What follows belongs to an exercise in optimizing a design on an open flow for small area and a short achievable clock period; a production flow would make more cautious choices. Where RTL was checked, it was by simulation tests only, not by an equivalence proof against the original. Some runs may be left out. An edit can pass the tests and still lose a function that they never use. Function not checked in runs 3 to 13: the RTL went through the layout flow alone.

`flow/constraint.sdc`:
```
create_clock -name core_clock -period 5.5 [get_ports {clk}]
set_input_delay 1.1000 -clock core_clock [delete_from_list [all_inputs] [get_ports {clk}]]
set_output_delay 1.1000 -clock core_clock [all_outputs]
set_load 0.01 [all_outputs]
```
`flow/design.v`:
```
module LCD_CTRL(clk,reset,datain,cmd,cmd_valid,dataout,output_valid,busy);
input clk;
input reset;
input [7:0] datain;
input [2:0] cmd;
input cmd_valid;
output  [7:0] dataout;
output  output_valid;
output  busy;
reg [2:0]origin_x, origin_y;
reg	magnification;
reg [7:0]img_buffer[0:7][0:7];
reg [5:0]counter;
reg [1:0] state;
wire [2:0]zoomouty[0:15];
wire [2:0]zoomoutx[0:15];
wire [2:0]zoominy[0:15];
wire [2:0]zoominx[0:15];
wire [2:0]addressy,addressx;
integer i;
assign zoomouty[0]=3'd0;
assign zoomouty[1]=3'd0;
assign zoomouty[2]=3'd0;
assign zoomouty[3]=3'd0;
assign zoomouty[4]=3'd2;
assign zoomouty[5]=3'd2;
assign zoomouty[6]=3'd2;
assign zoomouty[7]=3'd2;
assign zoomouty[8]=3'd4;
assign zoomouty[9]=3'd4;
assign zoomouty[10]=3'd4;
assign zoomouty[11]=3'd4;
assign zoomouty[12]=3'd6;
assign zoomouty[13]=3'd6;
assign zoomouty[14]=3'd6;
assign zoomouty[15]=3'd6;
assign zoomoutx[0]=3'd0;
assign zoomoutx[1]=3'd2;
assign zoomoutx[2]=3'd4;
assign zoomoutx[3]=3'd6;
assign zoomoutx[4]=3'd0;
assign zoomoutx[5]=3'd2;
assign zoomoutx[6]=3'd4;
assign zoomoutx[7]=3'd6;
assign zoomoutx[8]=3'd0;
assign zoomoutx[9]=3'd2;
assign zoomoutx[10]=3'd4;
assign zoomoutx[11]=3'd6;
assign zoomoutx[12]=3'd0;
assign zoomoutx[13]=3'd2;
assign zoomoutx[14]=3'd4;
assign zoomoutx[15]=3'd6;
assign zoominy[0] =origin_y;
assign zoominy[1] =origin_y;
assign zoominy[2] =origin_y;
assign zoominy[3] =origin_y;
assign zoominy[4] =origin_y+3'd1;
assign zoominy[5] =origin_y+3'd1;
assign zoominy[6] =origin_y+3'd1;
assign zoominy[7] =origin_y+3'd1;
assign zoominy[8] =origin_y+3'd2;
assign zoominy[9] =origin_y+3'd2;
assign zoominy[10]=origin_y+3'd2;
assign zoominy[11]=origin_y+3'd2;
assign zoominy[12]=origin_y+3'd3;
assign zoominy[13]=origin_y+3'd3;
assign zoominy[14]=origin_y+3'd3;
assign zoominy[15]=origin_y+3'd3;
assign zoominx[0] =origin_x;
assign zoominx[1] =origin_x+3'd1;
assign zoominx[2] =origin_x+3'd2;
assign zoominx[3] =origin_x+3'd3;
assign zoominx[4] =origin_x;
assign zoominx[5] =origin_x+3'd1;
assign zoominx[6] =origin_x+3'd2;
assign zoominx[7] =origin_x+3'd3;
assign zoominx[8] =origin_x;
assign zoominx[9] =origin_x+3'd1;
assign zoominx[10]=origin_x+3'd2;
assign zoominx[11]=origin_x+3'd3;
assign zoominx[12]=origin_x;
assign zoominx[13]=origin_x+3'd1;
assign zoominx[14]=origin_x+3'd2;
assign zoominx[15]=origin_x+3'd3;
always@(posedge clk)begin
if(reset)begin
state<=2'd0;
counter<=6'd0;
end
else begin
		case(state)
		2'd0:  	if(cmd_valid)	begin
									case(cmd)
									3'd1:	state<=2'd1;
									default:state<=2'd3;
									endcase
								end
		2'd1:					 
								if(counter<6'd63)
									counter<=counter+6'd1;
								else begin
									counter<=0;
									state<=2'd3; end 
		2'd3:	begin 
					if(counter<6'd15)begin
						counter<=counter+6'd1;
						end
					else begin
						counter<=0;
						state<=2'd0;end
				end
		endcase			
end end
always@(posedge clk)begin
		case(state)
		2'd0:			if(cmd_valid)begin 
							case(cmd)
							3'd0:;	  
							3'd1:;	 
							3'd2:	begin 
									magnification<=1;
									{origin_y,origin_x}<={3'b010,3'b010};
									end
							3'd3:	begin 
									magnification<=0;
									end
							3'd4:	begin 
										if(origin_x==3'b100)
											origin_x<=origin_x;
										else 
											origin_x<=origin_x+3'd1;
									end
							3'd5:	begin 
										if(origin_x==3'b000)
											origin_x<=origin_x;
										else 
											origin_x<=origin_x-3'd1;
									end
							3'd6:	begin 
										if(origin_y==3'b000)
											origin_y<=origin_y;
										else 
											origin_y<=origin_y-3'd1;
									end
							3'd7:	begin 
										if(origin_y==3'b100)
											origin_y<=origin_y;
										else 
											origin_y<=origin_y+3'd1;
									end
							endcase
						end
		2'd1:			begin 	if(counter<6'd63)		
									img_buffer[counter[5:3]][counter[2:0]]<=datain;
								else begin
									img_buffer[counter[5:3]][counter[2:0]]<=datain;
									origin_x<=0;
									origin_y<=0;
									magnification<=0;
								end			
						end
		2'd3: 		;	
		endcase
end
assign	busy=(state==0)?0:1;
assign	output_valid=(state==2'd3 )? 1 :0;
assign	dataout=img_buffer[addressy][addressx];
assign	addressy=(magnification)? zoominy[counter]: zoomouty[counter];
assign	addressx=(magnification)? zoominx[counter]: zoomoutx[counter];
endmodule
```
`flow/run.sh`:
```
#!/bin/bash
# synth_recipe.tcl (not shown) runs the flow's synth.tcl, then flattens the netlist and writes it again
# the make line also repeats each setting of config.mk as NAME=value (left out here)
make -C /OpenROAD-flow-scripts/flow DESIGN_CONFIG=/design/flow/config.mk WORK_HOME=/design/flow/orfs CLKGATE_MAP_FILE= SYNTH_SCRIPT=/design/flow/synth_recipe.tcl finish
```
`flow/config.mk`:
```
export PLATFORM = sky130hd
export DESIGN_NAME = LCD_CTRL
export DESIGN_NICKNAME = LCD_CTRL
export VERILOG_FILES = /design/flow/design.v
export SDC_FILE = /design/flow/constraint.sdc
export NUM_CORES = 4
export LEC_CHECK = 0
export CAP_MARGIN = 20
export CORE_MARGIN = 2
export CORE_UTILIZATION = 40
export SETUP_SLACK_MARGIN = 3.0
export SLEW_MARGIN = 20
```
==> run_1/layer_met1.png <==
Scale bar: 100 um. Supply wires on this layer in grey.
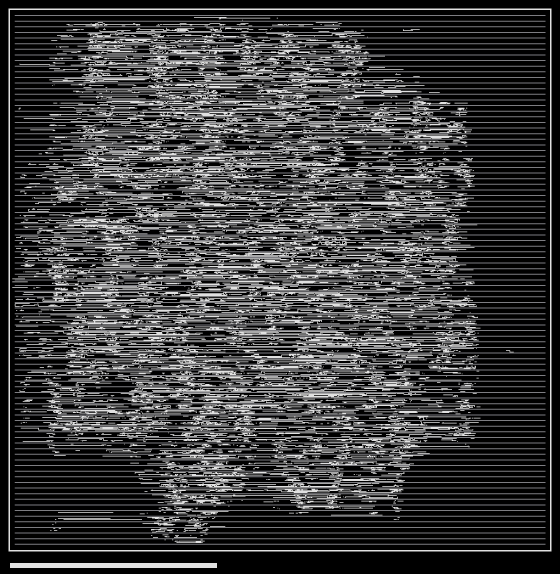
wire length on this layer: 37.4 mm
main direction: horizontal
longest straight run: 54.7 um
share of all routed wire: 37%
Vias: 23210
final WL: 101600 um
GR Util met1: 39.10%

==> run_1/layer_met2.png <==
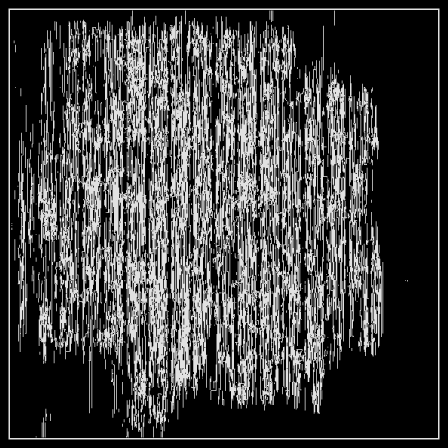
nets with wire on the layer: 2112
main direction: vertical
longest straight run: 69.0 um
wire length on this layer: 45.3 mm

==> results.toml, run 1 <==
[outcome]
status = "no timing/DRC/antenna violations"

[detailed_routing]
met2_length_um = 45300
m1WireLength_um = 37430
dr.pass1.iters = 8

[worst_setup_path]
slowest_delay_ps = 440
timing.rr.end = "img_buffer[21][1]"
r2r_cells = 5
r2r_setup_slack_ps = 2850
path_cells = "buf_4 > ha_4 > a211oi_4 > buf_4 > nor3_4 > buf_12 > a21oi_4 > buf_12 > nand2_1 > buf_4 > mux4_2 > mux2i_2 > o31a_1 > nand4_1 > buf_2"
crit_type = "register to output pin"

[global_routing]
met2_usage_pct = 44.83
grt_max_degree = 94

[yosys]
synth.yosys.seq_area_share_pct = 59.54
synth_xor_area_share_pct = 0.5300
synthMuxAreaShare_pct = 1.117
syn_inst = 2344
yosysUniqueCellTypes = 74
synth-edff-count = 519

[floorplanning]
core_sq_um = 65630
die_width_um = 261.1

[timing]
setup_viol = 0
fmax_ghz = 0.1926
whs_ps = 568.8

[layout]
mostFrequentLayoutCells = "edfxtp_1 (519), o22ai_1 (195), o21ai_0 (193)"
fin_util_pct = 50.99

[place]
place_inst = 3118
place_congestion = 0.9220
port_buffers = 23

[cts]
cts_max_level = 2
ctsResizeCount = 355

[worst_hold_path]
min_from = "state[1]"
==> run_1/layer_met3.png <==
Scale bar: 100 um.
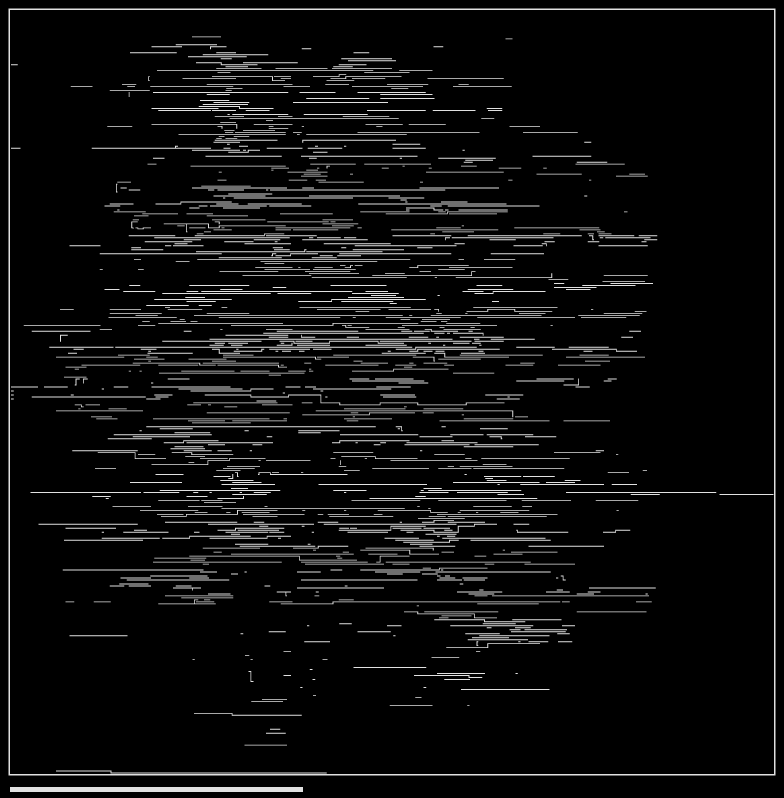
nets with wire on the layer: 403
share of all routed wire: 12%
main direction: horizontal
GR Layer Usage met3: 5.314%

==> run 2, diff against run 1 <==
==> flow/design.v (replaced) <==
module LCD_CTRL(clk,reset,datain,cmd,cmd_valid,dataout,output_valid,busy);
input clk;
input reset;
input [7:0] datain;
input [2:0] cmd;
input cmd_valid;
output [7:0] dataout;
output output_valid;
output busy;
reg [7:0] ring [0:63];
reg [5:0] phase;
reg       busy_r, ov_r;       
reg [3:0] cnt;                
reg [5:0] ra_reg;             
reg [2:0] ox, oy;
reg       mag;
reg [7:0] out_r;
integer i;
wire idle   = ~busy_r;
wire accept = idle & cmd_valid;
wire is_load = busy_r & ~ov_r;
wire [2:0] ox_r = (ox == 3'd4) ? ox : ox + 3'd1;
wire [2:0] ox_l = (ox == 3'd0) ? ox : ox - 3'd1;
wire [2:0] oy_u = (oy == 3'd0) ? oy : oy - 3'd1;
wire [2:0] oy_d = (oy == 3'd4) ? oy : oy + 3'd1;
wire [5:0] p_o  = phase - {oy, ox};
wire [5:0] p_r  = phase - {oy, ox_r};
wire [5:0] p_l  = phase - {oy, ox_l};
wire [5:0] p_u  = phase - {oy_u, ox};
wire [5:0] p_d  = phase - {oy_d, ox};
wire [5:0] p_zi = phase - 6'd18;
reg [5:0] ra0;
reg       mag_n;
always @* begin
  mag_n = mag;
  case (cmd)
    3'd2: mag_n = 1'b1;
    3'd1, 3'd3: mag_n = 1'b0;
    default: ;
  endcase
  case (cmd)
    3'd0: ra0 = mag ? p_o : phase;
    3'd2: ra0 = p_zi;
    3'd4: ra0 = mag ? p_r : phase;
    3'd5: ra0 = mag ? p_l : phase;
    3'd6: ra0 = mag ? p_u : phase;
    3'd7: ra0 = mag ? p_d : phase;
    default: ra0 = phase;
  endcase
end
wire [5:0] ra = ov_r ? ra_reg : is_load ? phase : ra0;
wire [7:0] rd = ring[ra];
wire       row_next = (cnt[1:0] == 2'd2);
wire [5:0] step     = mag ? (row_next ? 6'd60 : 6'd0) : (row_next ? 6'd55 : 6'd63);
always @(posedge clk) begin
  for (i = 63; i > 0; i = i - 1) ring[i] <= ring[i-1];
  ring[0] <= is_load ? datain : ring[63];
  out_r <= rd;
  phase <= (accept & (cmd == 3'd1)) ? 6'd63 : phase + 6'd1;
end
always @(posedge clk) begin
  if (reset) begin
    busy_r <= 1'b0;
    ov_r   <= 1'b0;
  end else if (idle) begin
    if (cmd_valid) begin
      busy_r <= 1'b1;
      ov_r   <= (cmd != 3'd1);
    end
  end else if (is_load) begin
    if (phase == 6'd62) ov_r <= 1'b1;
  end else if (cnt == 4'd15) begin
    busy_r <= 1'b0;
    ov_r   <= 1'b0;
  end
end
always @(posedge clk) begin
  if (ov_r) begin
    cnt    <= cnt + 4'd1;
    ra_reg <= ra_reg + step;
  end else begin
    cnt    <= 4'd0;
    ra_reg <= ra + (mag_n & ~is_load ? 6'd0 : 6'd63);
  end
end
always @(posedge clk) begin
  if (accept) begin
    mag <= mag_n;
    case (cmd)
      3'd1: begin ox <= 3'd0; oy <= 3'd0; end
      3'd2: begin ox <= 3'd2; oy <= 3'd2; end
      3'd4: ox <= ox_r;
      3'd5: ox <= ox_l;
      3'd6: oy <= oy_u;
      3'd7: oy <= oy_d;
      default: ;
    endcase
  end
end
assign dataout      = out_r;
assign busy         = busy_r;
assign output_valid = ov_r;
endmodule
==> run_2/layer_met1.png <==
Scale bar: 50 um. Supply wires on this layer in grey.
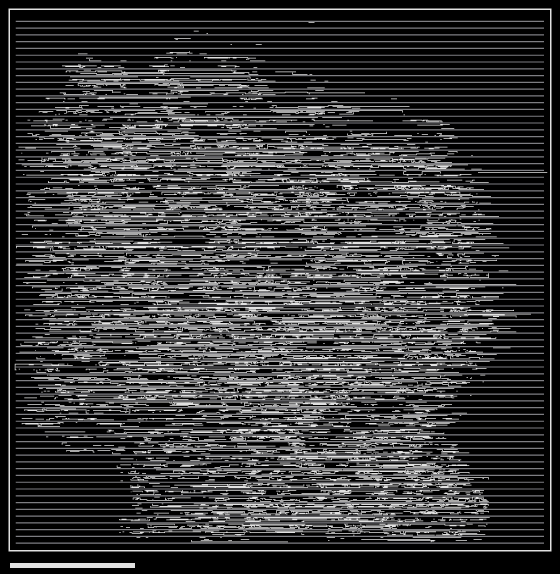
nets with wire on the layer: 1839
main direction: horizontal
wire length on this layer: 27.8 mm
longest straight run: 65.3 um
share of all routed wire: 42%
GR Util met1: 36.56%
final WL: 66030 um
Vias: 15080

==> run_2/layer_met4.png <==
Supply wires on this layer in grey.
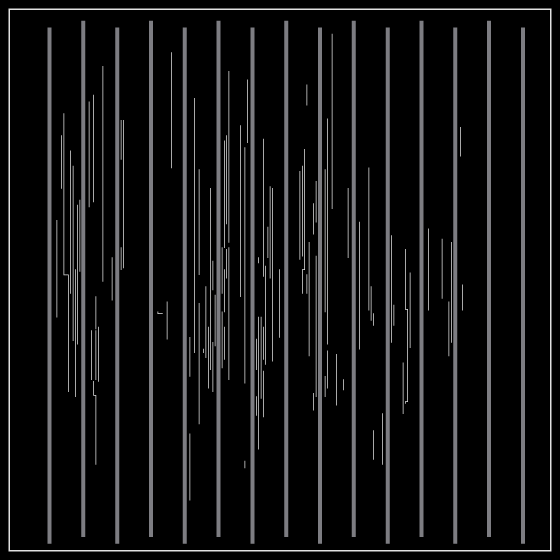
longest straight run: 102 um
share of all routed wire: 4.8%
nets with wire on the layer: 74

==> run_2/layer_met2.png <==
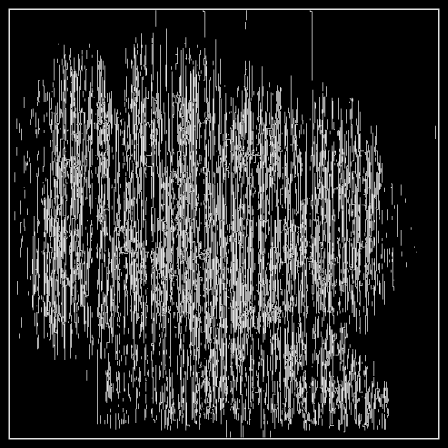
nets with wire on the layer: 1718
wire length on this layer: 28.0 mm
main direction: vertical
longest straight run: 65.9 um
share of all routed wire: 42%
grt met2 use: 40.06%

==> results.toml, run 2 <==
[yosys]
yosysUniqueCellTypes = 87
synth_xor_area_share_pct = 1.500
syn_inst = 1647
synth_top_area_cell = "dfxtp_1"
synthMuxAreaShare_pct = 1.424
synth-edff-count = 7
synth.yosys.seq_area_share_pct = 60.67

[detailed_routing]
dr.pass1.iters = 6
met2_length_um = 27970
m1WireLength_um = 27760

[cts]
ctsResizeCount = 210
cts_num_sinks = 545
cts_max_level = 2
cts_root_buffer = "clkbuf_16"
clk_pin_slew_ps = 70
post-cts-setup-buffer-count = 79

[layout]
mostFrequentLayoutCells = "dfxtp_1 (534), buf_4 (162), nand2_1 (127)"
layout.nonclk_buf_share_pct = 11.13
layout-drive-gt1-share_pct = 27.50
fin_util_pct = 54.18
fillers = 3717
register_area_sq_um = 10990

[worst_hold_path]
hold_end = "ring[62][4]"
min_from = "ring[61][4]"

[place]
place_inst = 2266
place_congestion = 0.9533
port_buffers = 23

[worst_setup_path]
crit_type = "register to register"
path_cells = "inv_2 > ha_4 > nand2_4 > mux2i_4 > ha_1 > nand2b_1 > a21oi_2 > mux2_4 > o31a_1 > a211oi_4 > bufinv_8 > buf_6 > nand3_4 > o2bb2ai_4 > a221oi_2 > nand4_1 > a222oi_1 > a41oi_1"
r2r_cells = 18
slowest_delay_ps = 430
r2r_setup_slack_ps = 1120
timing.rr.end = "out_r[3]"

[floorplanning]
die_width_um = 216.7
core_sq_um = 44410

[timing]
fmax_ghz = 0.2284
setup_viol = 0
whs_ps = 335.1
finalCriticalPeriod_ps = 4378

[global_routing]
grt_use_met3_pct = 6.554
track_usage_pct = 26.82
grt_max_degree = 44
grt_overflow = 0
antenna_found_initial = 2

[outcome]
status = "no timing/DRC/antenna violations"
==> run 3: a larger rewrite; changed files in full <==
==> flow/design.v <==
module LCD_CTRL(clk,reset,datain,cmd,cmd_valid,dataout,output_valid,busy);
input clk;
input reset;
input [7:0] datain;
input [2:0] cmd;
input cmd_valid;
output [7:0] dataout;
output output_valid;
output busy;
reg [7:0] ring [0:63];
reg [5:0] phase;              
reg [5:0] base;               
reg       busy_r, ov_r;       
reg [3:0] cnt;                
reg [5:0] ra_reg;             
reg [2:0] ox, oy;
reg       mag;
reg [7:0] out_r;
integer i;
wire is_load = busy_r & ~ov_r;
wire accept  = ~busy_r & cmd_valid;
wire ox0 = (ox == 3'd0), ox4 = (ox == 3'd4);
wire oy0 = (oy == 3'd0), oy4 = (oy == 3'd4);
reg [5:0] bn;
always @* begin
  case (cmd)
    3'd1: bn = 6'd62;
    3'd2: bn = phase - 6'd18;
    3'd4: bn = ox4 ? base : base - 6'd1;
    3'd5: bn = ox0 ? base : base + 6'd1;
    3'd6: bn = oy0 ? base : base + 6'd8;
    3'd7: bn = oy4 ? base : base - 6'd8;
    default: bn = base;
  endcase
end
wire out_view = (cmd == 3'd1) | (cmd == 3'd3) | (~mag & (cmd != 3'd2));
wire [5:0] ra = busy_r ? ra_reg : out_view ? phase : bn;
wire [7:0]  lo = 8'd1 << ra[2:0];
wire [7:0]  hi = 8'd1 << ra[5:3];
wire [63:0] sel;
wire [7:0]  rd;
genvar g, b;
generate
  for (g = 0; g < 64; g = g + 1) begin : s
    assign sel[g] = lo[g%8] & hi[g/8];
  end
  for (b = 0; b < 8; b = b + 1) begin : rbit
    wire [20:0] t;
    wire        t21;
    wire [5:0]  u;
    wire        v0, v1;
    for (g = 0; g < 21; g = g + 1) begin : a3
      lcd_aoi222 ua (.a(sel[3*g]), .b(ring[3*g][b]), .c(sel[3*g+1]), .d(ring[3*g+1][b]),
                     .e(sel[3*g+2]), .f(ring[3*g+2][b]), .y(t[g]));
    end
    lcd_nand2 ub (.a(sel[63]), .b(ring[63][b]), .y(t21));
    lcd_nand4 n0 (.a(t[0]),  .b(t[1]),  .c(t[2]),  .d(t[3]),  .y(u[0]));
    lcd_nand4 n1 (.a(t[4]),  .b(t[5]),  .c(t[6]),  .d(t[7]),  .y(u[1]));
    lcd_nand4 n2 (.a(t[8]),  .b(t[9]),  .c(t[10]), .d(t[11]), .y(u[2]));
    lcd_nand4 n3 (.a(t[12]), .b(t[13]), .c(t[14]), .d(t[15]), .y(u[3]));
    lcd_nand4 n4 (.a(t[16]), .b(t[17]), .c(t[18]), .d(t[19]), .y(u[4]));
    lcd_nand2 n5 (.a(t[20]), .b(t21), .y(u[5]));
    lcd_nor3  m0 (.a(u[0]), .b(u[1]), .c(u[2]), .y(v0));
    lcd_nor3  m1 (.a(u[3]), .b(u[4]), .c(u[5]), .y(v1));
    lcd_nand2 m2 (.a(v0), .b(v1), .y(rd[b]));
  end
endgenerate
wire       row_next = (cnt[1:0] == 2'd2);
wire       mag_n    = (cmd == 3'd2) | (mag & ~out_view);
reg  [5:0] step;
always @* begin
  if (ov_r)         step = mag ? (row_next ? 6'd60 : 6'd0) : (row_next ? 6'd55 : 6'd63);
  else if (busy_r)  step = (ra_reg == 6'd62) ? 6'd63 : 6'd1;
  else if (cmd == 3'd1) step = 6'd1;
  else              step = mag_n ? 6'd0 : 6'd63;
end
always @(posedge clk) begin
  for (i = 63; i > 0; i = i - 1) ring[i] <= ring[i-1];
  ring[0] <= is_load ? datain : ring[63];
  out_r  <= rd;
  ra_reg <= ((accept & (cmd == 3'd1)) ? 6'd62 : ra) + step;
  phase  <= (accept & (cmd == 3'd1)) ? 6'd63 : phase + 6'd1;
  base   <= (accept ? bn : base) + 6'd1;
  cnt    <= ov_r ? cnt + 4'd1 : 4'd0;
end
always @(posedge clk) begin
  if (reset) begin
    busy_r <= 1'b0;
    ov_r   <= 1'b0;
  end else if (~busy_r) begin
    if (cmd_valid) begin
      busy_r <= 1'b1;
      ov_r   <= (cmd != 3'd1);
    end
  end else if (is_load) begin
    if (ra_reg == 6'd62) ov_r <= 1'b1;
  end else if (cnt == 4'd15) begin
    busy_r <= 1'b0;
    ov_r   <= 1'b0;
  end
end
always @(posedge clk) begin
  if (accept) begin
    mag <= mag_n;
    case (cmd)
      3'd1: begin ox <= 3'd0; oy <= 3'd0; end
      3'd2: begin ox <= 3'd2; oy <= 3'd2; end
      3'd4: if (!ox4) ox <= ox + 3'd1;
      3'd5: if (!ox0) ox <= ox - 3'd1;
      3'd6: if (!oy0) oy <= oy - 3'd1;
      3'd7: if (!oy4) oy <= oy + 3'd1;
      default: ;
    endcase
  end
end
assign dataout      = out_r;
assign busy         = busy_r;
assign output_valid = ov_r;
endmodule
module lcd_aoi222(input a, b, c, d, e, f, output y);
  assign y = ~((a & b) | (c & d) | (e & f));
endmodule
module lcd_nand4(input a, b, c, d, output y);
  assign y = ~(a & b & c & d);
endmodule
module lcd_nand2(input a, b, output y);
  assign y = ~(a & b);
endmodule
module lcd_nor3(input a, b, c, output y);
  assign y = ~(a | b | c);
endmodule
==> flow/config.mk <==
export PLATFORM = sky130hd
export DESIGN_NAME = LCD_CTRL
export DESIGN_NICKNAME = LCD_CTRL
export VERILOG_FILES = /design/flow/design.v
export SDC_FILE = /design/flow/constraint.sdc
export NUM_CORES = 4
export LEC_CHECK = 0
export CAP_MARGIN = 20
export CORE_MARGIN = 2
export CORE_UTILIZATION = 40
export SETUP_SLACK_MARGIN = 3.0
export SLEW_MARGIN = 20
export SYNTH_HIERARCHICAL = 1
==> run_3/layer_met1.png <==
Scale bar: 50 um. Supply wires on this layer in grey.
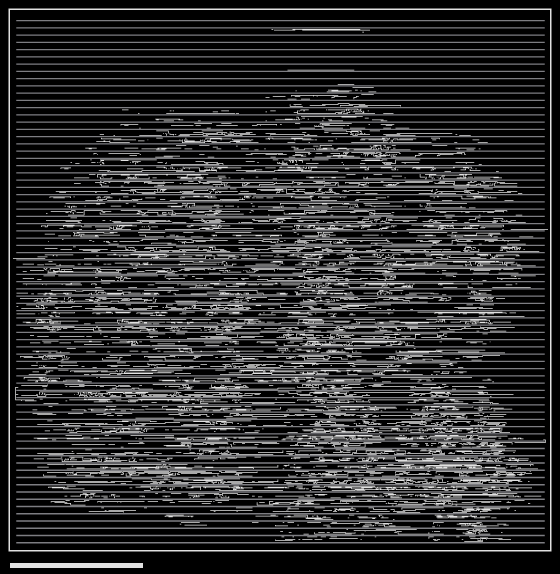
share of all routed wire: 45%
longest straight run: 43.2 um
main direction: horizontal
nets with wire on the layer: 1354
final WL: 40640 um
Vias: 10940
GR Util met1: 26.81%

==> run_3/layer_met4.png <==
Supply wires on this layer in grey.
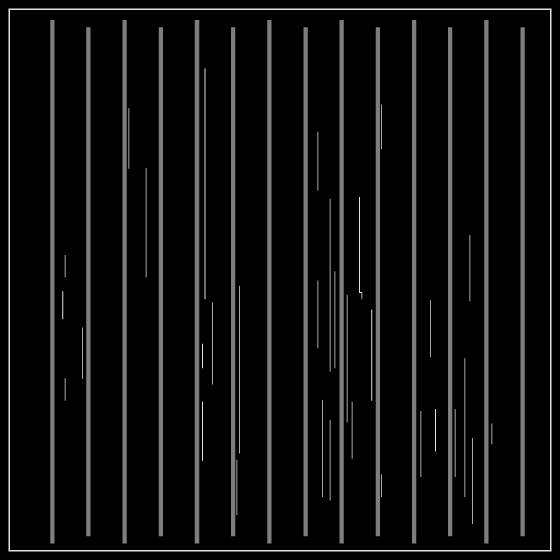
longest straight run: 86.4 um
wire length on this layer: 921 um
share of all routed wire: 2.3%

==> run_3/layer_met3.png <==
Scale bar: 50 um.
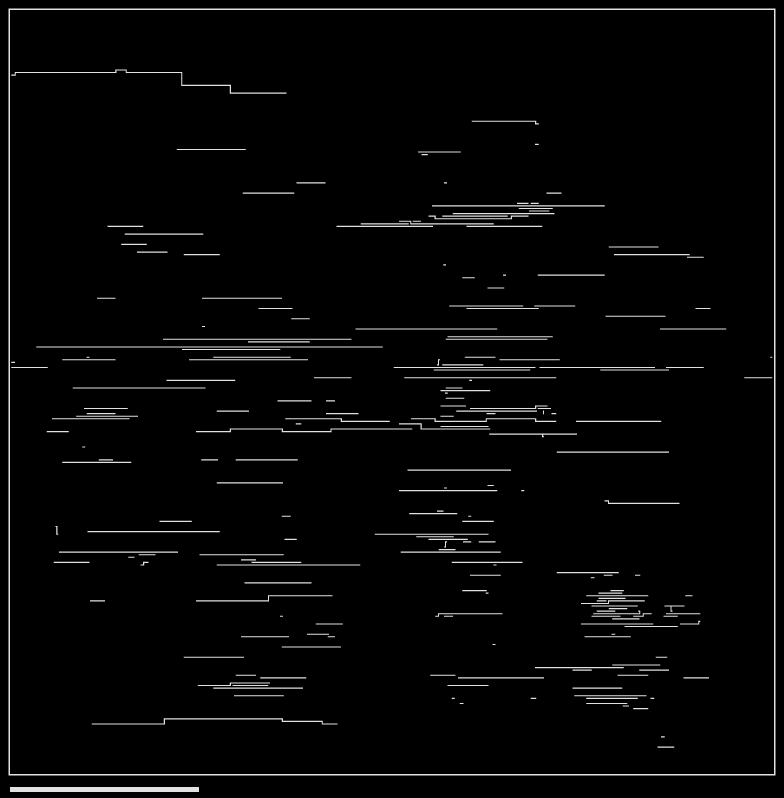
share of all routed wire: 6.8%
wire length on this layer: 2750 um
main direction: horizontal
longest straight run: 91.5 um
nets with wire on the layer: 150

==> results.toml, run 3 <==
[outcome]
status = "no timing/DRC/antenna violations"

[timing]
setup_viol = 0
whs_ps = 338.4
fmax_ghz = 0.2640
fin_tns_setup_ps = 0
finalCriticalPeriod_ps = 3788

[layout]
layout.nonclk_buf_share_pct = 6.329
fin_util_pct = 52.24
inv_count = 20
register_area_sq_um = 11120
layout-drive-gt1-share_pct = 26.29
n_clock_buffer = 73
fillers = 3203

[detailed_routing]
dr.pass1.iters = 6
m1WireLength_um = 18120

[cts]
clk_pin_slew_ps = 60
cts_root_buffer = "clkbuf_16"
ctsResizeCount = 224
cts_made_buffers = 51
post-cts-setup-buffer-count = 57
cts_max_level = 2
cts_num_sinks = 551

[place]
place_inst = 1734
port_buffers = 23
pre_cts_slack_ps = 230.6

[worst_setup_path]
r2r_setup_slack_ps = 1760
crit_type = "input pin to register"
path_common_cell = "buf_4"
r2r_cells = 15
timing.rr.end = "out_r[4]"
slowest_delay_ps = 520

[global_routing]
met2_usage_pct = 31.41
grt_use_met3_pct = 3.242
grt_max_degree = 16
track_usage_pct = 19.43
antenna_found_initial = 1

[yosys]
synth-edff-count = 7
synth.yosys.seq_area_share_pct = 70.38
synth_top_area_cell = "dfxtp_1"
post_synth_and_or_nand_nor_area_fraction_pct = 9.560
syn_inst = 1194
synthMuxAreaShare_pct = 0.8330
synth_xor_area_share_pct = 1.214
yosysUniqueCellTypes = 71

[floorplanning]
die_width_um = 202.6
core_sq_um = 38830
initial_core_util_pct = 40.62

[worst_hold_path]
hold_class = "register to register"
hold_end = "ring[62][1]"
min_from = "ring[61][1]"
==> run 4, diff against run 3 <==
--- a/flow/config.mk
+++ b/flow/config.mk
@@ -8,6 +8,6 @@
 export CAP_MARGIN = 20
 export CORE_MARGIN = 2
 export CORE_UTILIZATION = 40
-export SETUP_SLACK_MARGIN = 3.0
+export SETUP_SLACK_MARGIN = 0
 export SLEW_MARGIN = 20
 export SYNTH_HIERARCHICAL = 1
==> run_4/layer_met3.png <==
Scale bar: 50 um.
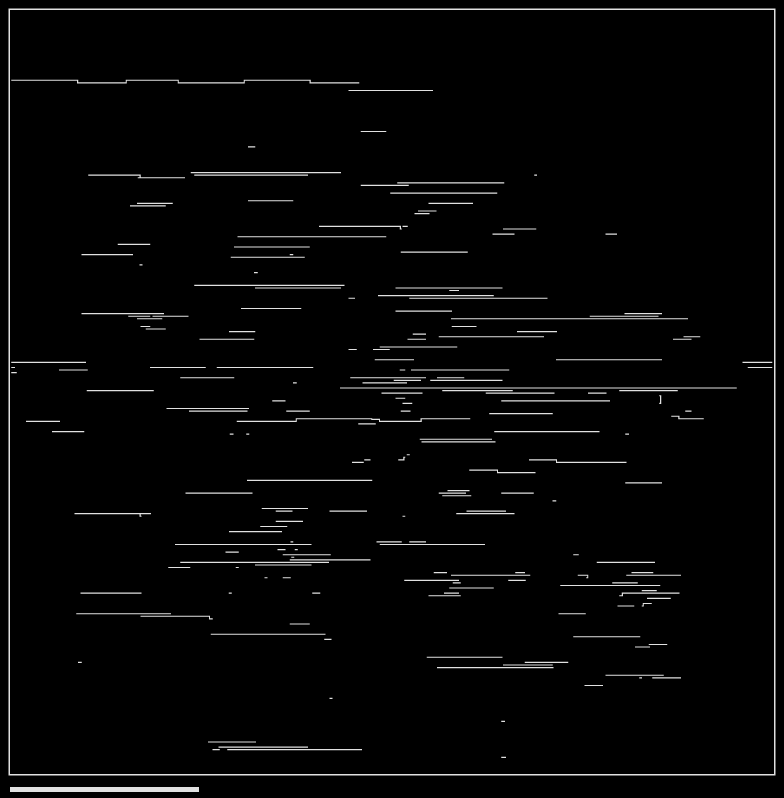
longest straight run: 105 um
share of all routed wire: 6.7%
main direction: horizontal
nets with wire on the layer: 131

==> run_4/layer_met1.png <==
Scale bar: 50 um. Supply wires on this layer in grey.
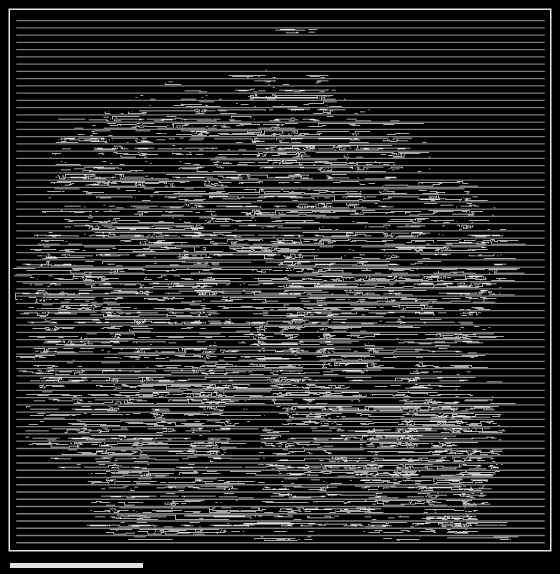
main direction: horizontal
wire length on this layer: 17200 um

==> run_4/layer_met4.png <==
Supply wires on this layer in grey.
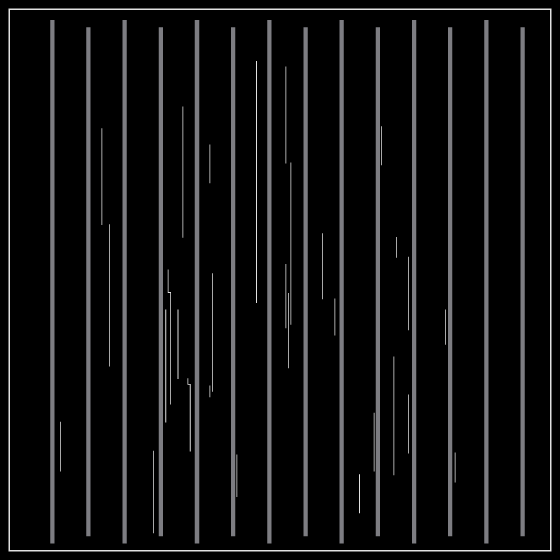
share of all routed wire: 2.3%
nets with wire on the layer: 15
wire length on this layer: 864 um

==> results.toml, run 4 <==
[outcome]
status = "no timing/DRC/antenna violations"

[layout]
inv_count = 20
mostFrequentLayoutCells = "dfxtp_1 (544), a222oi_1 (168), nor2_1 (79)"
layout-drive-gt1-share_pct = 12.44
fin_util_pct = 47.77
register_area_sq_um = 11100
fillers = 3425
n_clock_buffer = 71

[detailed_routing]
wirelength_um = 37710
m1WireLength_um = 17240
vias = 10330
met2_length_um = 17090

[cts]
cts_num_sinks = 551
ctsResizeCount = 0
post-cts-setup-buffer-count = 0
cts_made_buffers = 50
cts_max_level = 2

[global_routing]
grt_use_met3_pct = 3.210
met1_usage_pct = 25.31
track_usage_pct = 18.19
met2_usage_pct = 28.86
antenna_found_initial = 0

[yosys]
synth_xor_area_share_pct = 1.214
synthMuxAreaShare_pct = 0.8330
synth_top_area_cell = "dfxtp_1"
synth.yosys.seq_area_share_pct = 70.38
post_synth_and_or_nand_nor_area_fraction_pct = 9.560
synth-edff-count = 7
syn_inst = 1194

[worst_hold_path]
min_from = "ring[31][1]"
hold_class = "register to register"
hold_end = "ring[32][1]"

[floorplanning]
die_width_um = 202.6
core_sq_um = 38830

[worst_setup_path]
slowest_delay_ps = 670
path_common_cell = "buf_4"
crit_type = "input pin to register"
timing.rr.end = "out_r[1]"
r2r_setup_slack_ps = 1260
path_cells = "clkdlybuf4s50_1 > buf_4 > or3b_2 > o31ai_1 > o21bai_1 > o21ai_0 > a211oi_1 > buf_4 > nand3_1 > buf_4 > nor2_1 > a222oi_1 > nand4_1 > nor3_2 > nand2_1"

[timing]
setup_viol = 0
fin_tns_setup_ps = 0
whs_ps = 342.1

[place]
place_congestion = 0.8587
port_buffers = 23
place_inst = 1754
pre_cts_slack_ps = 90.52
==> run 5, diff against run 4 <==
--- a/flow/design.v
+++ b/flow/design.v
@@ -16,27 +16,14 @@
 reg [2:0] ox, oy;
 reg       mag;
 reg [7:0] out_r;
+reg [7:0] c00, c22, c_o, c_r, c_d, c_u;
 integer i;
 wire is_load = busy_r & ~ov_r;
 wire accept  = ~busy_r & cmd_valid;
 wire ox0 = (ox == 3'd0), ox4 = (ox == 3'd4);
 wire oy0 = (oy == 3'd0), oy4 = (oy == 3'd4);
-reg [5:0] bn;
-always @* begin
-  case (cmd)
-    3'd1: bn = 6'd62;
-    3'd2: bn = phase - 6'd18;
-    3'd4: bn = ox4 ? base : base - 6'd1;
-    3'd5: bn = ox0 ? base : base + 6'd1;
-    3'd6: bn = oy0 ? base : base + 6'd8;
-    3'd7: bn = oy4 ? base : base - 6'd8;
-    default: bn = base;
-  endcase
-end
-wire out_view = (cmd == 3'd1) | (cmd == 3'd3) | (~mag & (cmd != 3'd2));
-wire [5:0] ra = busy_r ? ra_reg : out_view ? phase : bn;
-wire [7:0]  lo = 8'd1 << ra[2:0];
-wire [7:0]  hi = 8'd1 << ra[5:3];
+wire [7:0]  lo = 8'd1 << ra_reg[2:0];
+wire [7:0]  hi = 8'd1 << ra_reg[5:3];
 wire [63:0] sel;
 wire [7:0]  rd;
 genvar g, b;
@@ -65,23 +52,68 @@
     lcd_nand2 m2 (.a(v0), .b(v1), .y(rd[b]));
   end
 endgenerate
+reg [5:0] bn;
+always @* begin
+  case (cmd)
+    3'd1: bn = 6'd62;
+    3'd2: bn = phase - 6'd18;
+    3'd4: bn = ox4 ? base : base - 6'd1;
+    3'd5: bn = ox0 ? base : base + 6'd1;
+    3'd6: bn = oy0 ? base : base + 6'd8;
+    3'd7: bn = oy4 ? base : base - 6'd8;
+    default: bn = base;
+  endcase
+end
+wire mag_n = (cmd == 3'd2) | (mag & (cmd != 3'd1) & (cmd != 3'd3));
+reg [7:0] first;
+always @* begin
+  case (cmd)
+    3'd2: first = c22;
+    3'd0: first = mag ? c_o : c00;
+    3'd4: first = mag ? (ox4 ? c_o : c_r) : c00;
+    3'd5: first = mag ? (ox0 ? c_o : rd) : c00;
+    3'd6: first = mag ? (oy0 ? c_o : c_u) : c00;
+    3'd7: first = mag ? (oy4 ? c_o : c_d) : c00;
+    default: first = c00;
+  endcase
+end
 wire       row_next = (cnt[1:0] == 2'd2);
-wire       mag_n    = (cmd == 3'd2) | (mag & ~out_view);
-reg  [5:0] step;
+wire [5:0] step     = mag ? (row_next ? 6'd60 : 6'd0) : (row_next ? 6'd55 : 6'd63);
+reg [5:0] ra_n;
 always @* begin
-  if (ov_r)         step = mag ? (row_next ? 6'd60 : 6'd0) : (row_next ? 6'd55 : 6'd63);
-  else if (busy_r)  step = (ra_reg == 6'd62) ? 6'd63 : 6'd1;
-  else if (cmd == 3'd1) step = 6'd1;
-  else              step = mag_n ? 6'd0 : 6'd63;
+  if (~busy_r) begin
+    if (~cmd_valid)        ra_n = base + 6'd2;           
+    else if (cmd == 3'd1)  ra_n = 6'd63;
+    else if (mag_n)        ra_n = bn;                    
+    else                   ra_n = phase - 6'd1;          
+  end else if (~ov_r) begin
+    ra_n = (ra_reg == 6'd62) ? 6'd61 : ra_reg + 6'd1;
+  end else if (cnt == 4'd14) begin
+    ra_n = base + 6'd9;                                  
+  end else if (cnt == 4'd15) begin
+    ra_n = base + 6'd2;                                  
+  end else begin
+    ra_n = ra_reg + step;
+  end
 end
 always @(posedge clk) begin
   for (i = 63; i > 0; i = i - 1) ring[i] <= ring[i-1];
   ring[0] <= is_load ? datain : ring[63];
-  out_r  <= rd;
-  ra_reg <= ((accept & (cmd == 3'd1)) ? 6'd62 : ra) + step;
+  out_r  <= busy_r ? rd : first;
+  ra_reg <= ra_n;
   phase  <= (accept & (cmd == 3'd1)) ? 6'd63 : phase + 6'd1;
   base   <= (accept ? bn : base) + 6'd1;
   cnt    <= ov_r ? cnt + 4'd1 : 4'd0;
+end
+always @(posedge clk) begin
+  if (is_load & (ra_reg == 6'd63)) c00 <= datain;
+  if (is_load & (ra_reg == 6'd17)) c22 <= datain;
+  if (ov_r & (cnt == 4'd0)) begin
+    c_o <= out_r;
+    c_r <= rd;
+  end
+  if (ov_r & (cnt == 4'd3))  c_d <= rd;
+  if (ov_r & (cnt == 4'd15)) c_u <= rd;
 end
 always @(posedge clk) begin
   if (reset) begin
--- a/flow/config.mk
+++ b/flow/config.mk
@@ -8,6 +8,6 @@
 export CAP_MARGIN = 20
 export CORE_MARGIN = 2
 export CORE_UTILIZATION = 40
-export SETUP_SLACK_MARGIN = 0
+export SETUP_SLACK_MARGIN = 3.4
 export SLEW_MARGIN = 20
 export SYNTH_HIERARCHICAL = 1
==> run_5/layer_met1.png <==
Scale bar: 50 um. Supply wires on this layer in grey.
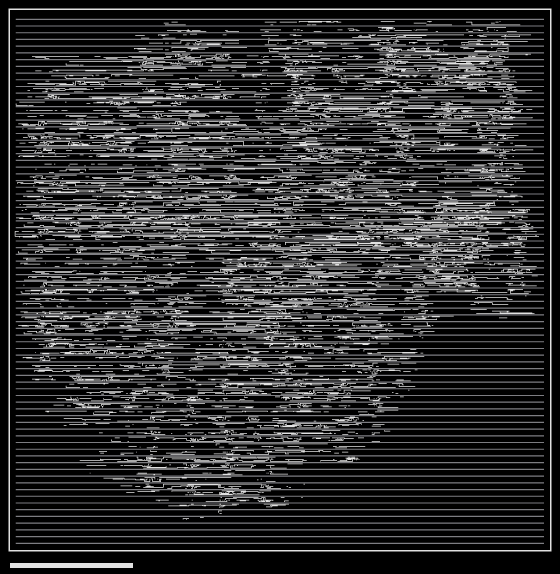
nets with wire on the layer: 1539
share of all routed wire: 44%

==> run_5/layer_met4.png <==
Supply wires on this layer in grey.
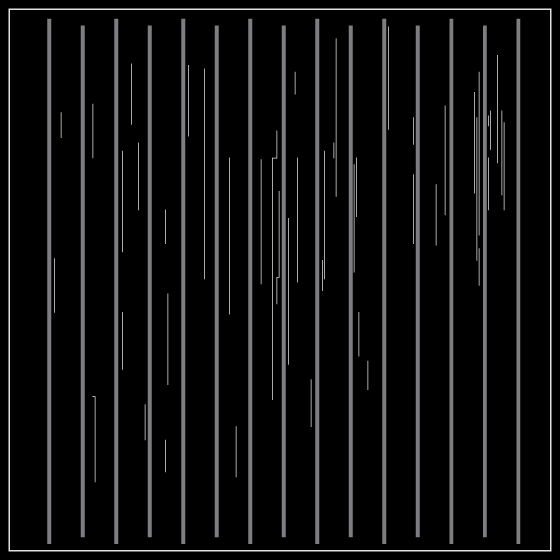
main direction: vertical
wire length on this layer: 1540 um
share of all routed wire: 3.2%
longest straight run: 97.8 um

==> run_5/placement.png <==
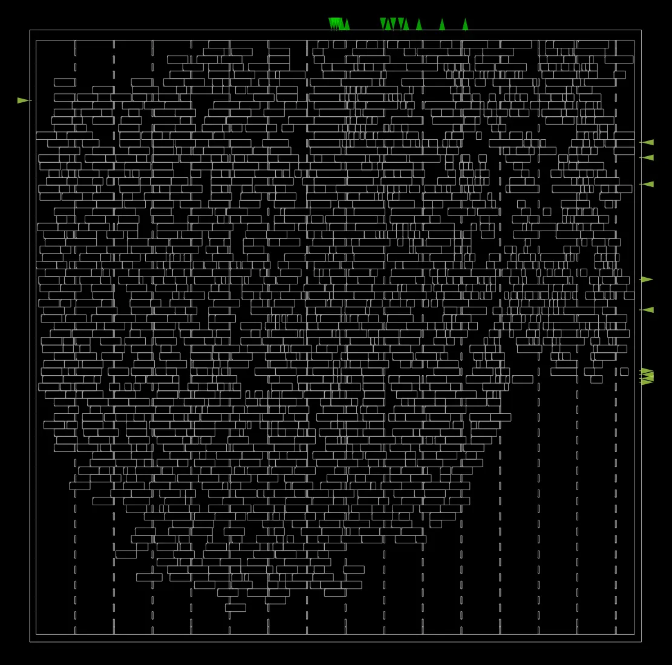
Non-Filler Instances: 2211
seq_cells: 599
final core occ: 50.99%

==> results.toml, run 5 <==
[floorplanning]
die_width_um = 218.7
core_sq_um = 45380
initial_core_util_pct = 40.61

[worst_setup_path]
timing.rr.end = "out_r[7]"
crit_type = "register to register"
path_cells = "inv_2 > ha_4 > nand2_8 > buf_12 > nor2_2 > a222oi_1 > nand4_1 > nor3_4 > nand2_2 > a32o_1 > a2111oi_4 > o22ai_1 > a22o_1"

[yosys]
synth_top_area_cell = "dfxtp_1"
synthMuxAreaShare_pct = 0.9912
synth.yosys.seq_area_share_pct = 68.05
post_synth_and_or_nand_nor_area_fraction_pct = 9.416
synth-edff-count = 55

[worst_hold_path]
hold_end = "ring[62][5]"
hold_class = "register to register"
min_from = "ring[61][5]"

[cts]
clk_pin_slew_ps = 60
cts_root_buffer = "clkbuf_16"

[global_routing]
track_usage_pct = 20.06
grt_max_degree = 30
grt_use_met3_pct = 4.315
met2_usage_pct = 32.34

[layout]
n_clock_buffer = 82
layout-drive-gt1-share_pct = 26.51
mostFrequentLayoutCells = "dfxtp_1 (522), a222oi_1 (170), nor2_1 (64)"
register_area_sq_um = 12600
inv_count = 36

[timing]
setup_viol = 0
fin_tns_setup_ps = 0
whs_ps = 323.6
fmax_ghz = 0.3260

[detailed_routing]
m1WireLength_um = 21010
vias = 12520
met2_length_um = 22360
wirelength_um = 47980

[place]
place_congestion = 0.8924
port_buffers = 23

[outcome]
status = "no timing/DRC/antenna violations"
==> run 6, diff against run 5 <==
--- a/flow/config.mk
+++ b/flow/config.mk
@@ -8,6 +8,6 @@
 export CAP_MARGIN = 20
 export CORE_MARGIN = 2
 export CORE_UTILIZATION = 40
-export SETUP_SLACK_MARGIN = 3.4
+export SETUP_SLACK_MARGIN = 3.0
 export SLEW_MARGIN = 20
 export SYNTH_HIERARCHICAL = 1
==> run_6/placement.png <==
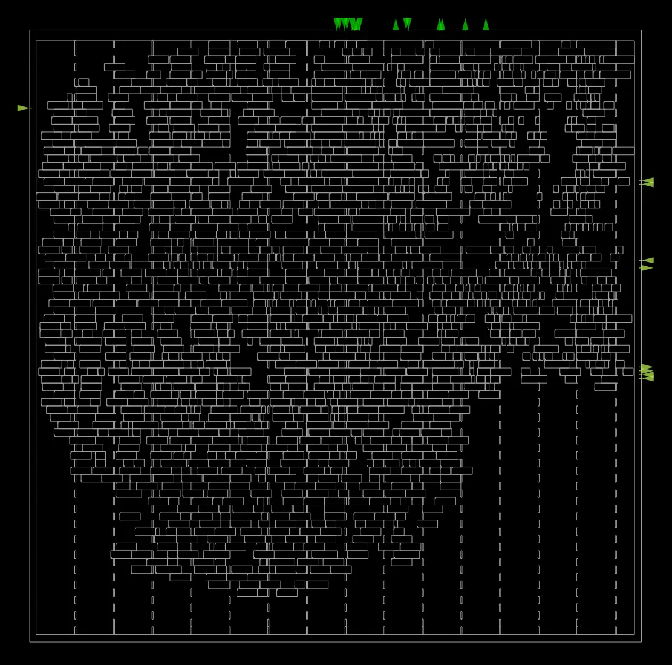
core footprint: 45380 sq um
final core occ: 49.68%
fill count: 3939
fraction of area in registers: 55.78%
Non-Filler Instances: 2186

==> run_6/layer_met3.png <==
Scale bar: 50 um.
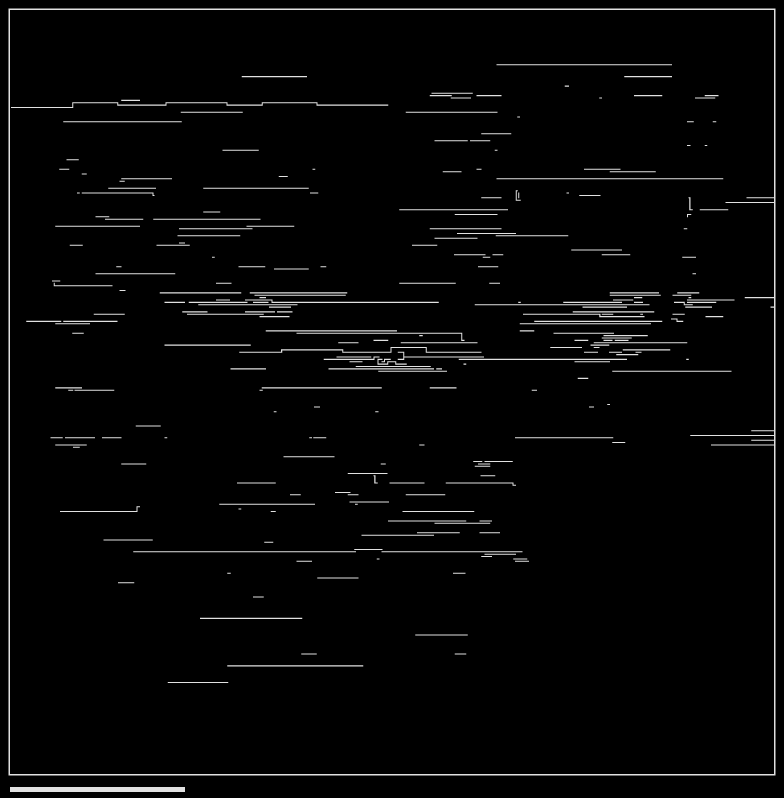
share of all routed wire: 6.2%
nets with wire on the layer: 174
longest straight run: 64.6 um
wire length on this layer: 2940 um

==> run_6/layer_met2.png <==
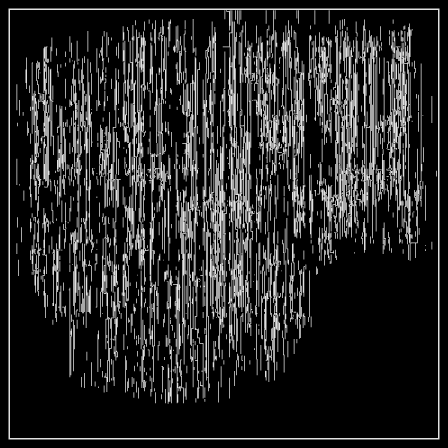
main direction: vertical
wire length on this layer: 22.4 mm
share of all routed wire: 47%
nets with wire on the layer: 1436

==> results.toml, run 6 <==
[yosys]
syn_inst = 1430
synthMuxAreaShare_pct = 0.9912
synth_xor_area_share_pct = 1.799
synth_top_family_by_area = "compound AO/OA/AOI/OAI gates"
post_synth_and_or_nand_nor_area_fraction_pct = 9.416
yosysUniqueCellTypes = 87
synth_top_area_cell = "dfxtp_1"
synth-edff-count = 55

[worst_setup_path]
r2r_cells = 12
crit_type = "register to register"
slowest_delay_ps = 470
path_cells = "buf_4 > ha_4 > nand2_8 > nor2_2 > a222oi_1 > nand4_1 > nor3_2 > nand2_2 > a221o_1 > a221o_1 > a21oi_2 > o31ai_1"
path_common_cell = "a221o_1"

[layout]
layout-drive-gt1-share_pct = 21.63
layout.nonclk_buf_share_pct = 4.195
register_area_sq_um = 12580
inv_count = 36
design.seq.count = 599

[worst_hold_path]
hold_class = "register to register"
min_from = "ring[4][5]"

[place]
pre_cts_slack_ps = 1388
port_buffers = 23
place_inst = 2021
place_congestion = 0.8954

[cts]
cts_made_buffers = 55
cts_max_level = 2
ctsResizeCount = 171
cts_root_buffer = "clkbuf_16"
cts_num_sinks = 599

[global_routing]
grt_use_met3_pct = 3.507
track_usage_pct = 19.96
met2_usage_pct = 32.33
met1_usage_pct = 26.39
grt_max_degree = 18
grt_overflow = 0

[timing]
finalCriticalPeriod_ps = 3101
setup_viol = 0
worst_slack_ps = 2399
fmax_ghz = 0.3225
whs_ps = 337.4
fin_tns_setup_ps = 0

[detailed_routing]
met2_length_um = 22360
dr.pass1.iters = 7
vias = 12540
wirelength_um = 47770

[outcome]
status = "no timing/DRC/antenna violations"

[floorplanning]
die_width_um = 218.7
==> run 7, diff against run 6 <==
--- a/flow/design.v
+++ b/flow/design.v
@@ -12,7 +12,7 @@
 reg [5:0] base;               
 reg       busy_r, ov_r;       
 reg [3:0] cnt;                
-reg [5:0] ra_reg;             
+reg [7:0] lo_r, hi_r;         
 reg [2:0] ox, oy;
 reg       mag;
 reg [7:0] out_r;
@@ -22,14 +22,16 @@
 wire accept  = ~busy_r & cmd_valid;
 wire ox0 = (ox == 3'd0), ox4 = (ox == 3'd4);
 wire oy0 = (oy == 3'd0), oy4 = (oy == 3'd4);
-wire [7:0]  lo = 8'd1 << ra_reg[2:0];
-wire [7:0]  hi = 8'd1 << ra_reg[5:3];
+wire [5:0] ra_reg = {|hi_r[7:4] , |{hi_r[7:6], hi_r[3:2]}, |{hi_r[7], hi_r[5], hi_r[3], hi_r[1]},
+                     |lo_r[7:4] , |{lo_r[7:6], lo_r[3:2]}, |{lo_r[7], lo_r[5], lo_r[3], lo_r[1]}};
+wire use_rd = busy_r | (mag & ~ox0 & (cmd == 3'd5));
 wire [63:0] sel;
-wire [7:0]  rd;
+wire [7:0]  rd, out_d, first_n;
+wire        nuse_rd = ~use_rd;
 genvar g, b;
 generate
   for (g = 0; g < 64; g = g + 1) begin : s
-    assign sel[g] = lo[g%8] & hi[g/8];
+    assign sel[g] = lo_r[g%8] & hi_r[g/8];
   end
   for (b = 0; b < 8; b = b + 1) begin : rbit
     wire [20:0] t;
@@ -50,6 +52,7 @@
     lcd_nor3  m0 (.a(u[0]), .b(u[1]), .c(u[2]), .y(v0));
     lcd_nor3  m1 (.a(u[3]), .b(u[4]), .c(u[5]), .y(v1));
     lcd_nand2 m2 (.a(v0), .b(v1), .y(rd[b]));
+    lcd_a32oi m3 (.a1(v0), .a2(v1), .a3(use_rd), .b1(nuse_rd), .b2(first_n[b]), .y(out_d[b]));
   end
 endgenerate
 reg [5:0] bn;
@@ -64,6 +67,18 @@
     default: bn = base;
   endcase
 end
+reg [5:0] bnp;
+always @* begin
+  case (cmd)
+    3'd1: bnp = 6'd63;
+    3'd2: bnp = phase - 6'd17;
+    3'd4: bnp = ox4 ? base + 6'd1 : base;
+    3'd5: bnp = ox0 ? base + 6'd1 : base + 6'd2;
+    3'd6: bnp = oy0 ? base + 6'd1 : base + 6'd9;
+    3'd7: bnp = oy4 ? base + 6'd1 : base - 6'd7;
+    default: bnp = base + 6'd1;
+  endcase
+end
 wire mag_n = (cmd == 3'd2) | (mag & (cmd != 3'd1) & (cmd != 3'd3));
 reg [7:0] first;
 always @* begin
@@ -71,12 +86,13 @@
     3'd2: first = c22;
     3'd0: first = mag ? c_o : c00;
     3'd4: first = mag ? (ox4 ? c_o : c_r) : c00;
-    3'd5: first = mag ? (ox0 ? c_o : rd) : c00;
+    3'd5: first = mag ? c_o : c00;
     3'd6: first = mag ? (oy0 ? c_o : c_u) : c00;
     3'd7: first = mag ? (oy4 ? c_o : c_d) : c00;
     default: first = c00;
   endcase
 end
+assign first_n = ~first;
 wire       row_next = (cnt[1:0] == 2'd2);
 wire [5:0] step     = mag ? (row_next ? 6'd60 : 6'd0) : (row_next ? 6'd55 : 6'd63);
 reg [5:0] ra_n;
@@ -99,10 +115,11 @@
 always @(posedge clk) begin
   for (i = 63; i > 0; i = i - 1) ring[i] <= ring[i-1];
   ring[0] <= is_load ? datain : ring[63];
-  out_r  <= busy_r ? rd : first;
-  ra_reg <= ra_n;
+  out_r  <= out_d;
+  lo_r   <= 8'd1 << ra_n[2:0];
+  hi_r   <= 8'd1 << ra_n[5:3];
   phase  <= (accept & (cmd == 3'd1)) ? 6'd63 : phase + 6'd1;
-  base   <= (accept ? bn : base) + 6'd1;
+  base   <= accept ? bnp : base + 6'd1;
   cnt    <= ov_r ? cnt + 4'd1 : 4'd0;
 end
 always @(posedge clk) begin
@@ -161,3 +178,6 @@
 module lcd_nor3(input a, b, c, output y);
   assign y = ~(a | b | c);
 endmodule
+module lcd_a32oi(input a1, a2, a3, b1, b2, output y);
+  assign y = ~((a1 & a2 & a3) | (b1 & b2));
+endmodule
--- a/flow/config.mk
+++ b/flow/config.mk
@@ -8,6 +8,6 @@
 export CAP_MARGIN = 20
 export CORE_MARGIN = 2
 export CORE_UTILIZATION = 40
-export SETUP_SLACK_MARGIN = 3.0
+export SETUP_SLACK_MARGIN = 3.3
 export SLEW_MARGIN = 20
 export SYNTH_HIERARCHICAL = 1
==> run_7/layer_met4.png <==
Supply wires on this layer in grey.
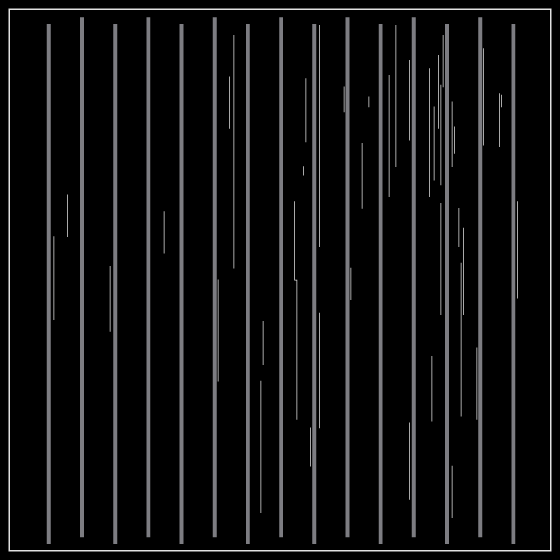
share of all routed wire: 2.8%
nets with wire on the layer: 26
main direction: vertical
longest straight run: 95.2 um
wire length on this layer: 1370 um

==> run_7/placement.png <==
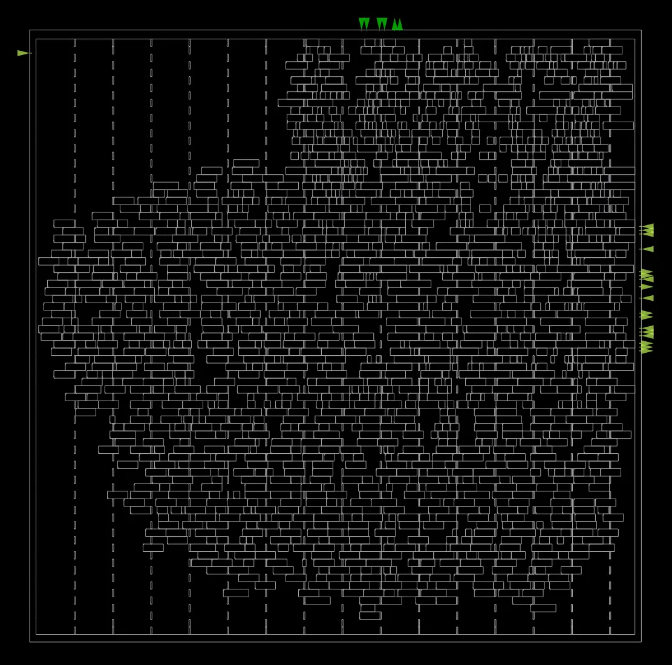
seq_cells: 609
final core occ: 49.70%
num tapcells: 607

==> run_7/layer_met1.png <==
Scale bar: 50 um. Supply wires on this layer in grey.
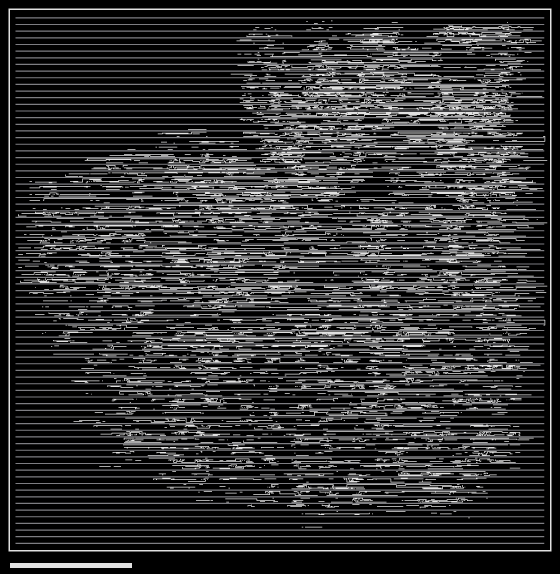
main direction: horizontal
longest straight run: 69.5 um
nets with wire on the layer: 1558
wire length on this layer: 22.3 mm
share of all routed wire: 45%

==> results.toml, run 7 <==
[outcome]
status = "no timing/DRC/antenna violations"

[cts]
cts_root_buffer = "clkbuf_16"
cts_max_level = 2
cts_num_sinks = 609
post-cts-setup-buffer-count = 73

[yosys]
yosysUniqueCellTypes = 74
synth.yosys.seq_area_share_pct = 68.08
synth_top_area_cell = "dfxtp_1"

[global_routing]
grt_use_met3_pct = 3.811
grt_max_degree = 18
met2_usage_pct = 31.41
track_usage_pct = 19.89

[layout]
register_area_sq_um = 12870
layout.cells.non_filler = 2220
n_clock_buffer = 79
seq_share_pct = 55.74
layout.nonclk_buf_share_pct = 4.715

[worst_setup_path]
crit_type = "register to register"
r2r_cells = 9
timing.rr.end = "lo_r[4]"
slowest_delay_ps = 490

[timing]
fin_tns_setup_ps = 0
fmax_ghz = 0.4060

[place]
pre_cts_slack_ps = 1403

[detailed_routing]
met2_length_um = 22570
dr.pass1.iters = 5
wirelength_um = 49740

[floorplanning]
core_sq_um = 46460
==> run 8, diff against run 7 <==
--- a/flow/config.mk
+++ b/flow/config.mk
@@ -8,6 +8,6 @@
 export CAP_MARGIN = 20
 export CORE_MARGIN = 2
 export CORE_UTILIZATION = 40
-export SETUP_SLACK_MARGIN = 3.3
+export SETUP_SLACK_MARGIN = 3.0
 export SLEW_MARGIN = 20
 export SYNTH_HIERARCHICAL = 1
==> run_8/layer_met3.png <==
Scale bar: 50 um.
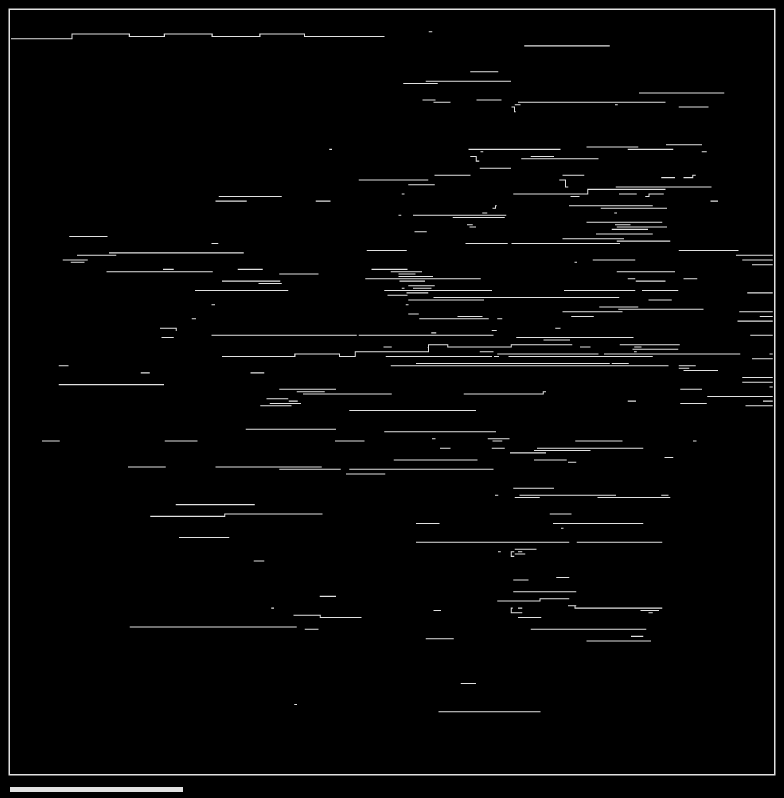
main direction: horizontal
share of all routed wire: 6.3%
longest straight run: 80.0 um
wire length on this layer: 3100 um
nets with wire on the layer: 161

==> run_8/layer_met2.png <==
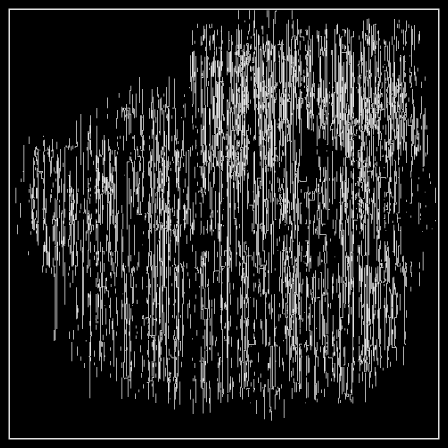
longest straight run: 70.4 um
wire length on this layer: 22.5 mm
main direction: vertical
nets with wire on the layer: 1446
Vias: 12830
grt met2 use: 30.43%

==> run_8/placement.png <==
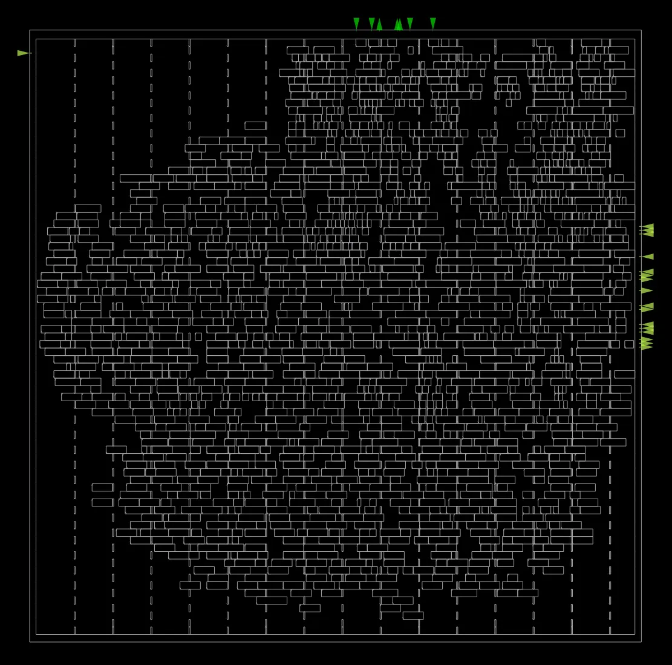
row count: 79
Non-Filler Instances: 2212
final core occ: 49.26%

==> results.toml, run 8 <==
[outcome]
status = "no timing/DRC/antenna violations"

[floorplanning]
initial_core_util_pct = 40.48
core_sq_um = 46460

[timing]
finalCriticalPeriod_ps = 2552
whs_ps = 334.1
fin_tns_setup_ps = 0
worst_slack_ps = 2948

[global_routing]
grt_overflow = 0
met1_usage_pct = 27.89
grt_max_degree = 18
grt_use_met3_pct = 3.147

[layout]
seq_share_pct = 56.12
fillers = 4034
design.seq.count = 609
inv_count = 33
n_clock_buffer = 80
layout.nonclk_buf_share_pct = 3.986
layout-drive-gt1-share_pct = 18.63

[yosys]
syn_inst = 1443
synth_top_family_by_area = "compound AO/OA/AOI/OAI gates"
yosysUniqueCellTypes = 74
synth_xor_area_share_pct = 1.490
synth-edff-count = 61

[cts]
cts_root_buffer = "clkbuf_16"
post-cts-setup-buffer-count = 29
ctsResizeCount = 94
cts_made_buffers = 58
clk_pin_slew_ps = 60

[detailed_routing]
met2_length_um = 22510
dr.pass1.iters = 9
m1WireLength_um = 22960

[place]
port_buffers = 23
place_congestion = 0.8981
place_inst = 2039

[worst_setup_path]
r2r_setup_slack_ps = 3000
path_cells = "clkdlybuf4s15_2 > buf_12 > or3b_4 > nor4b_4 > o31a_1 > o22a_1 > o211ai_1 > buf_4 > nor4_2"

[worst_hold_path]
hold_end = "ring[42][1]"
min_from = "ring[41][1]"
--- run 9 (changed files replaced; the others as in run 8) ---
==> flow/design.v <==
module LCD_CTRL(clk,reset,datain,cmd,cmd_valid,dataout,output_valid,busy);
input clk;
input reset;
input [7:0] datain;
input [2:0] cmd;
input cmd_valid;
output [7:0] dataout;
output output_valid;
output busy;
reg [7:0] ring [0:63];
reg [5:0] phase;              
reg [5:0] base;               
reg       busy_r, ov_r;       
reg [3:0] cnt;                
reg [7:0] lo_n, hi_n;         
wire [7:0] lo_r = ~lo_n, hi_r = ~hi_n;
reg [2:0] ox, oy;
reg       mag;
reg [7:0] out_r;
reg [7:0] c00, c22, c_o, c_r, c_d, c_u;
integer i;
wire is_load = busy_r & ~ov_r;
wire accept  = ~busy_r & cmd_valid;
wire ox0 = (ox == 3'd0), ox4 = (ox == 3'd4);
wire oy0 = (oy == 3'd0), oy4 = (oy == 3'd4);
wire use_rd = busy_r | (mag & ~ox0 & (cmd == 3'd5));
wire [63:0] sel;
wire [7:0]  rd, out_d, first_n;
wire        nuse_rd = ~use_rd;
genvar g, b;
generate
  for (g = 0; g < 64; g = g + 1) begin : s
    assign sel[g] = ~(lo_n[g%8] | hi_n[g/8]);
  end
  for (b = 0; b < 8; b = b + 1) begin : rbit
    wire [20:0] t;
    wire        t21;
    wire [5:0]  u;
    wire        v0, v1;
    for (g = 0; g < 21; g = g + 1) begin : a3
      lcd_aoi222 ua (.a(sel[3*g]), .b(ring[3*g][b]), .c(sel[3*g+1]), .d(ring[3*g+1][b]),
                     .e(sel[3*g+2]), .f(ring[3*g+2][b]), .y(t[g]));
    end
    lcd_nand2 ub (.a(sel[63]), .b(ring[63][b]), .y(t21));
    lcd_nand4 n0 (.a(t[0]),  .b(t[1]),  .c(t[2]),  .d(t[3]),  .y(u[0]));
    lcd_nand4 n1 (.a(t[4]),  .b(t[5]),  .c(t[6]),  .d(t[7]),  .y(u[1]));
    lcd_nand4 n2 (.a(t[8]),  .b(t[9]),  .c(t[10]), .d(t[11]), .y(u[2]));
    lcd_nand4 n3 (.a(t[12]), .b(t[13]), .c(t[14]), .d(t[15]), .y(u[3]));
    lcd_nand4 n4 (.a(t[16]), .b(t[17]), .c(t[18]), .d(t[19]), .y(u[4]));
    lcd_nand2 n5 (.a(t[20]), .b(t21), .y(u[5]));
    lcd_nor3  m0 (.a(u[0]), .b(u[1]), .c(u[2]), .y(v0));
    lcd_nor3  m1 (.a(u[3]), .b(u[4]), .c(u[5]), .y(v1));
    lcd_nand2 m2 (.a(v0), .b(v1), .y(rd[b]));
    lcd_a32oi m3 (.a1(v0), .a2(v1), .a3(use_rd), .b1(nuse_rd), .b2(first_n[b]), .y(out_d[b]));
  end
endgenerate
function [15:0] oh;
  input [5:0] v;
  oh = {8'd1 << v[5:3], 8'd1 << v[2:0]};
endfunction
function [7:0] rotl;
  input [7:0] v;
  input [2:0] k;
  rotl = (v << k) | (v >> (4'd8 - k));
endfunction
function [15:0] oh_add;
  input [15:0] v;
  input [5:0]  k;
  reg          c;
  begin
    c = |(v[7:0] & ~(8'hff >> k[2:0]));
    oh_add = {c ? rotl(v[15:8], k[5:3] + 3'd1) : rotl(v[15:8], k[5:3]),
              rotl(v[7:0], k[2:0])};
  end
endfunction
wire mag_n = (cmd == 3'd2) | (mag & (cmd != 3'd1) & (cmd != 3'd3));
wire [15:0] rr = {hi_r, lo_r};
wire        row_next = (cnt[1:0] == 2'd2);
wire        at62     = lo_r[6] & hi_r[7];
reg  [15:0] busy_n;
always @* begin
  if (~ov_r)              busy_n = at62 ? oh(6'd61) : oh_add(rr, 6'd1);
  else if (cnt == 4'd14)  busy_n = oh(base + 6'd9);    
  else if (cnt == 4'd15)  busy_n = oh(base + 6'd2);    
  else if (mag)           busy_n = row_next ? oh_add(rr, 6'd60) : rr;
  else                    busy_n = row_next ? oh_add(rr, 6'd55) : oh_add(rr, 6'd63);
end
reg [5:0] bn;
always @* begin
  case (cmd)
    3'd2: bn = phase - 6'd18;
    3'd4: bn = ox4 ? base : base - 6'd1;
    3'd5: bn = ox0 ? base : base + 6'd1;
    3'd6: bn = oy0 ? base : base + 6'd8;
    3'd7: bn = oy4 ? base : base - 6'd8;
    default: bn = base;
  endcase
end
reg [5:0] idle_n;
always @* begin
  if (~cmd_valid)        idle_n = base + 6'd2;
  else if (cmd == 3'd1)  idle_n = 6'd63;
  else if (mag_n)        idle_n = bn;
  else                   idle_n = phase - 6'd1;
end
wire [15:0] ra_n = busy_r ? busy_n : oh(idle_n);
reg [5:0] bnp;
always @* begin
  case (cmd)
    3'd1: bnp = 6'd63;
    3'd2: bnp = phase - 6'd17;
    3'd4: bnp = ox4 ? base + 6'd1 : base;
    3'd5: bnp = ox0 ? base + 6'd1 : base + 6'd2;
    3'd6: bnp = oy0 ? base + 6'd1 : base + 6'd9;
    3'd7: bnp = oy4 ? base + 6'd1 : base - 6'd7;
    default: bnp = base + 6'd1;
  endcase
end
reg [7:0] first;
always @* begin
  case (cmd)
    3'd2: first = c22;
    3'd0: first = mag ? c_o : c00;
    3'd4: first = mag ? (ox4 ? c_o : c_r) : c00;
    3'd5: first = mag ? c_o : c00;
    3'd6: first = mag ? (oy0 ? c_o : c_u) : c00;
    3'd7: first = mag ? (oy4 ? c_o : c_d) : c00;
    default: first = c00;
  endcase
end
assign first_n = ~first;
always @(posedge clk) begin
  for (i = 63; i > 0; i = i - 1) ring[i] <= ring[i-1];
  ring[0] <= is_load ? datain : ring[63];
  out_r  <= out_d;
  {hi_n, lo_n} <= ~ra_n;
  phase  <= (accept & (cmd == 3'd1)) ? 6'd63 : phase + 6'd1;
  base   <= accept ? bnp : base + 6'd1;
  cnt    <= ov_r ? cnt + 4'd1 : 4'd0;
end
always @(posedge clk) begin
  if (is_load & lo_r[7] & hi_r[7]) c00 <= datain;
  if (is_load & lo_r[1] & hi_r[2]) c22 <= datain;
  if (ov_r & (cnt == 4'd0)) begin
    c_o <= out_r;
    c_r <= rd;
  end
  if (ov_r & (cnt == 4'd3))  c_d <= rd;
  if (ov_r & (cnt == 4'd15)) c_u <= rd;
end
always @(posedge clk) begin
  if (reset) begin
    busy_r <= 1'b0;
    ov_r   <= 1'b0;
  end else if (~busy_r) begin
    if (cmd_valid) begin
      busy_r <= 1'b1;
      ov_r   <= (cmd != 3'd1);
    end
  end else if (is_load) begin
    if (at62) ov_r <= 1'b1;
  end else if (cnt == 4'd15) begin
    busy_r <= 1'b0;
    ov_r   <= 1'b0;
  end
end
always @(posedge clk) begin
  if (accept) begin
    mag <= mag_n;
    case (cmd)
      3'd1: begin ox <= 3'd0; oy <= 3'd0; end
      3'd2: begin ox <= 3'd2; oy <= 3'd2; end
      3'd4: if (!ox4) ox <= ox + 3'd1;
      3'd5: if (!ox0) ox <= ox - 3'd1;
      3'd6: if (!oy0) oy <= oy - 3'd1;
      3'd7: if (!oy4) oy <= oy + 3'd1;
      default: ;
    endcase
  end
end
assign dataout      = out_r;
assign busy         = busy_r;
assign output_valid = ov_r;
endmodule
module lcd_aoi222(input a, b, c, d, e, f, output y);
  assign y = ~((a & b) | (c & d) | (e & f));
endmodule
module lcd_nand4(input a, b, c, d, output y);
  assign y = ~(a & b & c & d);
endmodule
module lcd_nand2(input a, b, output y);
  assign y = ~(a & b);
endmodule
module lcd_nor3(input a, b, c, output y);
  assign y = ~(a | b | c);
endmodule
module lcd_a32oi(input a1, a2, a3, b1, b2, output y);
  assign y = ~((a1 & a2 & a3) | (b1 & b2));
endmodule
==> flow/config.mk <==
export PLATFORM = sky130hd
export DESIGN_NAME = LCD_CTRL
export DESIGN_NICKNAME = LCD_CTRL
export VERILOG_FILES = /design/flow/design.v
export SDC_FILE = /design/flow/constraint.sdc
export NUM_CORES = 4
export LEC_CHECK = 0
export CAP_MARGIN = 20
export CORE_MARGIN = 2
export CORE_UTILIZATION = 40
export CTS_CLUSTER_DIAMETER = 100
export CTS_CLUSTER_SIZE = 30
export SETUP_SLACK_MARGIN = 3.3
export SLEW_MARGIN = 20
export SYNTH_HIERARCHICAL = 1
==> run_9/layer_met3.png <==
Scale bar: 50 um.
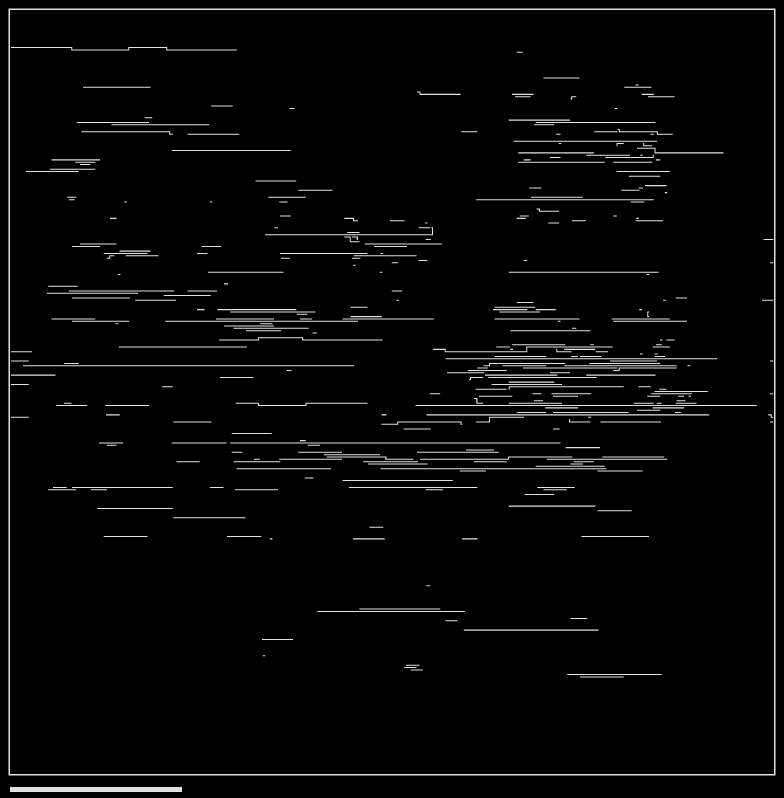
longest straight run: 98.9 um
nets with wire on the layer: 214
share of all routed wire: 7.2%

==> run_9/placement.png <==
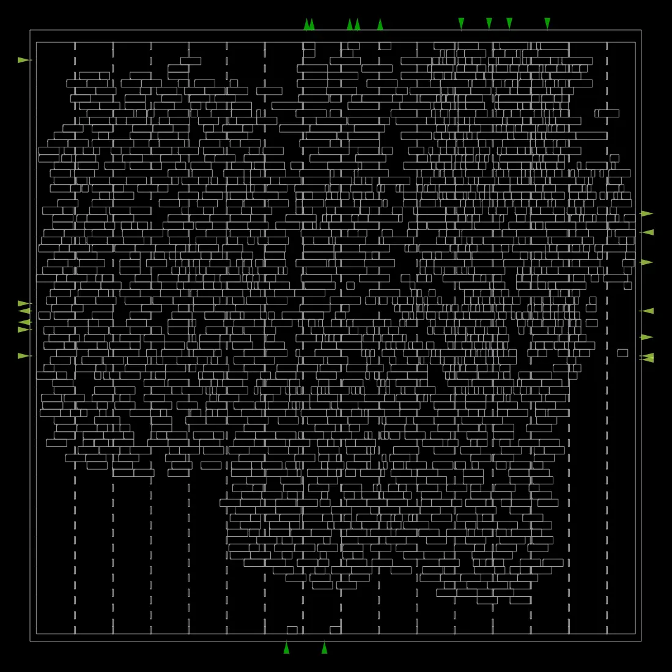
core footprint: 46750 sq um
Non-Filler Instances: 2297
final core occ: 49.99%

==> run_9/layer_met2.png <==
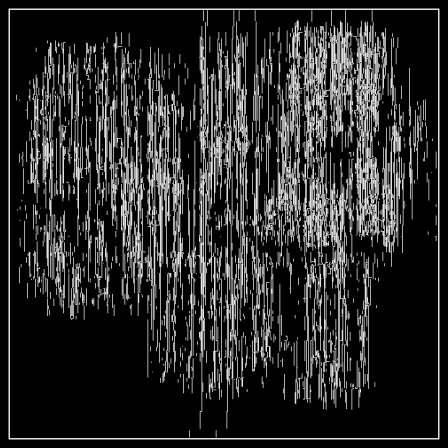
nets with wire on the layer: 1546
wire length on this layer: 24.2 mm
longest straight run: 126 um
share of all routed wire: 45%
grt met2 use: 32.79%
final WL: 53320 um
Vias: 13610

==> results.toml, run 9 <==
[timing]
fmax_ghz = 0.4186
whs_ps = 343.9

[cts]
cts_root_buffer = "clkbuf_16"
ctsResizeCount = 253
clk_pin_slew_ps = 120
cts_made_buffers = 24

[yosys]
synth-edff-count = 77
yosysUniqueCellTypes = 74
synthMuxAreaShare_pct = 1.125
syn_inst = 1507

[layout]
seq_share_pct = 55.58
fillers = 3950
register_area_sq_um = 12990

[detailed_routing]
m1WireLength_um = 23260
met2_length_um = 24240

[worst_setup_path]
crit_type = "register to register"
path_cells = "buf_12 > buf_12 > nor2_4 > buf_4 > a222oi_1 > nand4_1 > nor3_4 > nand2_2"
slowest_delay_ps = 600
timing.rr.end = "c_u[6]"

[worst_hold_path]
min_from = "ring[41][7]"
hold_class = "register to register"

[floorplanning]
taps = 607

[place]
place_inst = 2087

[global_routing]
grt_overflow = 0

[outcome]
status = "no timing/DRC/antenna violations"
==> run 10, diff against run 9 <==
--- a/flow/config.mk
+++ b/flow/config.mk
@@ -8,8 +8,6 @@
 export CAP_MARGIN = 20
 export CORE_MARGIN = 2
 export CORE_UTILIZATION = 40
-export CTS_CLUSTER_DIAMETER = 100
-export CTS_CLUSTER_SIZE = 30
 export SETUP_SLACK_MARGIN = 3.3
 export SLEW_MARGIN = 20
 export SYNTH_HIERARCHICAL = 1
==> run_10/layer_met2.png <==
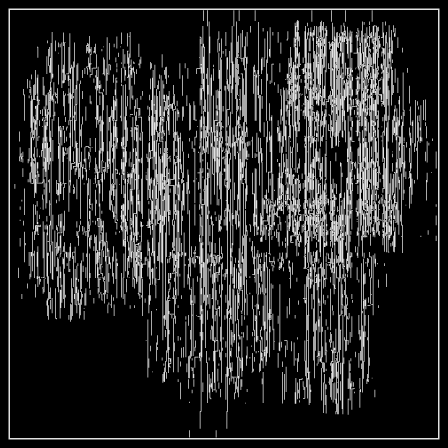
longest straight run: 115 um
wire length on this layer: 25.0 mm
nets with wire on the layer: 1576
share of all routed wire: 45%
main direction: vertical

==> run_10/placement.png <==
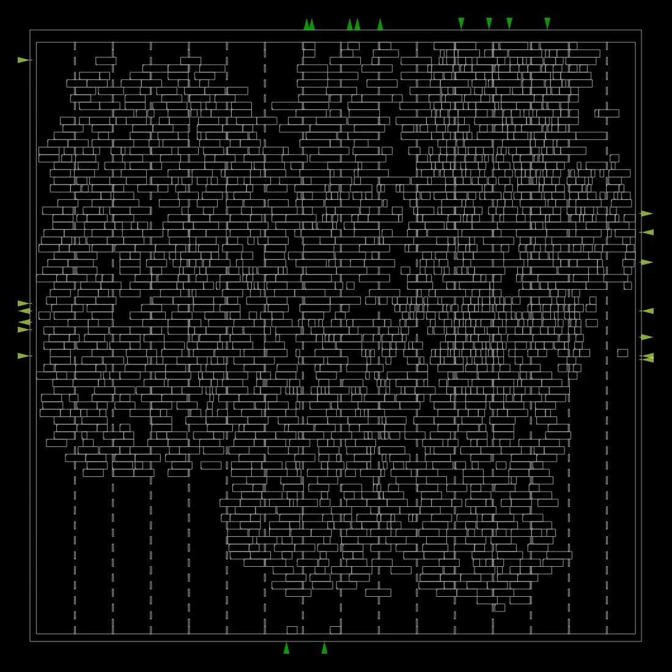
fill count: 3861
fraction of area in registers: 53.01%

==> run_10/layer_met1.png <==
Scale bar: 50 um. Supply wires on this layer in grey.
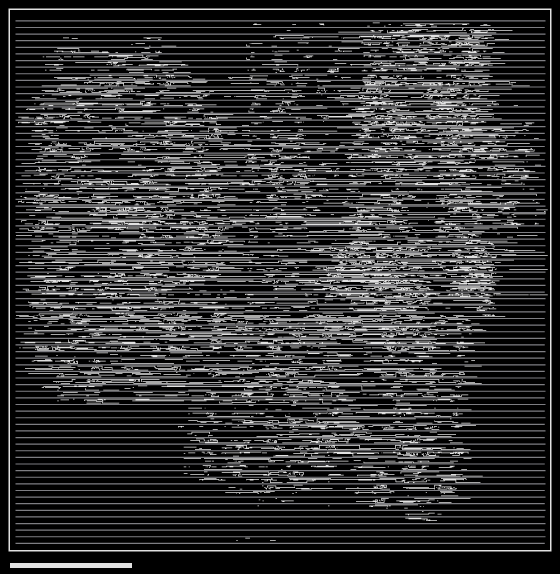
main direction: horizontal
nets with wire on the layer: 1684
share of all routed wire: 42%

==> results.toml, run 10 <==
[outcome]
status = "no timing/DRC/antenna violations"

[cts]
cts_made_buffers = 57
cts_num_sinks = 609
clk_pin_slew_ps = 70
post-cts-setup-buffer-count = 120

[floorplanning]
rows = 79
die_width_um = 222.1
initial_core_util_pct = 40.68
core_sq_um = 46750
taps = 607

[detailed_routing]
wirelength_um = 55130
vias = 13940
dr.pass1.iters = 7

[layout]
n_clock_buffer = 79
layout.cells.non_filler = 2364
register_area_sq_um = 12990
layout.nonclk_buf_share_pct = 8.451
design.seq.count = 609
inv_count = 31
fin_util_pct = 52.41

[worst_hold_path]
hold_class = "register to register"
min_from = "ring[10][2]"
hold_end = "ring[11][2]"

[worst_setup_path]
r2r_cells = 9
crit_type = "register to register"
path_common_cell = "buf_4"
slowest_delay_ps = 470

[global_routing]
grt_use_met3_pct = 4.810
grt_max_degree = 24
met2_usage_pct = 33.41
met1_usage_pct = 28.04
grt_overflow = 0
track_usage_pct = 21.35
antenna_found_initial = 0

[place]
pre_cts_slack_ps = 1321
place_inst = 2087
port_buffers = 23

[yosys]
post_synth_and_or_nand_nor_area_fraction_pct = 9.440
synth_top_family_by_area = "compound AO/OA/AOI/OAI gates"
synth.yosys.seq_area_share_pct = 68.15
synth_top_area_cell = "dfxtp_1"
syn_inst = 1507
synthMuxAreaShare_pct = 1.125
yosysUniqueCellTypes = 74

[timing]
worst_slack_ps = 3003
fmax_ghz = 0.4006
fin_tns_setup_ps = 0
whs_ps = 345.6
setup_viol = 0
==> run 11: a larger rewrite; changed files in full <==
==> flow/design.v <==
module LCD_CTRL(clk,reset,datain,cmd,cmd_valid,dataout,output_valid,busy);
input clk;
input reset;
input [7:0] datain;
input [2:0] cmd;
input cmd_valid;
output [7:0] dataout;
output output_valid;
output busy;
reg [7:0] ring [0:63];
reg [5:0] phase;              
reg [5:0] base;               
reg       busy_r, ov_r;       
reg [3:0] cnt;                
reg [7:0] lo_n, hi_n;         
reg [2:0] ox, oy;
reg       mag;
reg [7:0] out_r;
reg [7:0] c00, c22, c_o, c_r, c_d;
integer i;
wire [7:0] lo_r = ~lo_n;
wire [7:0] hi_r = ~hi_n;
wire is_load = busy_r & ~ov_r;
wire accept  = ~busy_r & cmd_valid;
wire ox0 = (ox == 3'd0), ox4 = (ox == 3'd4);
wire oy0 = (oy == 3'd0), oy4 = (oy == 3'd4);
wire mag_n = (cmd == 3'd2) | (mag & (cmd != 3'd1) & (cmd != 3'd3));
reg [7:0] first;
always @* begin
  if (~cmd_valid) first = out_r;
  else case (cmd)
    3'd2: first = c22;
    3'd0: first = mag ? c_o : c00;
    3'd4: first = mag ? (ox4 ? c_o : c_r) : c00;
    3'd5: first = mag ? c_o : c00;
    3'd6: first = mag ? (oy0 ? c_o : out_r) : c00;
    3'd7: first = mag ? (oy4 ? c_o : c_d) : c00;
    default: first = c00;
  endcase
end
wire [7:0] first_n = ~first;
wire use_rd  = busy_r | (cmd_valid & mag & ~ox0 & (cmd == 3'd5));
wire nuse_rd = ~use_rd;
wire [63:0] sel;
wire [7:0]  rd, out_d;
genvar g, b;
generate
  for (g = 0; g < 64; g = g + 1) begin : s
    assign sel[g] = ~(lo_n[g%8] | hi_n[g/8]);
  end
  for (b = 0; b < 8; b = b + 1) begin : rbit
    wire [20:0] t;
    wire        t21;
    wire [5:0]  u;
    wire        v0, v1;
    for (g = 0; g < 21; g = g + 1) begin : a3
      lcd_aoi222 ua (.a(sel[3*g]), .b(ring[3*g][b]), .c(sel[3*g+1]), .d(ring[3*g+1][b]),
                     .e(sel[3*g+2]), .f(ring[3*g+2][b]), .y(t[g]));
    end
    lcd_nand2 ub (.a(sel[63]), .b(ring[63][b]), .y(t21));
    lcd_nand4 n0 (.a(t[0]),  .b(t[1]),  .c(t[2]),  .d(t[3]),  .y(u[0]));
    lcd_nand4 n1 (.a(t[4]),  .b(t[5]),  .c(t[6]),  .d(t[7]),  .y(u[1]));
    lcd_nand4 n2 (.a(t[8]),  .b(t[9]),  .c(t[10]), .d(t[11]), .y(u[2]));
    lcd_nand4 n3 (.a(t[12]), .b(t[13]), .c(t[14]), .d(t[15]), .y(u[3]));
    lcd_nand4 n4 (.a(t[16]), .b(t[17]), .c(t[18]), .d(t[19]), .y(u[4]));
    lcd_nand2 n5 (.a(t[20]), .b(t21), .y(u[5]));
    lcd_nor3  m0 (.a(u[0]), .b(u[1]), .c(u[2]), .y(v0));
    lcd_nor3  m1 (.a(u[3]), .b(u[4]), .c(u[5]), .y(v1));
    lcd_nand2 m2 (.a(v0), .b(v1), .y(rd[b]));
    lcd_a32oi m3 (.a1(v0), .a2(v1), .a3(use_rd), .b1(nuse_rd), .b2(first_n[b]), .y(out_d[b]));
  end
endgenerate
function [15:0] oh;
  input [5:0] v;
  oh = {8'd1 << v[5:3], 8'd1 << v[2:0]};
endfunction
function [7:0] rotl;
  input [7:0] v;
  input [2:0] k;
  rotl = (v << k) | (v >> (4'd8 - k));
endfunction
function [15:0] oh_add;
  input [15:0] v;
  input [5:0]  k;
  reg          c;
  begin
    c = |(v[7:0] & ~(8'hff >> k[2:0]));
    oh_add = {c ? rotl(v[15:8], k[5:3] + 3'd1) : rotl(v[15:8], k[5:3]),
              rotl(v[7:0], k[2:0])};
  end
endfunction
wire [15:0] rr = {hi_r, lo_r};
wire        row_next = (cnt[1:0] == 2'd2);
wire        at62     = lo_r[6] & hi_r[7];
reg  [15:0] busy_n;
always @* begin
  if (~ov_r)              busy_n = at62 ? oh(6'd61) : oh_add(rr, 6'd1);
  else if (cnt == 4'd14)  busy_n = oh(base + 6'd9);    
  else if (cnt == 4'd15)  busy_n = oh(base + 6'd2);    
  else if (mag)           busy_n = row_next ? oh_add(rr, 6'd60) : rr;
  else                    busy_n = row_next ? oh_add(rr, 6'd55) : oh_add(rr, 6'd63);
end
reg [5:0] idle_n;
always @* begin
  if (~cmd_valid) idle_n = base + 6'd2;             
  else case (cmd)
    3'd0: idle_n = mag ? base : phase - 6'd1;
    3'd1: idle_n = 6'd63;
    3'd2: idle_n = phase - 6'd18;
    3'd4: idle_n = ~mag ? phase - 6'd1 : ox4 ? base : base - 6'd1;
    3'd5: idle_n = ~mag ? phase - 6'd1 : ox0 ? base : base + 6'd1;
    3'd6: idle_n = ~mag ? phase - 6'd1 : oy0 ? base : base + 6'd8;
    3'd7: idle_n = ~mag ? phase - 6'd1 : oy4 ? base : base - 6'd8;
    default: idle_n = phase - 6'd1;
  endcase
end
wire [15:0] idle_oh = oh(idle_n);
wire [15:0] ra_n;
lcd_mux2 #(.W(16)) mra (.s(busy_r), .a(busy_n), .b(idle_oh), .y(ra_n));
reg [5:0] bnp;
always @* begin
  case (cmd)
    3'd1: bnp = 6'd63;
    3'd2: bnp = phase - 6'd17;
    3'd4: bnp = ox4 ? base + 6'd1 : base;
    3'd5: bnp = ox0 ? base + 6'd1 : base + 6'd2;
    3'd6: bnp = oy0 ? base + 6'd1 : base + 6'd9;
    3'd7: bnp = oy4 ? base + 6'd1 : base - 6'd7;
    default: bnp = base + 6'd1;
  endcase
end
always @(posedge clk) begin
  for (i = 63; i > 0; i = i - 1) ring[i] <= ring[i-1];
  ring[0] <= is_load ? datain : ring[63];
  out_r <= out_d;
  lo_n  <= ~ra_n[7:0];
  hi_n  <= ~ra_n[15:8];
  phase <= accept & (cmd == 3'd1) ? 6'd63 : phase + 6'd1;
  base  <= accept ? bnp : base + 6'd1;
  cnt   <= ov_r ? cnt + 4'd1 : 4'd0;
end
always @(posedge clk) begin
  if (is_load & lo_r[7] & hi_r[7]) c00 <= datain;
  if (is_load & lo_r[1] & hi_r[2]) c22 <= datain;
  if (ov_r & (cnt == 4'd0)) c_o <= out_r;
  if (ov_r & (cnt == 4'd1)) c_r <= out_r;
  if (ov_r & (cnt == 4'd4)) c_d <= out_r;
end
always @(posedge clk) begin
  if (reset) begin
    busy_r <= 1'b0;
    ov_r   <= 1'b0;
  end else if (~busy_r) begin
    if (cmd_valid) begin
      busy_r <= 1'b1;
      ov_r   <= (cmd != 3'd1);
    end
  end else if (is_load) begin
    if (at62) ov_r <= 1'b1;
  end else if (cnt == 4'd15) begin
    busy_r <= 1'b0;
    ov_r   <= 1'b0;
  end
end
always @(posedge clk) begin
  if (accept) begin
    mag <= mag_n;
    case (cmd)
      3'd1: begin ox <= 3'd0; oy <= 3'd0; end
      3'd2: begin ox <= 3'd2; oy <= 3'd2; end
      3'd4: if (!ox4) ox <= ox + 3'd1;
      3'd5: if (!ox0) ox <= ox - 3'd1;
      3'd6: if (!oy0) oy <= oy - 3'd1;
      3'd7: if (!oy4) oy <= oy + 3'd1;
      default: ;
    endcase
  end
end
assign dataout      = out_r;
assign busy         = busy_r;
assign output_valid = ov_r;
endmodule
module lcd_aoi222(input a, b, c, d, e, f, output y);
  assign y = ~((a & b) | (c & d) | (e & f));
endmodule
module lcd_nand4(input a, b, c, d, output y);
  assign y = ~(a & b & c & d);
endmodule
module lcd_nand2(input a, b, output y);
  assign y = ~(a & b);
endmodule
module lcd_nor3(input a, b, c, output y);
  assign y = ~(a | b | c);
endmodule
module lcd_a32oi(input a1, a2, a3, b1, b2, output y);
  assign y = ~((a1 & a2 & a3) | (b1 & b2));
endmodule
module lcd_mux2 #(parameter W = 1) (input s, input [W-1:0] a, b, output [W-1:0] y);
  assign y = s ? a : b;
endmodule
==> flow/config.mk <==
export PLATFORM = sky130hd
export DESIGN_NAME = LCD_CTRL
export DESIGN_NICKNAME = LCD_CTRL
export VERILOG_FILES = /design/flow/design.v
export SDC_FILE = /design/flow/constraint.sdc
export NUM_CORES = 4
export LEC_CHECK = 0
export CAP_MARGIN = 20
export CORE_MARGIN = 2
export CORE_UTILIZATION = 40
export CTS_CLUSTER_DIAMETER = 100
export CTS_CLUSTER_SIZE = 25
export SETUP_SLACK_MARGIN = 3.6
export SLEW_MARGIN = 20
export SYNTH_HIERARCHICAL = 1
==> run_11/layer_met2.png <==
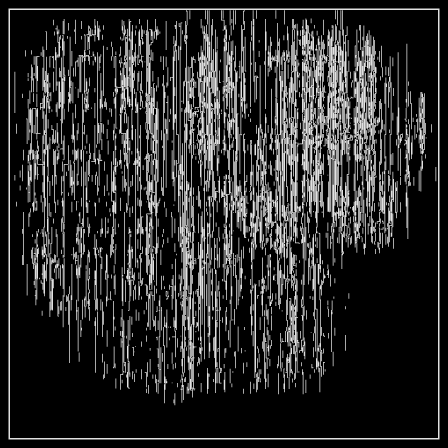
wire length on this layer: 24.9 mm
nets with wire on the layer: 1611
main direction: vertical
longest straight run: 107 um
Vias: 14030
grt met2 use: 33.99%
final WL: 54360 um

==> run_11/layer_met4.png <==
Supply wires on this layer in grey.
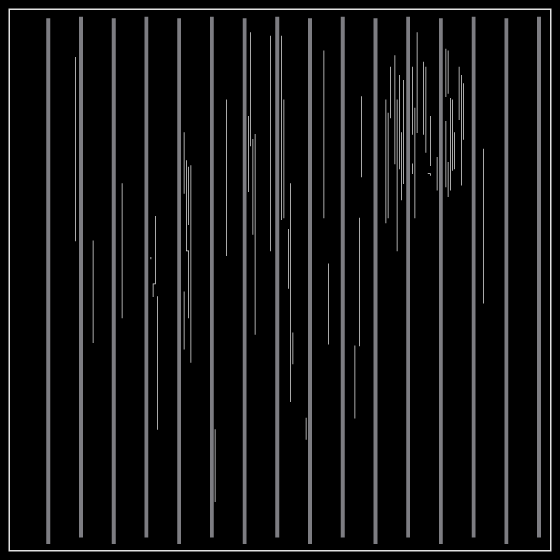
share of all routed wire: 4.1%
nets with wire on the layer: 45
longest straight run: 90.4 um
wire length on this layer: 2220 um

==> run_11/layer_met1.png <==
Scale bar: 50 um. Supply wires on this layer in grey.
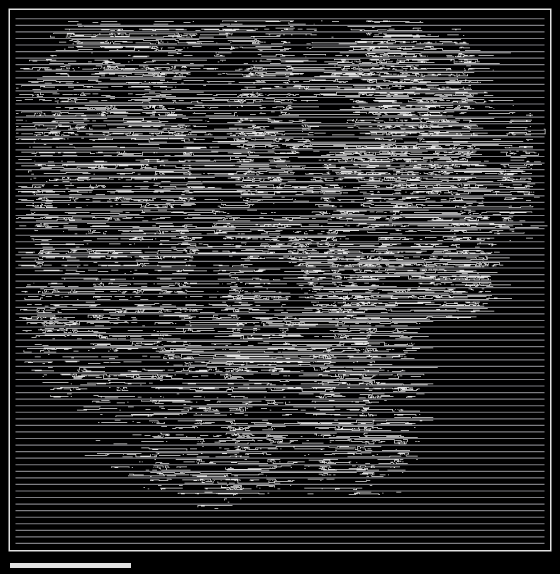
main direction: horizontal
longest straight run: 60.3 um
nets with wire on the layer: 1683
share of all routed wire: 45%
wire length on this layer: 24.4 mm

==> results.toml, run 11 <==
[worst_hold_path]
min_from = "ring[46][1]"
hold_end = "ring[47][1]"
hold_class = "register to register"

[detailed_routing]
m1WireLength_um = 24360
met2_length_um = 24910

[floorplanning]
core_sq_um = 47750
initial_core_util_pct = 40.53
die_width_um = 224.0
taps = 615

[layout]
seq_share_pct = 53.82
layout.cells.non_filler = 2345
layout.nonclk_buf_share_pct = 7.277
register_area_sq_um = 12650
n_clock_buffer = 34
mostFrequentLayoutCells = "dfxtp_1 (518), a222oi_1 (169), nor2_1 (105)"

[place]
pre_cts_slack_ps = 1208
place_inst = 2179
place_congestion = 0.9350

[worst_setup_path]
path_common_cell = "buf_6"
timing.rr.end = "hi_n[1]"
r2r_cells = 10
r2r_setup_slack_ps = 3110
crit_type = "input pin to register"

[yosys]
synth_top_family_by_area = "compound AO/OA/AOI/OAI gates"
post_synth_and_or_nand_nor_area_fraction_pct = 9.594
synthMuxAreaShare_pct = 3.032
syn_inst = 1593
synth.yosys.seq_area_share_pct = 64.91
synth_xor_area_share_pct = 1.493

[cts]
post-cts-setup-buffer-count = 96
cts_max_level = 1
cts_root_buffer = "clkbuf_16"
clk_pin_slew_ps = 90
ctsResizeCount = 324

[global_routing]
antenna_found_initial = 2
grt_max_degree = 27

[outcome]
status = "no timing/DRC/antenna violations"

[timing]
setup_viol = 0
whs_ps = 328.2
finalCriticalPeriod_ps = 2435
==> run 12, diff against run 11 <==
--- a/flow/config.mk
+++ b/flow/config.mk
@@ -10,6 +10,6 @@
 export CORE_UTILIZATION = 40
 export CTS_CLUSTER_DIAMETER = 100
 export CTS_CLUSTER_SIZE = 25
-export SETUP_SLACK_MARGIN = 3.6
+export SETUP_SLACK_MARGIN = 3.3
 export SLEW_MARGIN = 20
 export SYNTH_HIERARCHICAL = 1
==> run_12/layer_met4.png <==
Supply wires on this layer in grey.
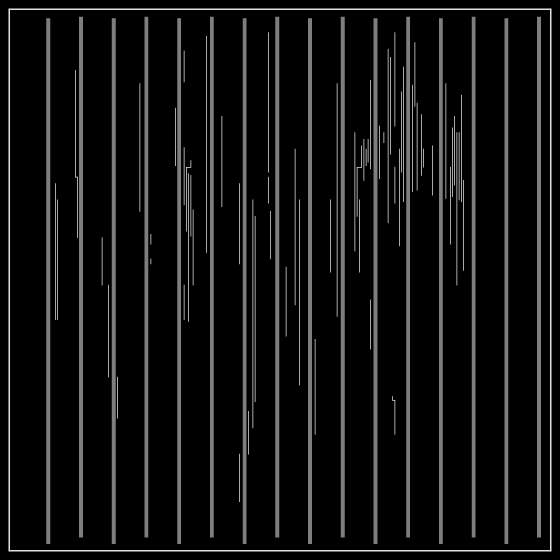
wire length on this layer: 2330 um
longest straight run: 96.6 um

==> run_12/layer_met3.png <==
Scale bar: 50 um.
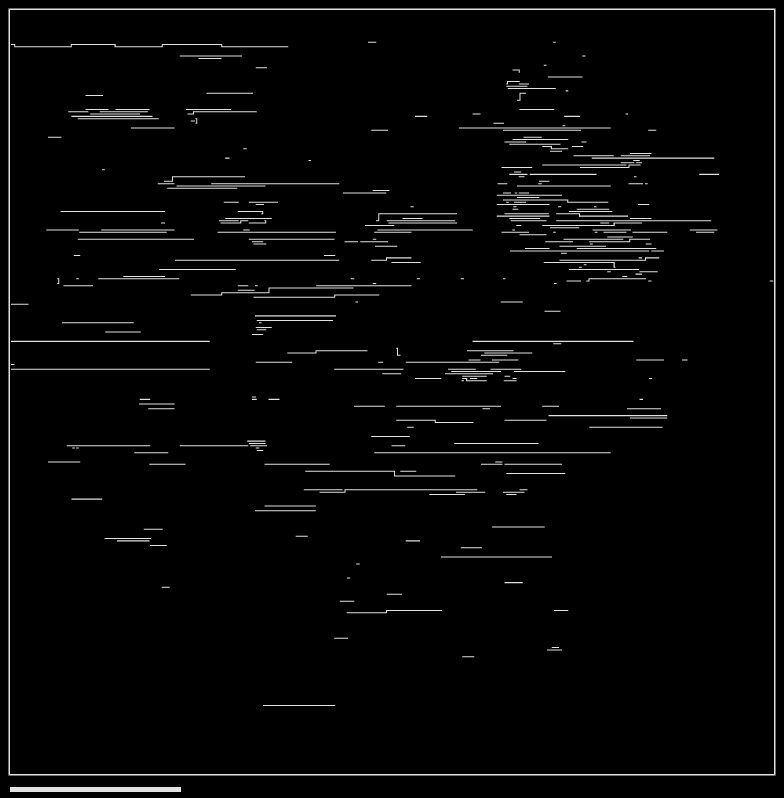
longest straight run: 69.0 um
wire length on this layer: 3310 um
main direction: horizontal
nets with wire on the layer: 200

==> run_12/placement.png <==
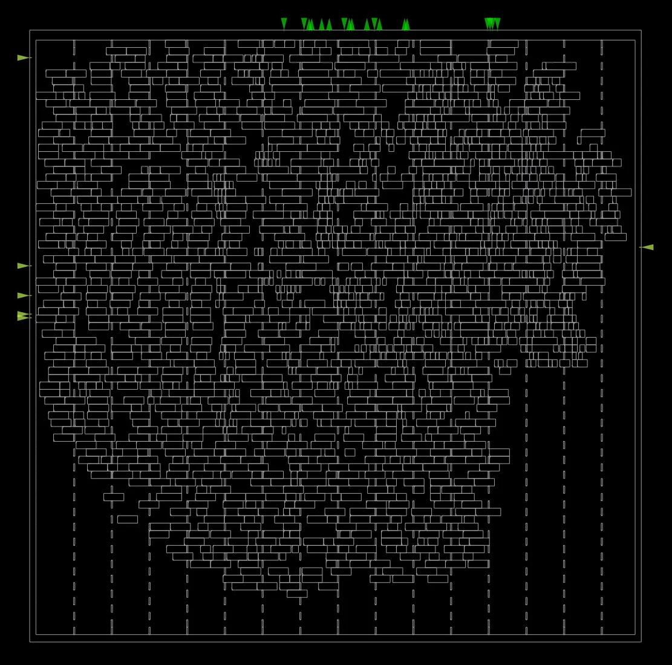
fill count: 4186
Non-Filler Instances: 2326
num tapcells: 615

==> results.toml, run 12 <==
[detailed_routing]
wirelength_um = 53690
met2_length_um = 24880
m1WireLength_um = 23130

[timing]
worst_slack_ps = 3082
setup_viol = 0
finalCriticalPeriod_ps = 2418
whs_ps = 336.6

[global_routing]
grt_overflow = 0
antenna_found_initial = 2
grt_max_degree = 27
track_usage_pct = 20.40

[floorplanning]
initial_core_util_pct = 40.53
core_sq_um = 47750

[layout]
mostFrequentLayoutCells = "dfxtp_1 (519), a222oi_1 (169), nor2_1 (107)"
design.seq.count = 601
layout.nonclk_buf_share_pct = 6.281
register_area_sq_um = 12650
fin_util_pct = 48.10
inv_count = 49

[outcome]
status = "no timing/DRC/antenna violations"

[yosys]
synth_top_family_by_area = "compound AO/OA/AOI/OAI gates"
synth_top_area_cell = "dfxtp_1"
synth.yosys.seq_area_share_pct = 64.91
synthMuxAreaShare_pct = 3.032

[worst_setup_path]
crit_type = "register to register"
path_cells = "buf_6 > inv_4 > ha_4 > nand2b_4 > a211oi_4 > mux2i_2 > a41oi_4 > o21a_4 > nor3_2 > mux2_4 > inv_2"
r2r_cells = 11

[worst_hold_path]
hold_end = "ring[32][7]"
min_from = "ring[31][7]"

[place]
place_congestion = 0.9409
pre_cts_slack_ps = 1193
port_buffers = 23

[cts]
ctsResizeCount = 246
cts_max_level = 1
--- run 13 (changed files replaced; the others as in run 12) ---
==> flow/design.v <==
module LCD_CTRL(clk,reset,datain,cmd,cmd_valid,dataout,output_valid,busy);
input clk;
input reset;
input [7:0] datain;
input [2:0] cmd;
input cmd_valid;
output [7:0] dataout;
output output_valid;
output busy;
reg [7:0] ring [0:63];
reg [5:0] phase;              
reg       busy_r, ov_r;       
reg [3:0] cnt;                
reg [5:0] ra;                 
reg [7:0] lo_n, hi_n;         
reg [2:0] ox, oy;
reg       mag;
reg [7:0] out_r;
reg [7:0] c00, c22, c_o, c_r, c_d;
integer i;
wire [7:0] lo_r = ~lo_n;
wire [7:0] hi_r = ~hi_n;
wire is_load = busy_r & ~ov_r;
wire accept  = ~busy_r & cmd_valid;
wire ox0 = (ox == 3'd0), ox4 = (ox == 3'd4);
wire oy0 = (oy == 3'd0), oy4 = (oy == 3'd4);
wire mag_n = (cmd == 3'd2) | (mag & (cmd != 3'd1) & (cmd != 3'd3));
reg [7:0] first;
always @* begin
  if (~cmd_valid) first = out_r;
  else case (cmd)
    3'd2: first = c22;
    3'd0: first = mag ? c_o : c00;
    3'd4: first = mag ? (ox4 ? c_o : c_r) : c00;
    3'd5: first = mag ? c_o : c00;
    3'd6: first = mag ? (oy0 ? c_o : out_r) : c00;
    3'd7: first = mag ? (oy4 ? c_o : c_d) : c00;
    default: first = c00;
  endcase
end
wire [7:0] first_n = ~first;
wire use_rd  = busy_r | (cmd_valid & mag & ~ox0 & (cmd == 3'd5));
wire nuse_rd = ~use_rd;
wire [63:0] sel;
wire [7:0]  rd, out_d;
genvar g, b;
generate
  for (g = 0; g < 64; g = g + 1) begin : s
    assign sel[g] = ~(lo_n[g%8] | hi_n[g/8]);
  end
  for (b = 0; b < 8; b = b + 1) begin : rbit
    wire [20:0] t;
    wire        t21;
    wire [5:0]  u;
    wire        v0, v1;
    for (g = 0; g < 21; g = g + 1) begin : a3
      lcd_aoi222 ua (.a(sel[3*g]), .b(ring[3*g][b]), .c(sel[3*g+1]), .d(ring[3*g+1][b]),
                     .e(sel[3*g+2]), .f(ring[3*g+2][b]), .y(t[g]));
    end
    lcd_nand2 ub (.a(sel[63]), .b(ring[63][b]), .y(t21));
    lcd_nand4 n0 (.a(t[0]),  .b(t[1]),  .c(t[2]),  .d(t[3]),  .y(u[0]));
    lcd_nand4 n1 (.a(t[4]),  .b(t[5]),  .c(t[6]),  .d(t[7]),  .y(u[1]));
    lcd_nand4 n2 (.a(t[8]),  .b(t[9]),  .c(t[10]), .d(t[11]), .y(u[2]));
    lcd_nand4 n3 (.a(t[12]), .b(t[13]), .c(t[14]), .d(t[15]), .y(u[3]));
    lcd_nand4 n4 (.a(t[16]), .b(t[17]), .c(t[18]), .d(t[19]), .y(u[4]));
    lcd_nand2 n5 (.a(t[20]), .b(t21), .y(u[5]));
    lcd_nor3  m0 (.a(u[0]), .b(u[1]), .c(u[2]), .y(v0));
    lcd_nor3  m1 (.a(u[3]), .b(u[4]), .c(u[5]), .y(v1));
    lcd_nand2 m2 (.a(v0), .b(v1), .y(rd[b]));
    lcd_a32oi m3 (.a1(v0), .a2(v1), .a3(use_rd), .b1(nuse_rd), .b2(first_n[b]), .y(out_d[b]));
  end
endgenerate
wire       row_next = (cnt[1:0] == 2'd2);
wire       at62     = (ra == 6'd62);
reg        from_ph;               
reg  [5:0] off;
always @* begin
  from_ph = 1'b0;
  if (busy_r) begin
    if (~ov_r)              off = at62 ? 6'd63 : 6'd1;
    else if (cnt == 4'd14)  off = 6'd36;         
    else if (cnt == 4'd15)  off = 6'd58;         
    else if (mag)           off = row_next ? 6'd60 : 6'd0;
    else                    off = row_next ? 6'd55 : 6'd63;
  end else if (~cmd_valid) begin
    off = 6'd1;                                  
  end else begin
    case (cmd)
      3'd1: begin from_ph = 1'b1; off = 6'd63; end    
      3'd2: begin from_ph = 1'b1; off = 6'd46; end    
      3'd3: begin from_ph = 1'b1; off = 6'd63; end    
      3'd4: off = ox4 ? 6'd63 : 6'd62;
      3'd5: off = ox0 ? 6'd63 : 6'd0;
      3'd6: off = oy0 ? 6'd63 : 6'd7;
      3'd7: off = oy4 ? 6'd63 : 6'd55;
      default: off = 6'd63;
    endcase
    if (~mag) begin from_ph = 1'b1; if (cmd != 3'd2) off = 6'd63; end
  end
end
wire [5:0] ra_src = from_ph ? ((cmd == 3'd1) ? 6'd0 : phase) : ra;
wire [5:0] ra_n   = ra_src + off;
always @(posedge clk) begin
  for (i = 63; i > 0; i = i - 1) ring[i] <= ring[i-1];
  ring[0] <= is_load ? datain : ring[63];
  out_r <= out_d;
  ra    <= ra_n;
  lo_n  <= ~(8'd1 << ra_n[2:0]);
  hi_n  <= ~(8'd1 << ra_n[5:3]);
  phase <= accept & (cmd == 3'd1) ? 6'd63 : phase + 6'd1;
  cnt   <= ov_r ? cnt + 4'd1 : 4'd0;
end
always @(posedge clk) begin
  if (is_load & (ra == 6'd63)) c00 <= datain;
  if (is_load & (ra == 6'd17)) c22 <= datain;
  if (ov_r & (cnt == 4'd0)) c_o <= out_r;
  if (ov_r & (cnt == 4'd1)) c_r <= out_r;
  if (ov_r & (cnt == 4'd4)) c_d <= out_r;
end
always @(posedge clk) begin
  if (reset) begin
    busy_r <= 1'b0;
    ov_r   <= 1'b0;
  end else if (~busy_r) begin
    if (cmd_valid) begin
      busy_r <= 1'b1;
      ov_r   <= (cmd != 3'd1);
    end
  end else if (is_load) begin
    if (at62) ov_r <= 1'b1;
  end else if (cnt == 4'd15) begin
    busy_r <= 1'b0;
    ov_r   <= 1'b0;
  end
end
always @(posedge clk) begin
  if (accept) begin
    mag <= mag_n;
    case (cmd)
      3'd1: begin ox <= 3'd0; oy <= 3'd0; end
      3'd2: begin ox <= 3'd2; oy <= 3'd2; end
      3'd4: if (!ox4) ox <= ox + 3'd1;
      3'd5: if (!ox0) ox <= ox - 3'd1;
      3'd6: if (!oy0) oy <= oy - 3'd1;
      3'd7: if (!oy4) oy <= oy + 3'd1;
      default: ;
    endcase
  end
end
assign dataout      = out_r;
assign busy         = busy_r;
assign output_valid = ov_r;
endmodule
module lcd_aoi222(input a, b, c, d, e, f, output y);
  assign y = ~((a & b) | (c & d) | (e & f));
endmodule
module lcd_nand4(input a, b, c, d, output y);
  assign y = ~(a & b & c & d);
endmodule
module lcd_nand2(input a, b, output y);
  assign y = ~(a & b);
endmodule
module lcd_nor3(input a, b, c, output y);
  assign y = ~(a | b | c);
endmodule
module lcd_a32oi(input a1, a2, a3, b1, b2, output y);
  assign y = ~((a1 & a2 & a3) | (b1 & b2));
endmodule
module lcd_mux2 #(parameter W = 1) (input s, input [W-1:0] a, b, output [W-1:0] y);
  assign y = s ? a : b;
endmodule
==> run_13/layer_met3.png <==
Scale bar: 50 um.
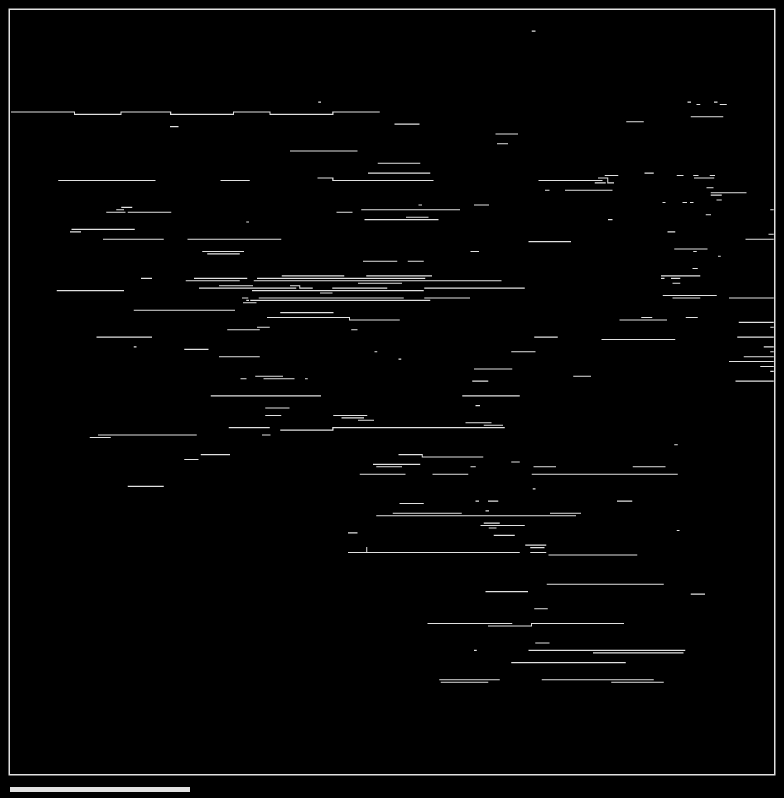
share of all routed wire: 5.0%
nets with wire on the layer: 128
main direction: horizontal
final WL: 43300 um
Vias: 11250
GR Layer Usage met3: 2.555%

==> run_13/layer_met1.png <==
Scale bar: 50 um. Supply wires on this layer in grey.
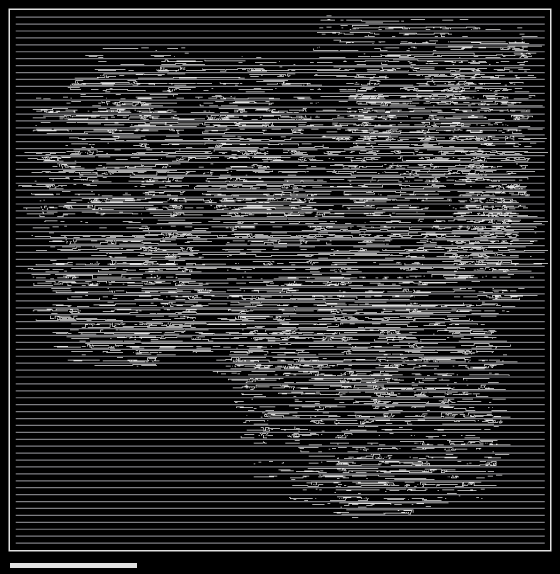
wire length on this layer: 19500 um
nets with wire on the layer: 1364
main direction: horizontal
longest straight run: 97.5 um
share of all routed wire: 45%

==> run_13/placement.png <==
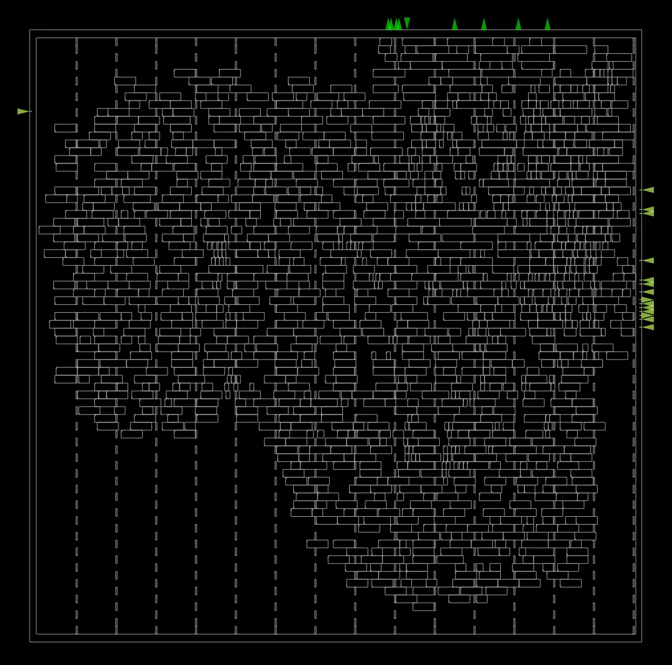
fraction of area in registers: 62.55%
core footprint: 42980 sq um

==> results.toml, run 13 <==
[worst_setup_path]
crit_type = "input pin to register"
timing.rr.end = "hi_n[2]"
slowest_delay_ps = 200
r2r_cells = 14

[outcome]
status = "no timing/DRC/antenna violations"

[timing]
fin_tns_setup_ps = 0
worst_slack_ps = 2667
fmax_ghz = 0.3530
whs_ps = 320.9

[yosys]
synth_top_family_by_area = "compound AO/OA/AOI/OAI gates"
synth_top_area_cell = "dfxtp_1"
yosysUniqueCellTypes = 58
synth.yosys.seq_area_share_pct = 72.07

[cts]
post-cts-setup-buffer-count = 43
cts_root_buffer = "clkbuf_16"
cts_max_level = 1

[global_routing]
grt_overflow = 0
met1_usage_pct = 26.15

[layout]
fillers = 3855

[floorplanning]
initial_core_util_pct = 40.36

[worst_hold_path]
hold_class = "register to register"
min_from = "ring[26][0]"
hold_end = "ring[27][0]"

[place]
place_inst = 1869

==> layout pictures side by side <==
Cell placement.
picture 1
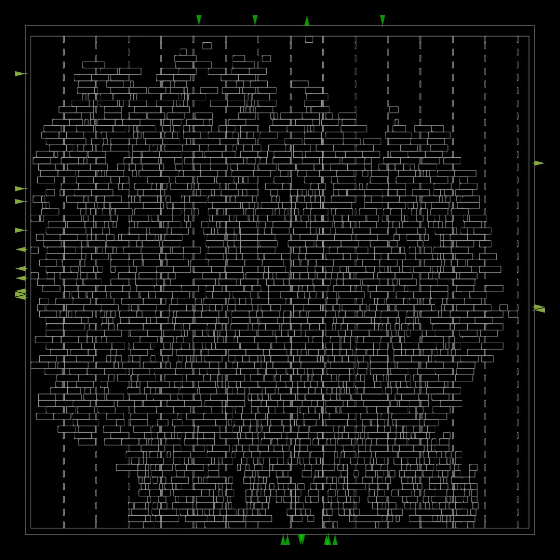
picture 2
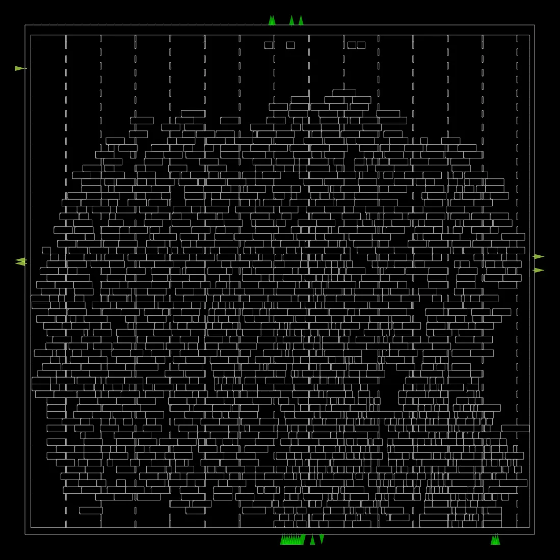
picture 3
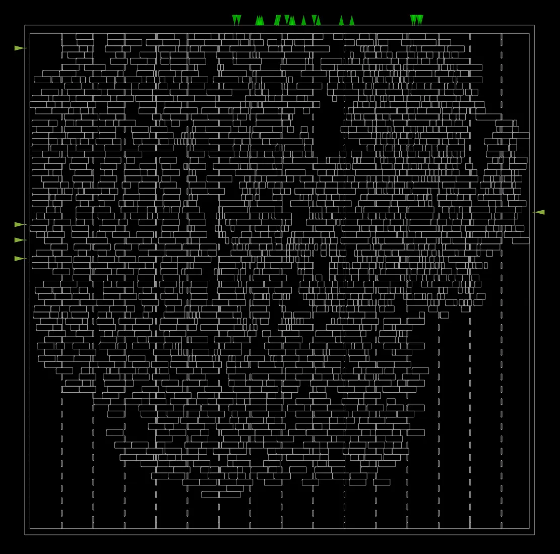
picture 4
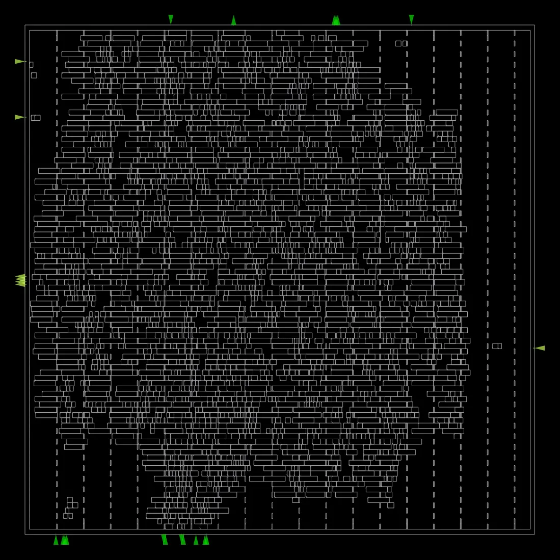
run 3 -> picture 2
run 2 -> picture 1
run 11 -> picture 3
run 1 -> picture 4
- fewest cells: picture 2
- most cells: picture 4


## Gallery

Met4 routing.
Supply wires on this layer in grey.
shot_01.png
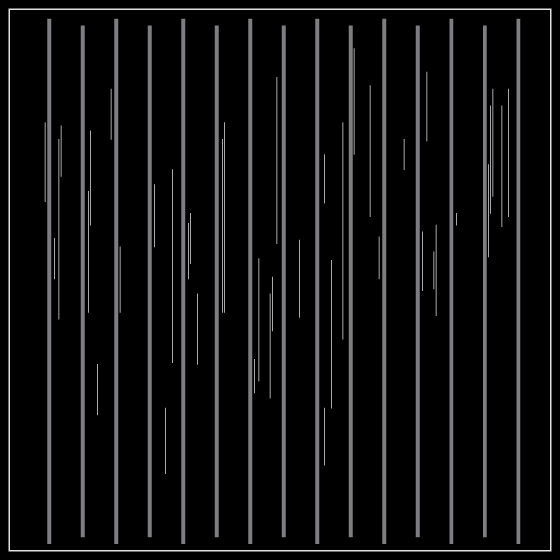
shot_02.png
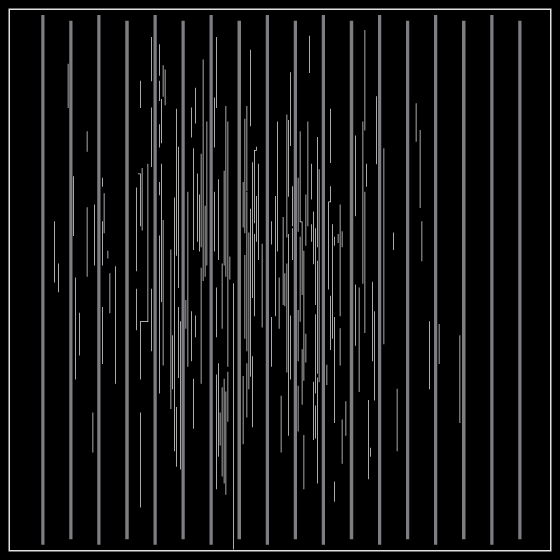
shot_03.png
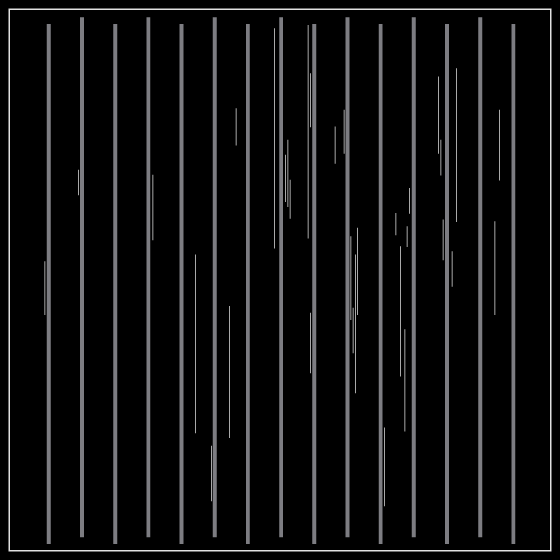
shot_04.png
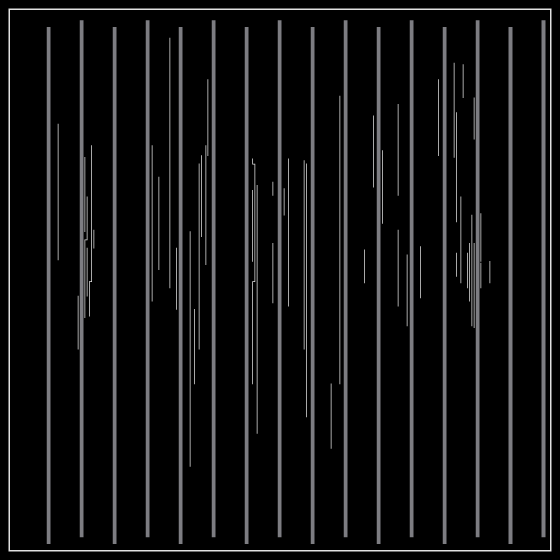
shot_05.png
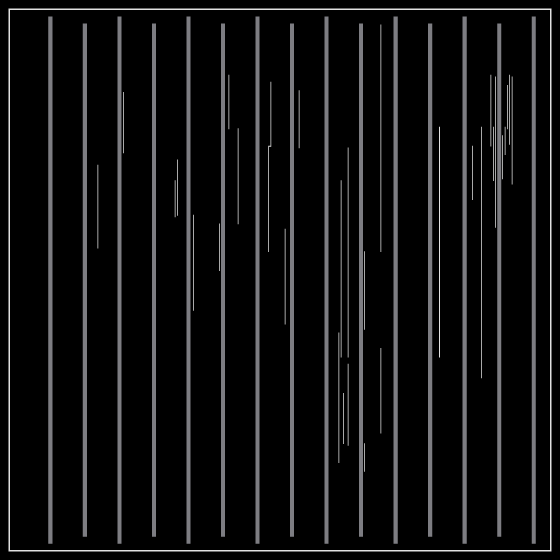
shot_04.png: run 9
shot_01.png: run 6
shot_03.png: run 8
shot_02.png: run 1
shot_05.png: run 13

-- separate check: timing with driven ports --
Ports are ideal in the flow. The routed layouts listed here were re-timed in OpenROAD. Step 1, drivers: a clkbuf_16 drives clk and a buf_2 each remaining input, both assumed. Step 2 moves the port delays by t, midway between the first and last clock arrival at a register: inputs arrive t later, outputs are due t later. That takes back most of the time a late clock gives input paths. Slacks: no drivers / after step 1 / after step 2; pairs: no drivers / after step 1.
run | t, ns | setup WS [ns] | hold slack, ns | slew at the worst register clock pin (ns)
run 1 | 0.698 | 0.309 / 0.255 / 0.953 | 0.569 / 0.569 / 0.569 | 0.07 / 0.07
run 2 | 0.660 | 1.122 / 1.122 / 0.585 | 0.335 / 0.335 / 0.335 | 0.07 / 0.07
run 3 | 0.613 | 1.712 / 1.725 / 1.113 | 0.338 / 0.338 / 0.338 | 0.07 / 0.07
run 4 | 0.607 | 0.718 / 0.745 / 0.139 | 0.342 / 0.342 / 0.342 | 0.07 / 0.07
run 5 | 0.659 | 2.433 / 2.433 / 2.433 | 0.324 / 0.324 / 0.324 | 0.07 / 0.07
run 6 | 0.655 | 2.399 / 2.399 / 2.399 | 0.337 / 0.337 / 0.337 | 0.07 / 0.07
run 7 | 0.649 | 3.037 / 3.037 / 2.451 | 0.333 / 0.333 / 0.333 | 0.07 / 0.07
run 8 | 0.660 | 2.948 / 2.974 / 2.314 | 0.334 / 0.334 / 0.334 | 0.07 / 0.07
run 9 | 0.635 | 3.111 / 3.095 / 2.460 | 0.344 / 0.344 / 0.344 | 0.12 / 0.12
run 10 | 0.657 | 3.003 / 3.003 / 2.369 | 0.346 / 0.346 / 0.346 | 0.07 / 0.07
run 11 | 0.668 | 3.065 / 3.077 / 2.409 | 0.328 / 0.328 / 0.328 | 0.11 / 0.11
run 12 | 0.661 | 3.082 / 3.082 / 2.426 | 0.337 / 0.337 / 0.337 | 0.11 / 0.11
run 13 | 0.633 | 2.667 / 2.672 / 2.039 | 0.321 / 0.321 / 0.321 | 0.10 / 0.10
After both steps every run listed still meets setup and hold.
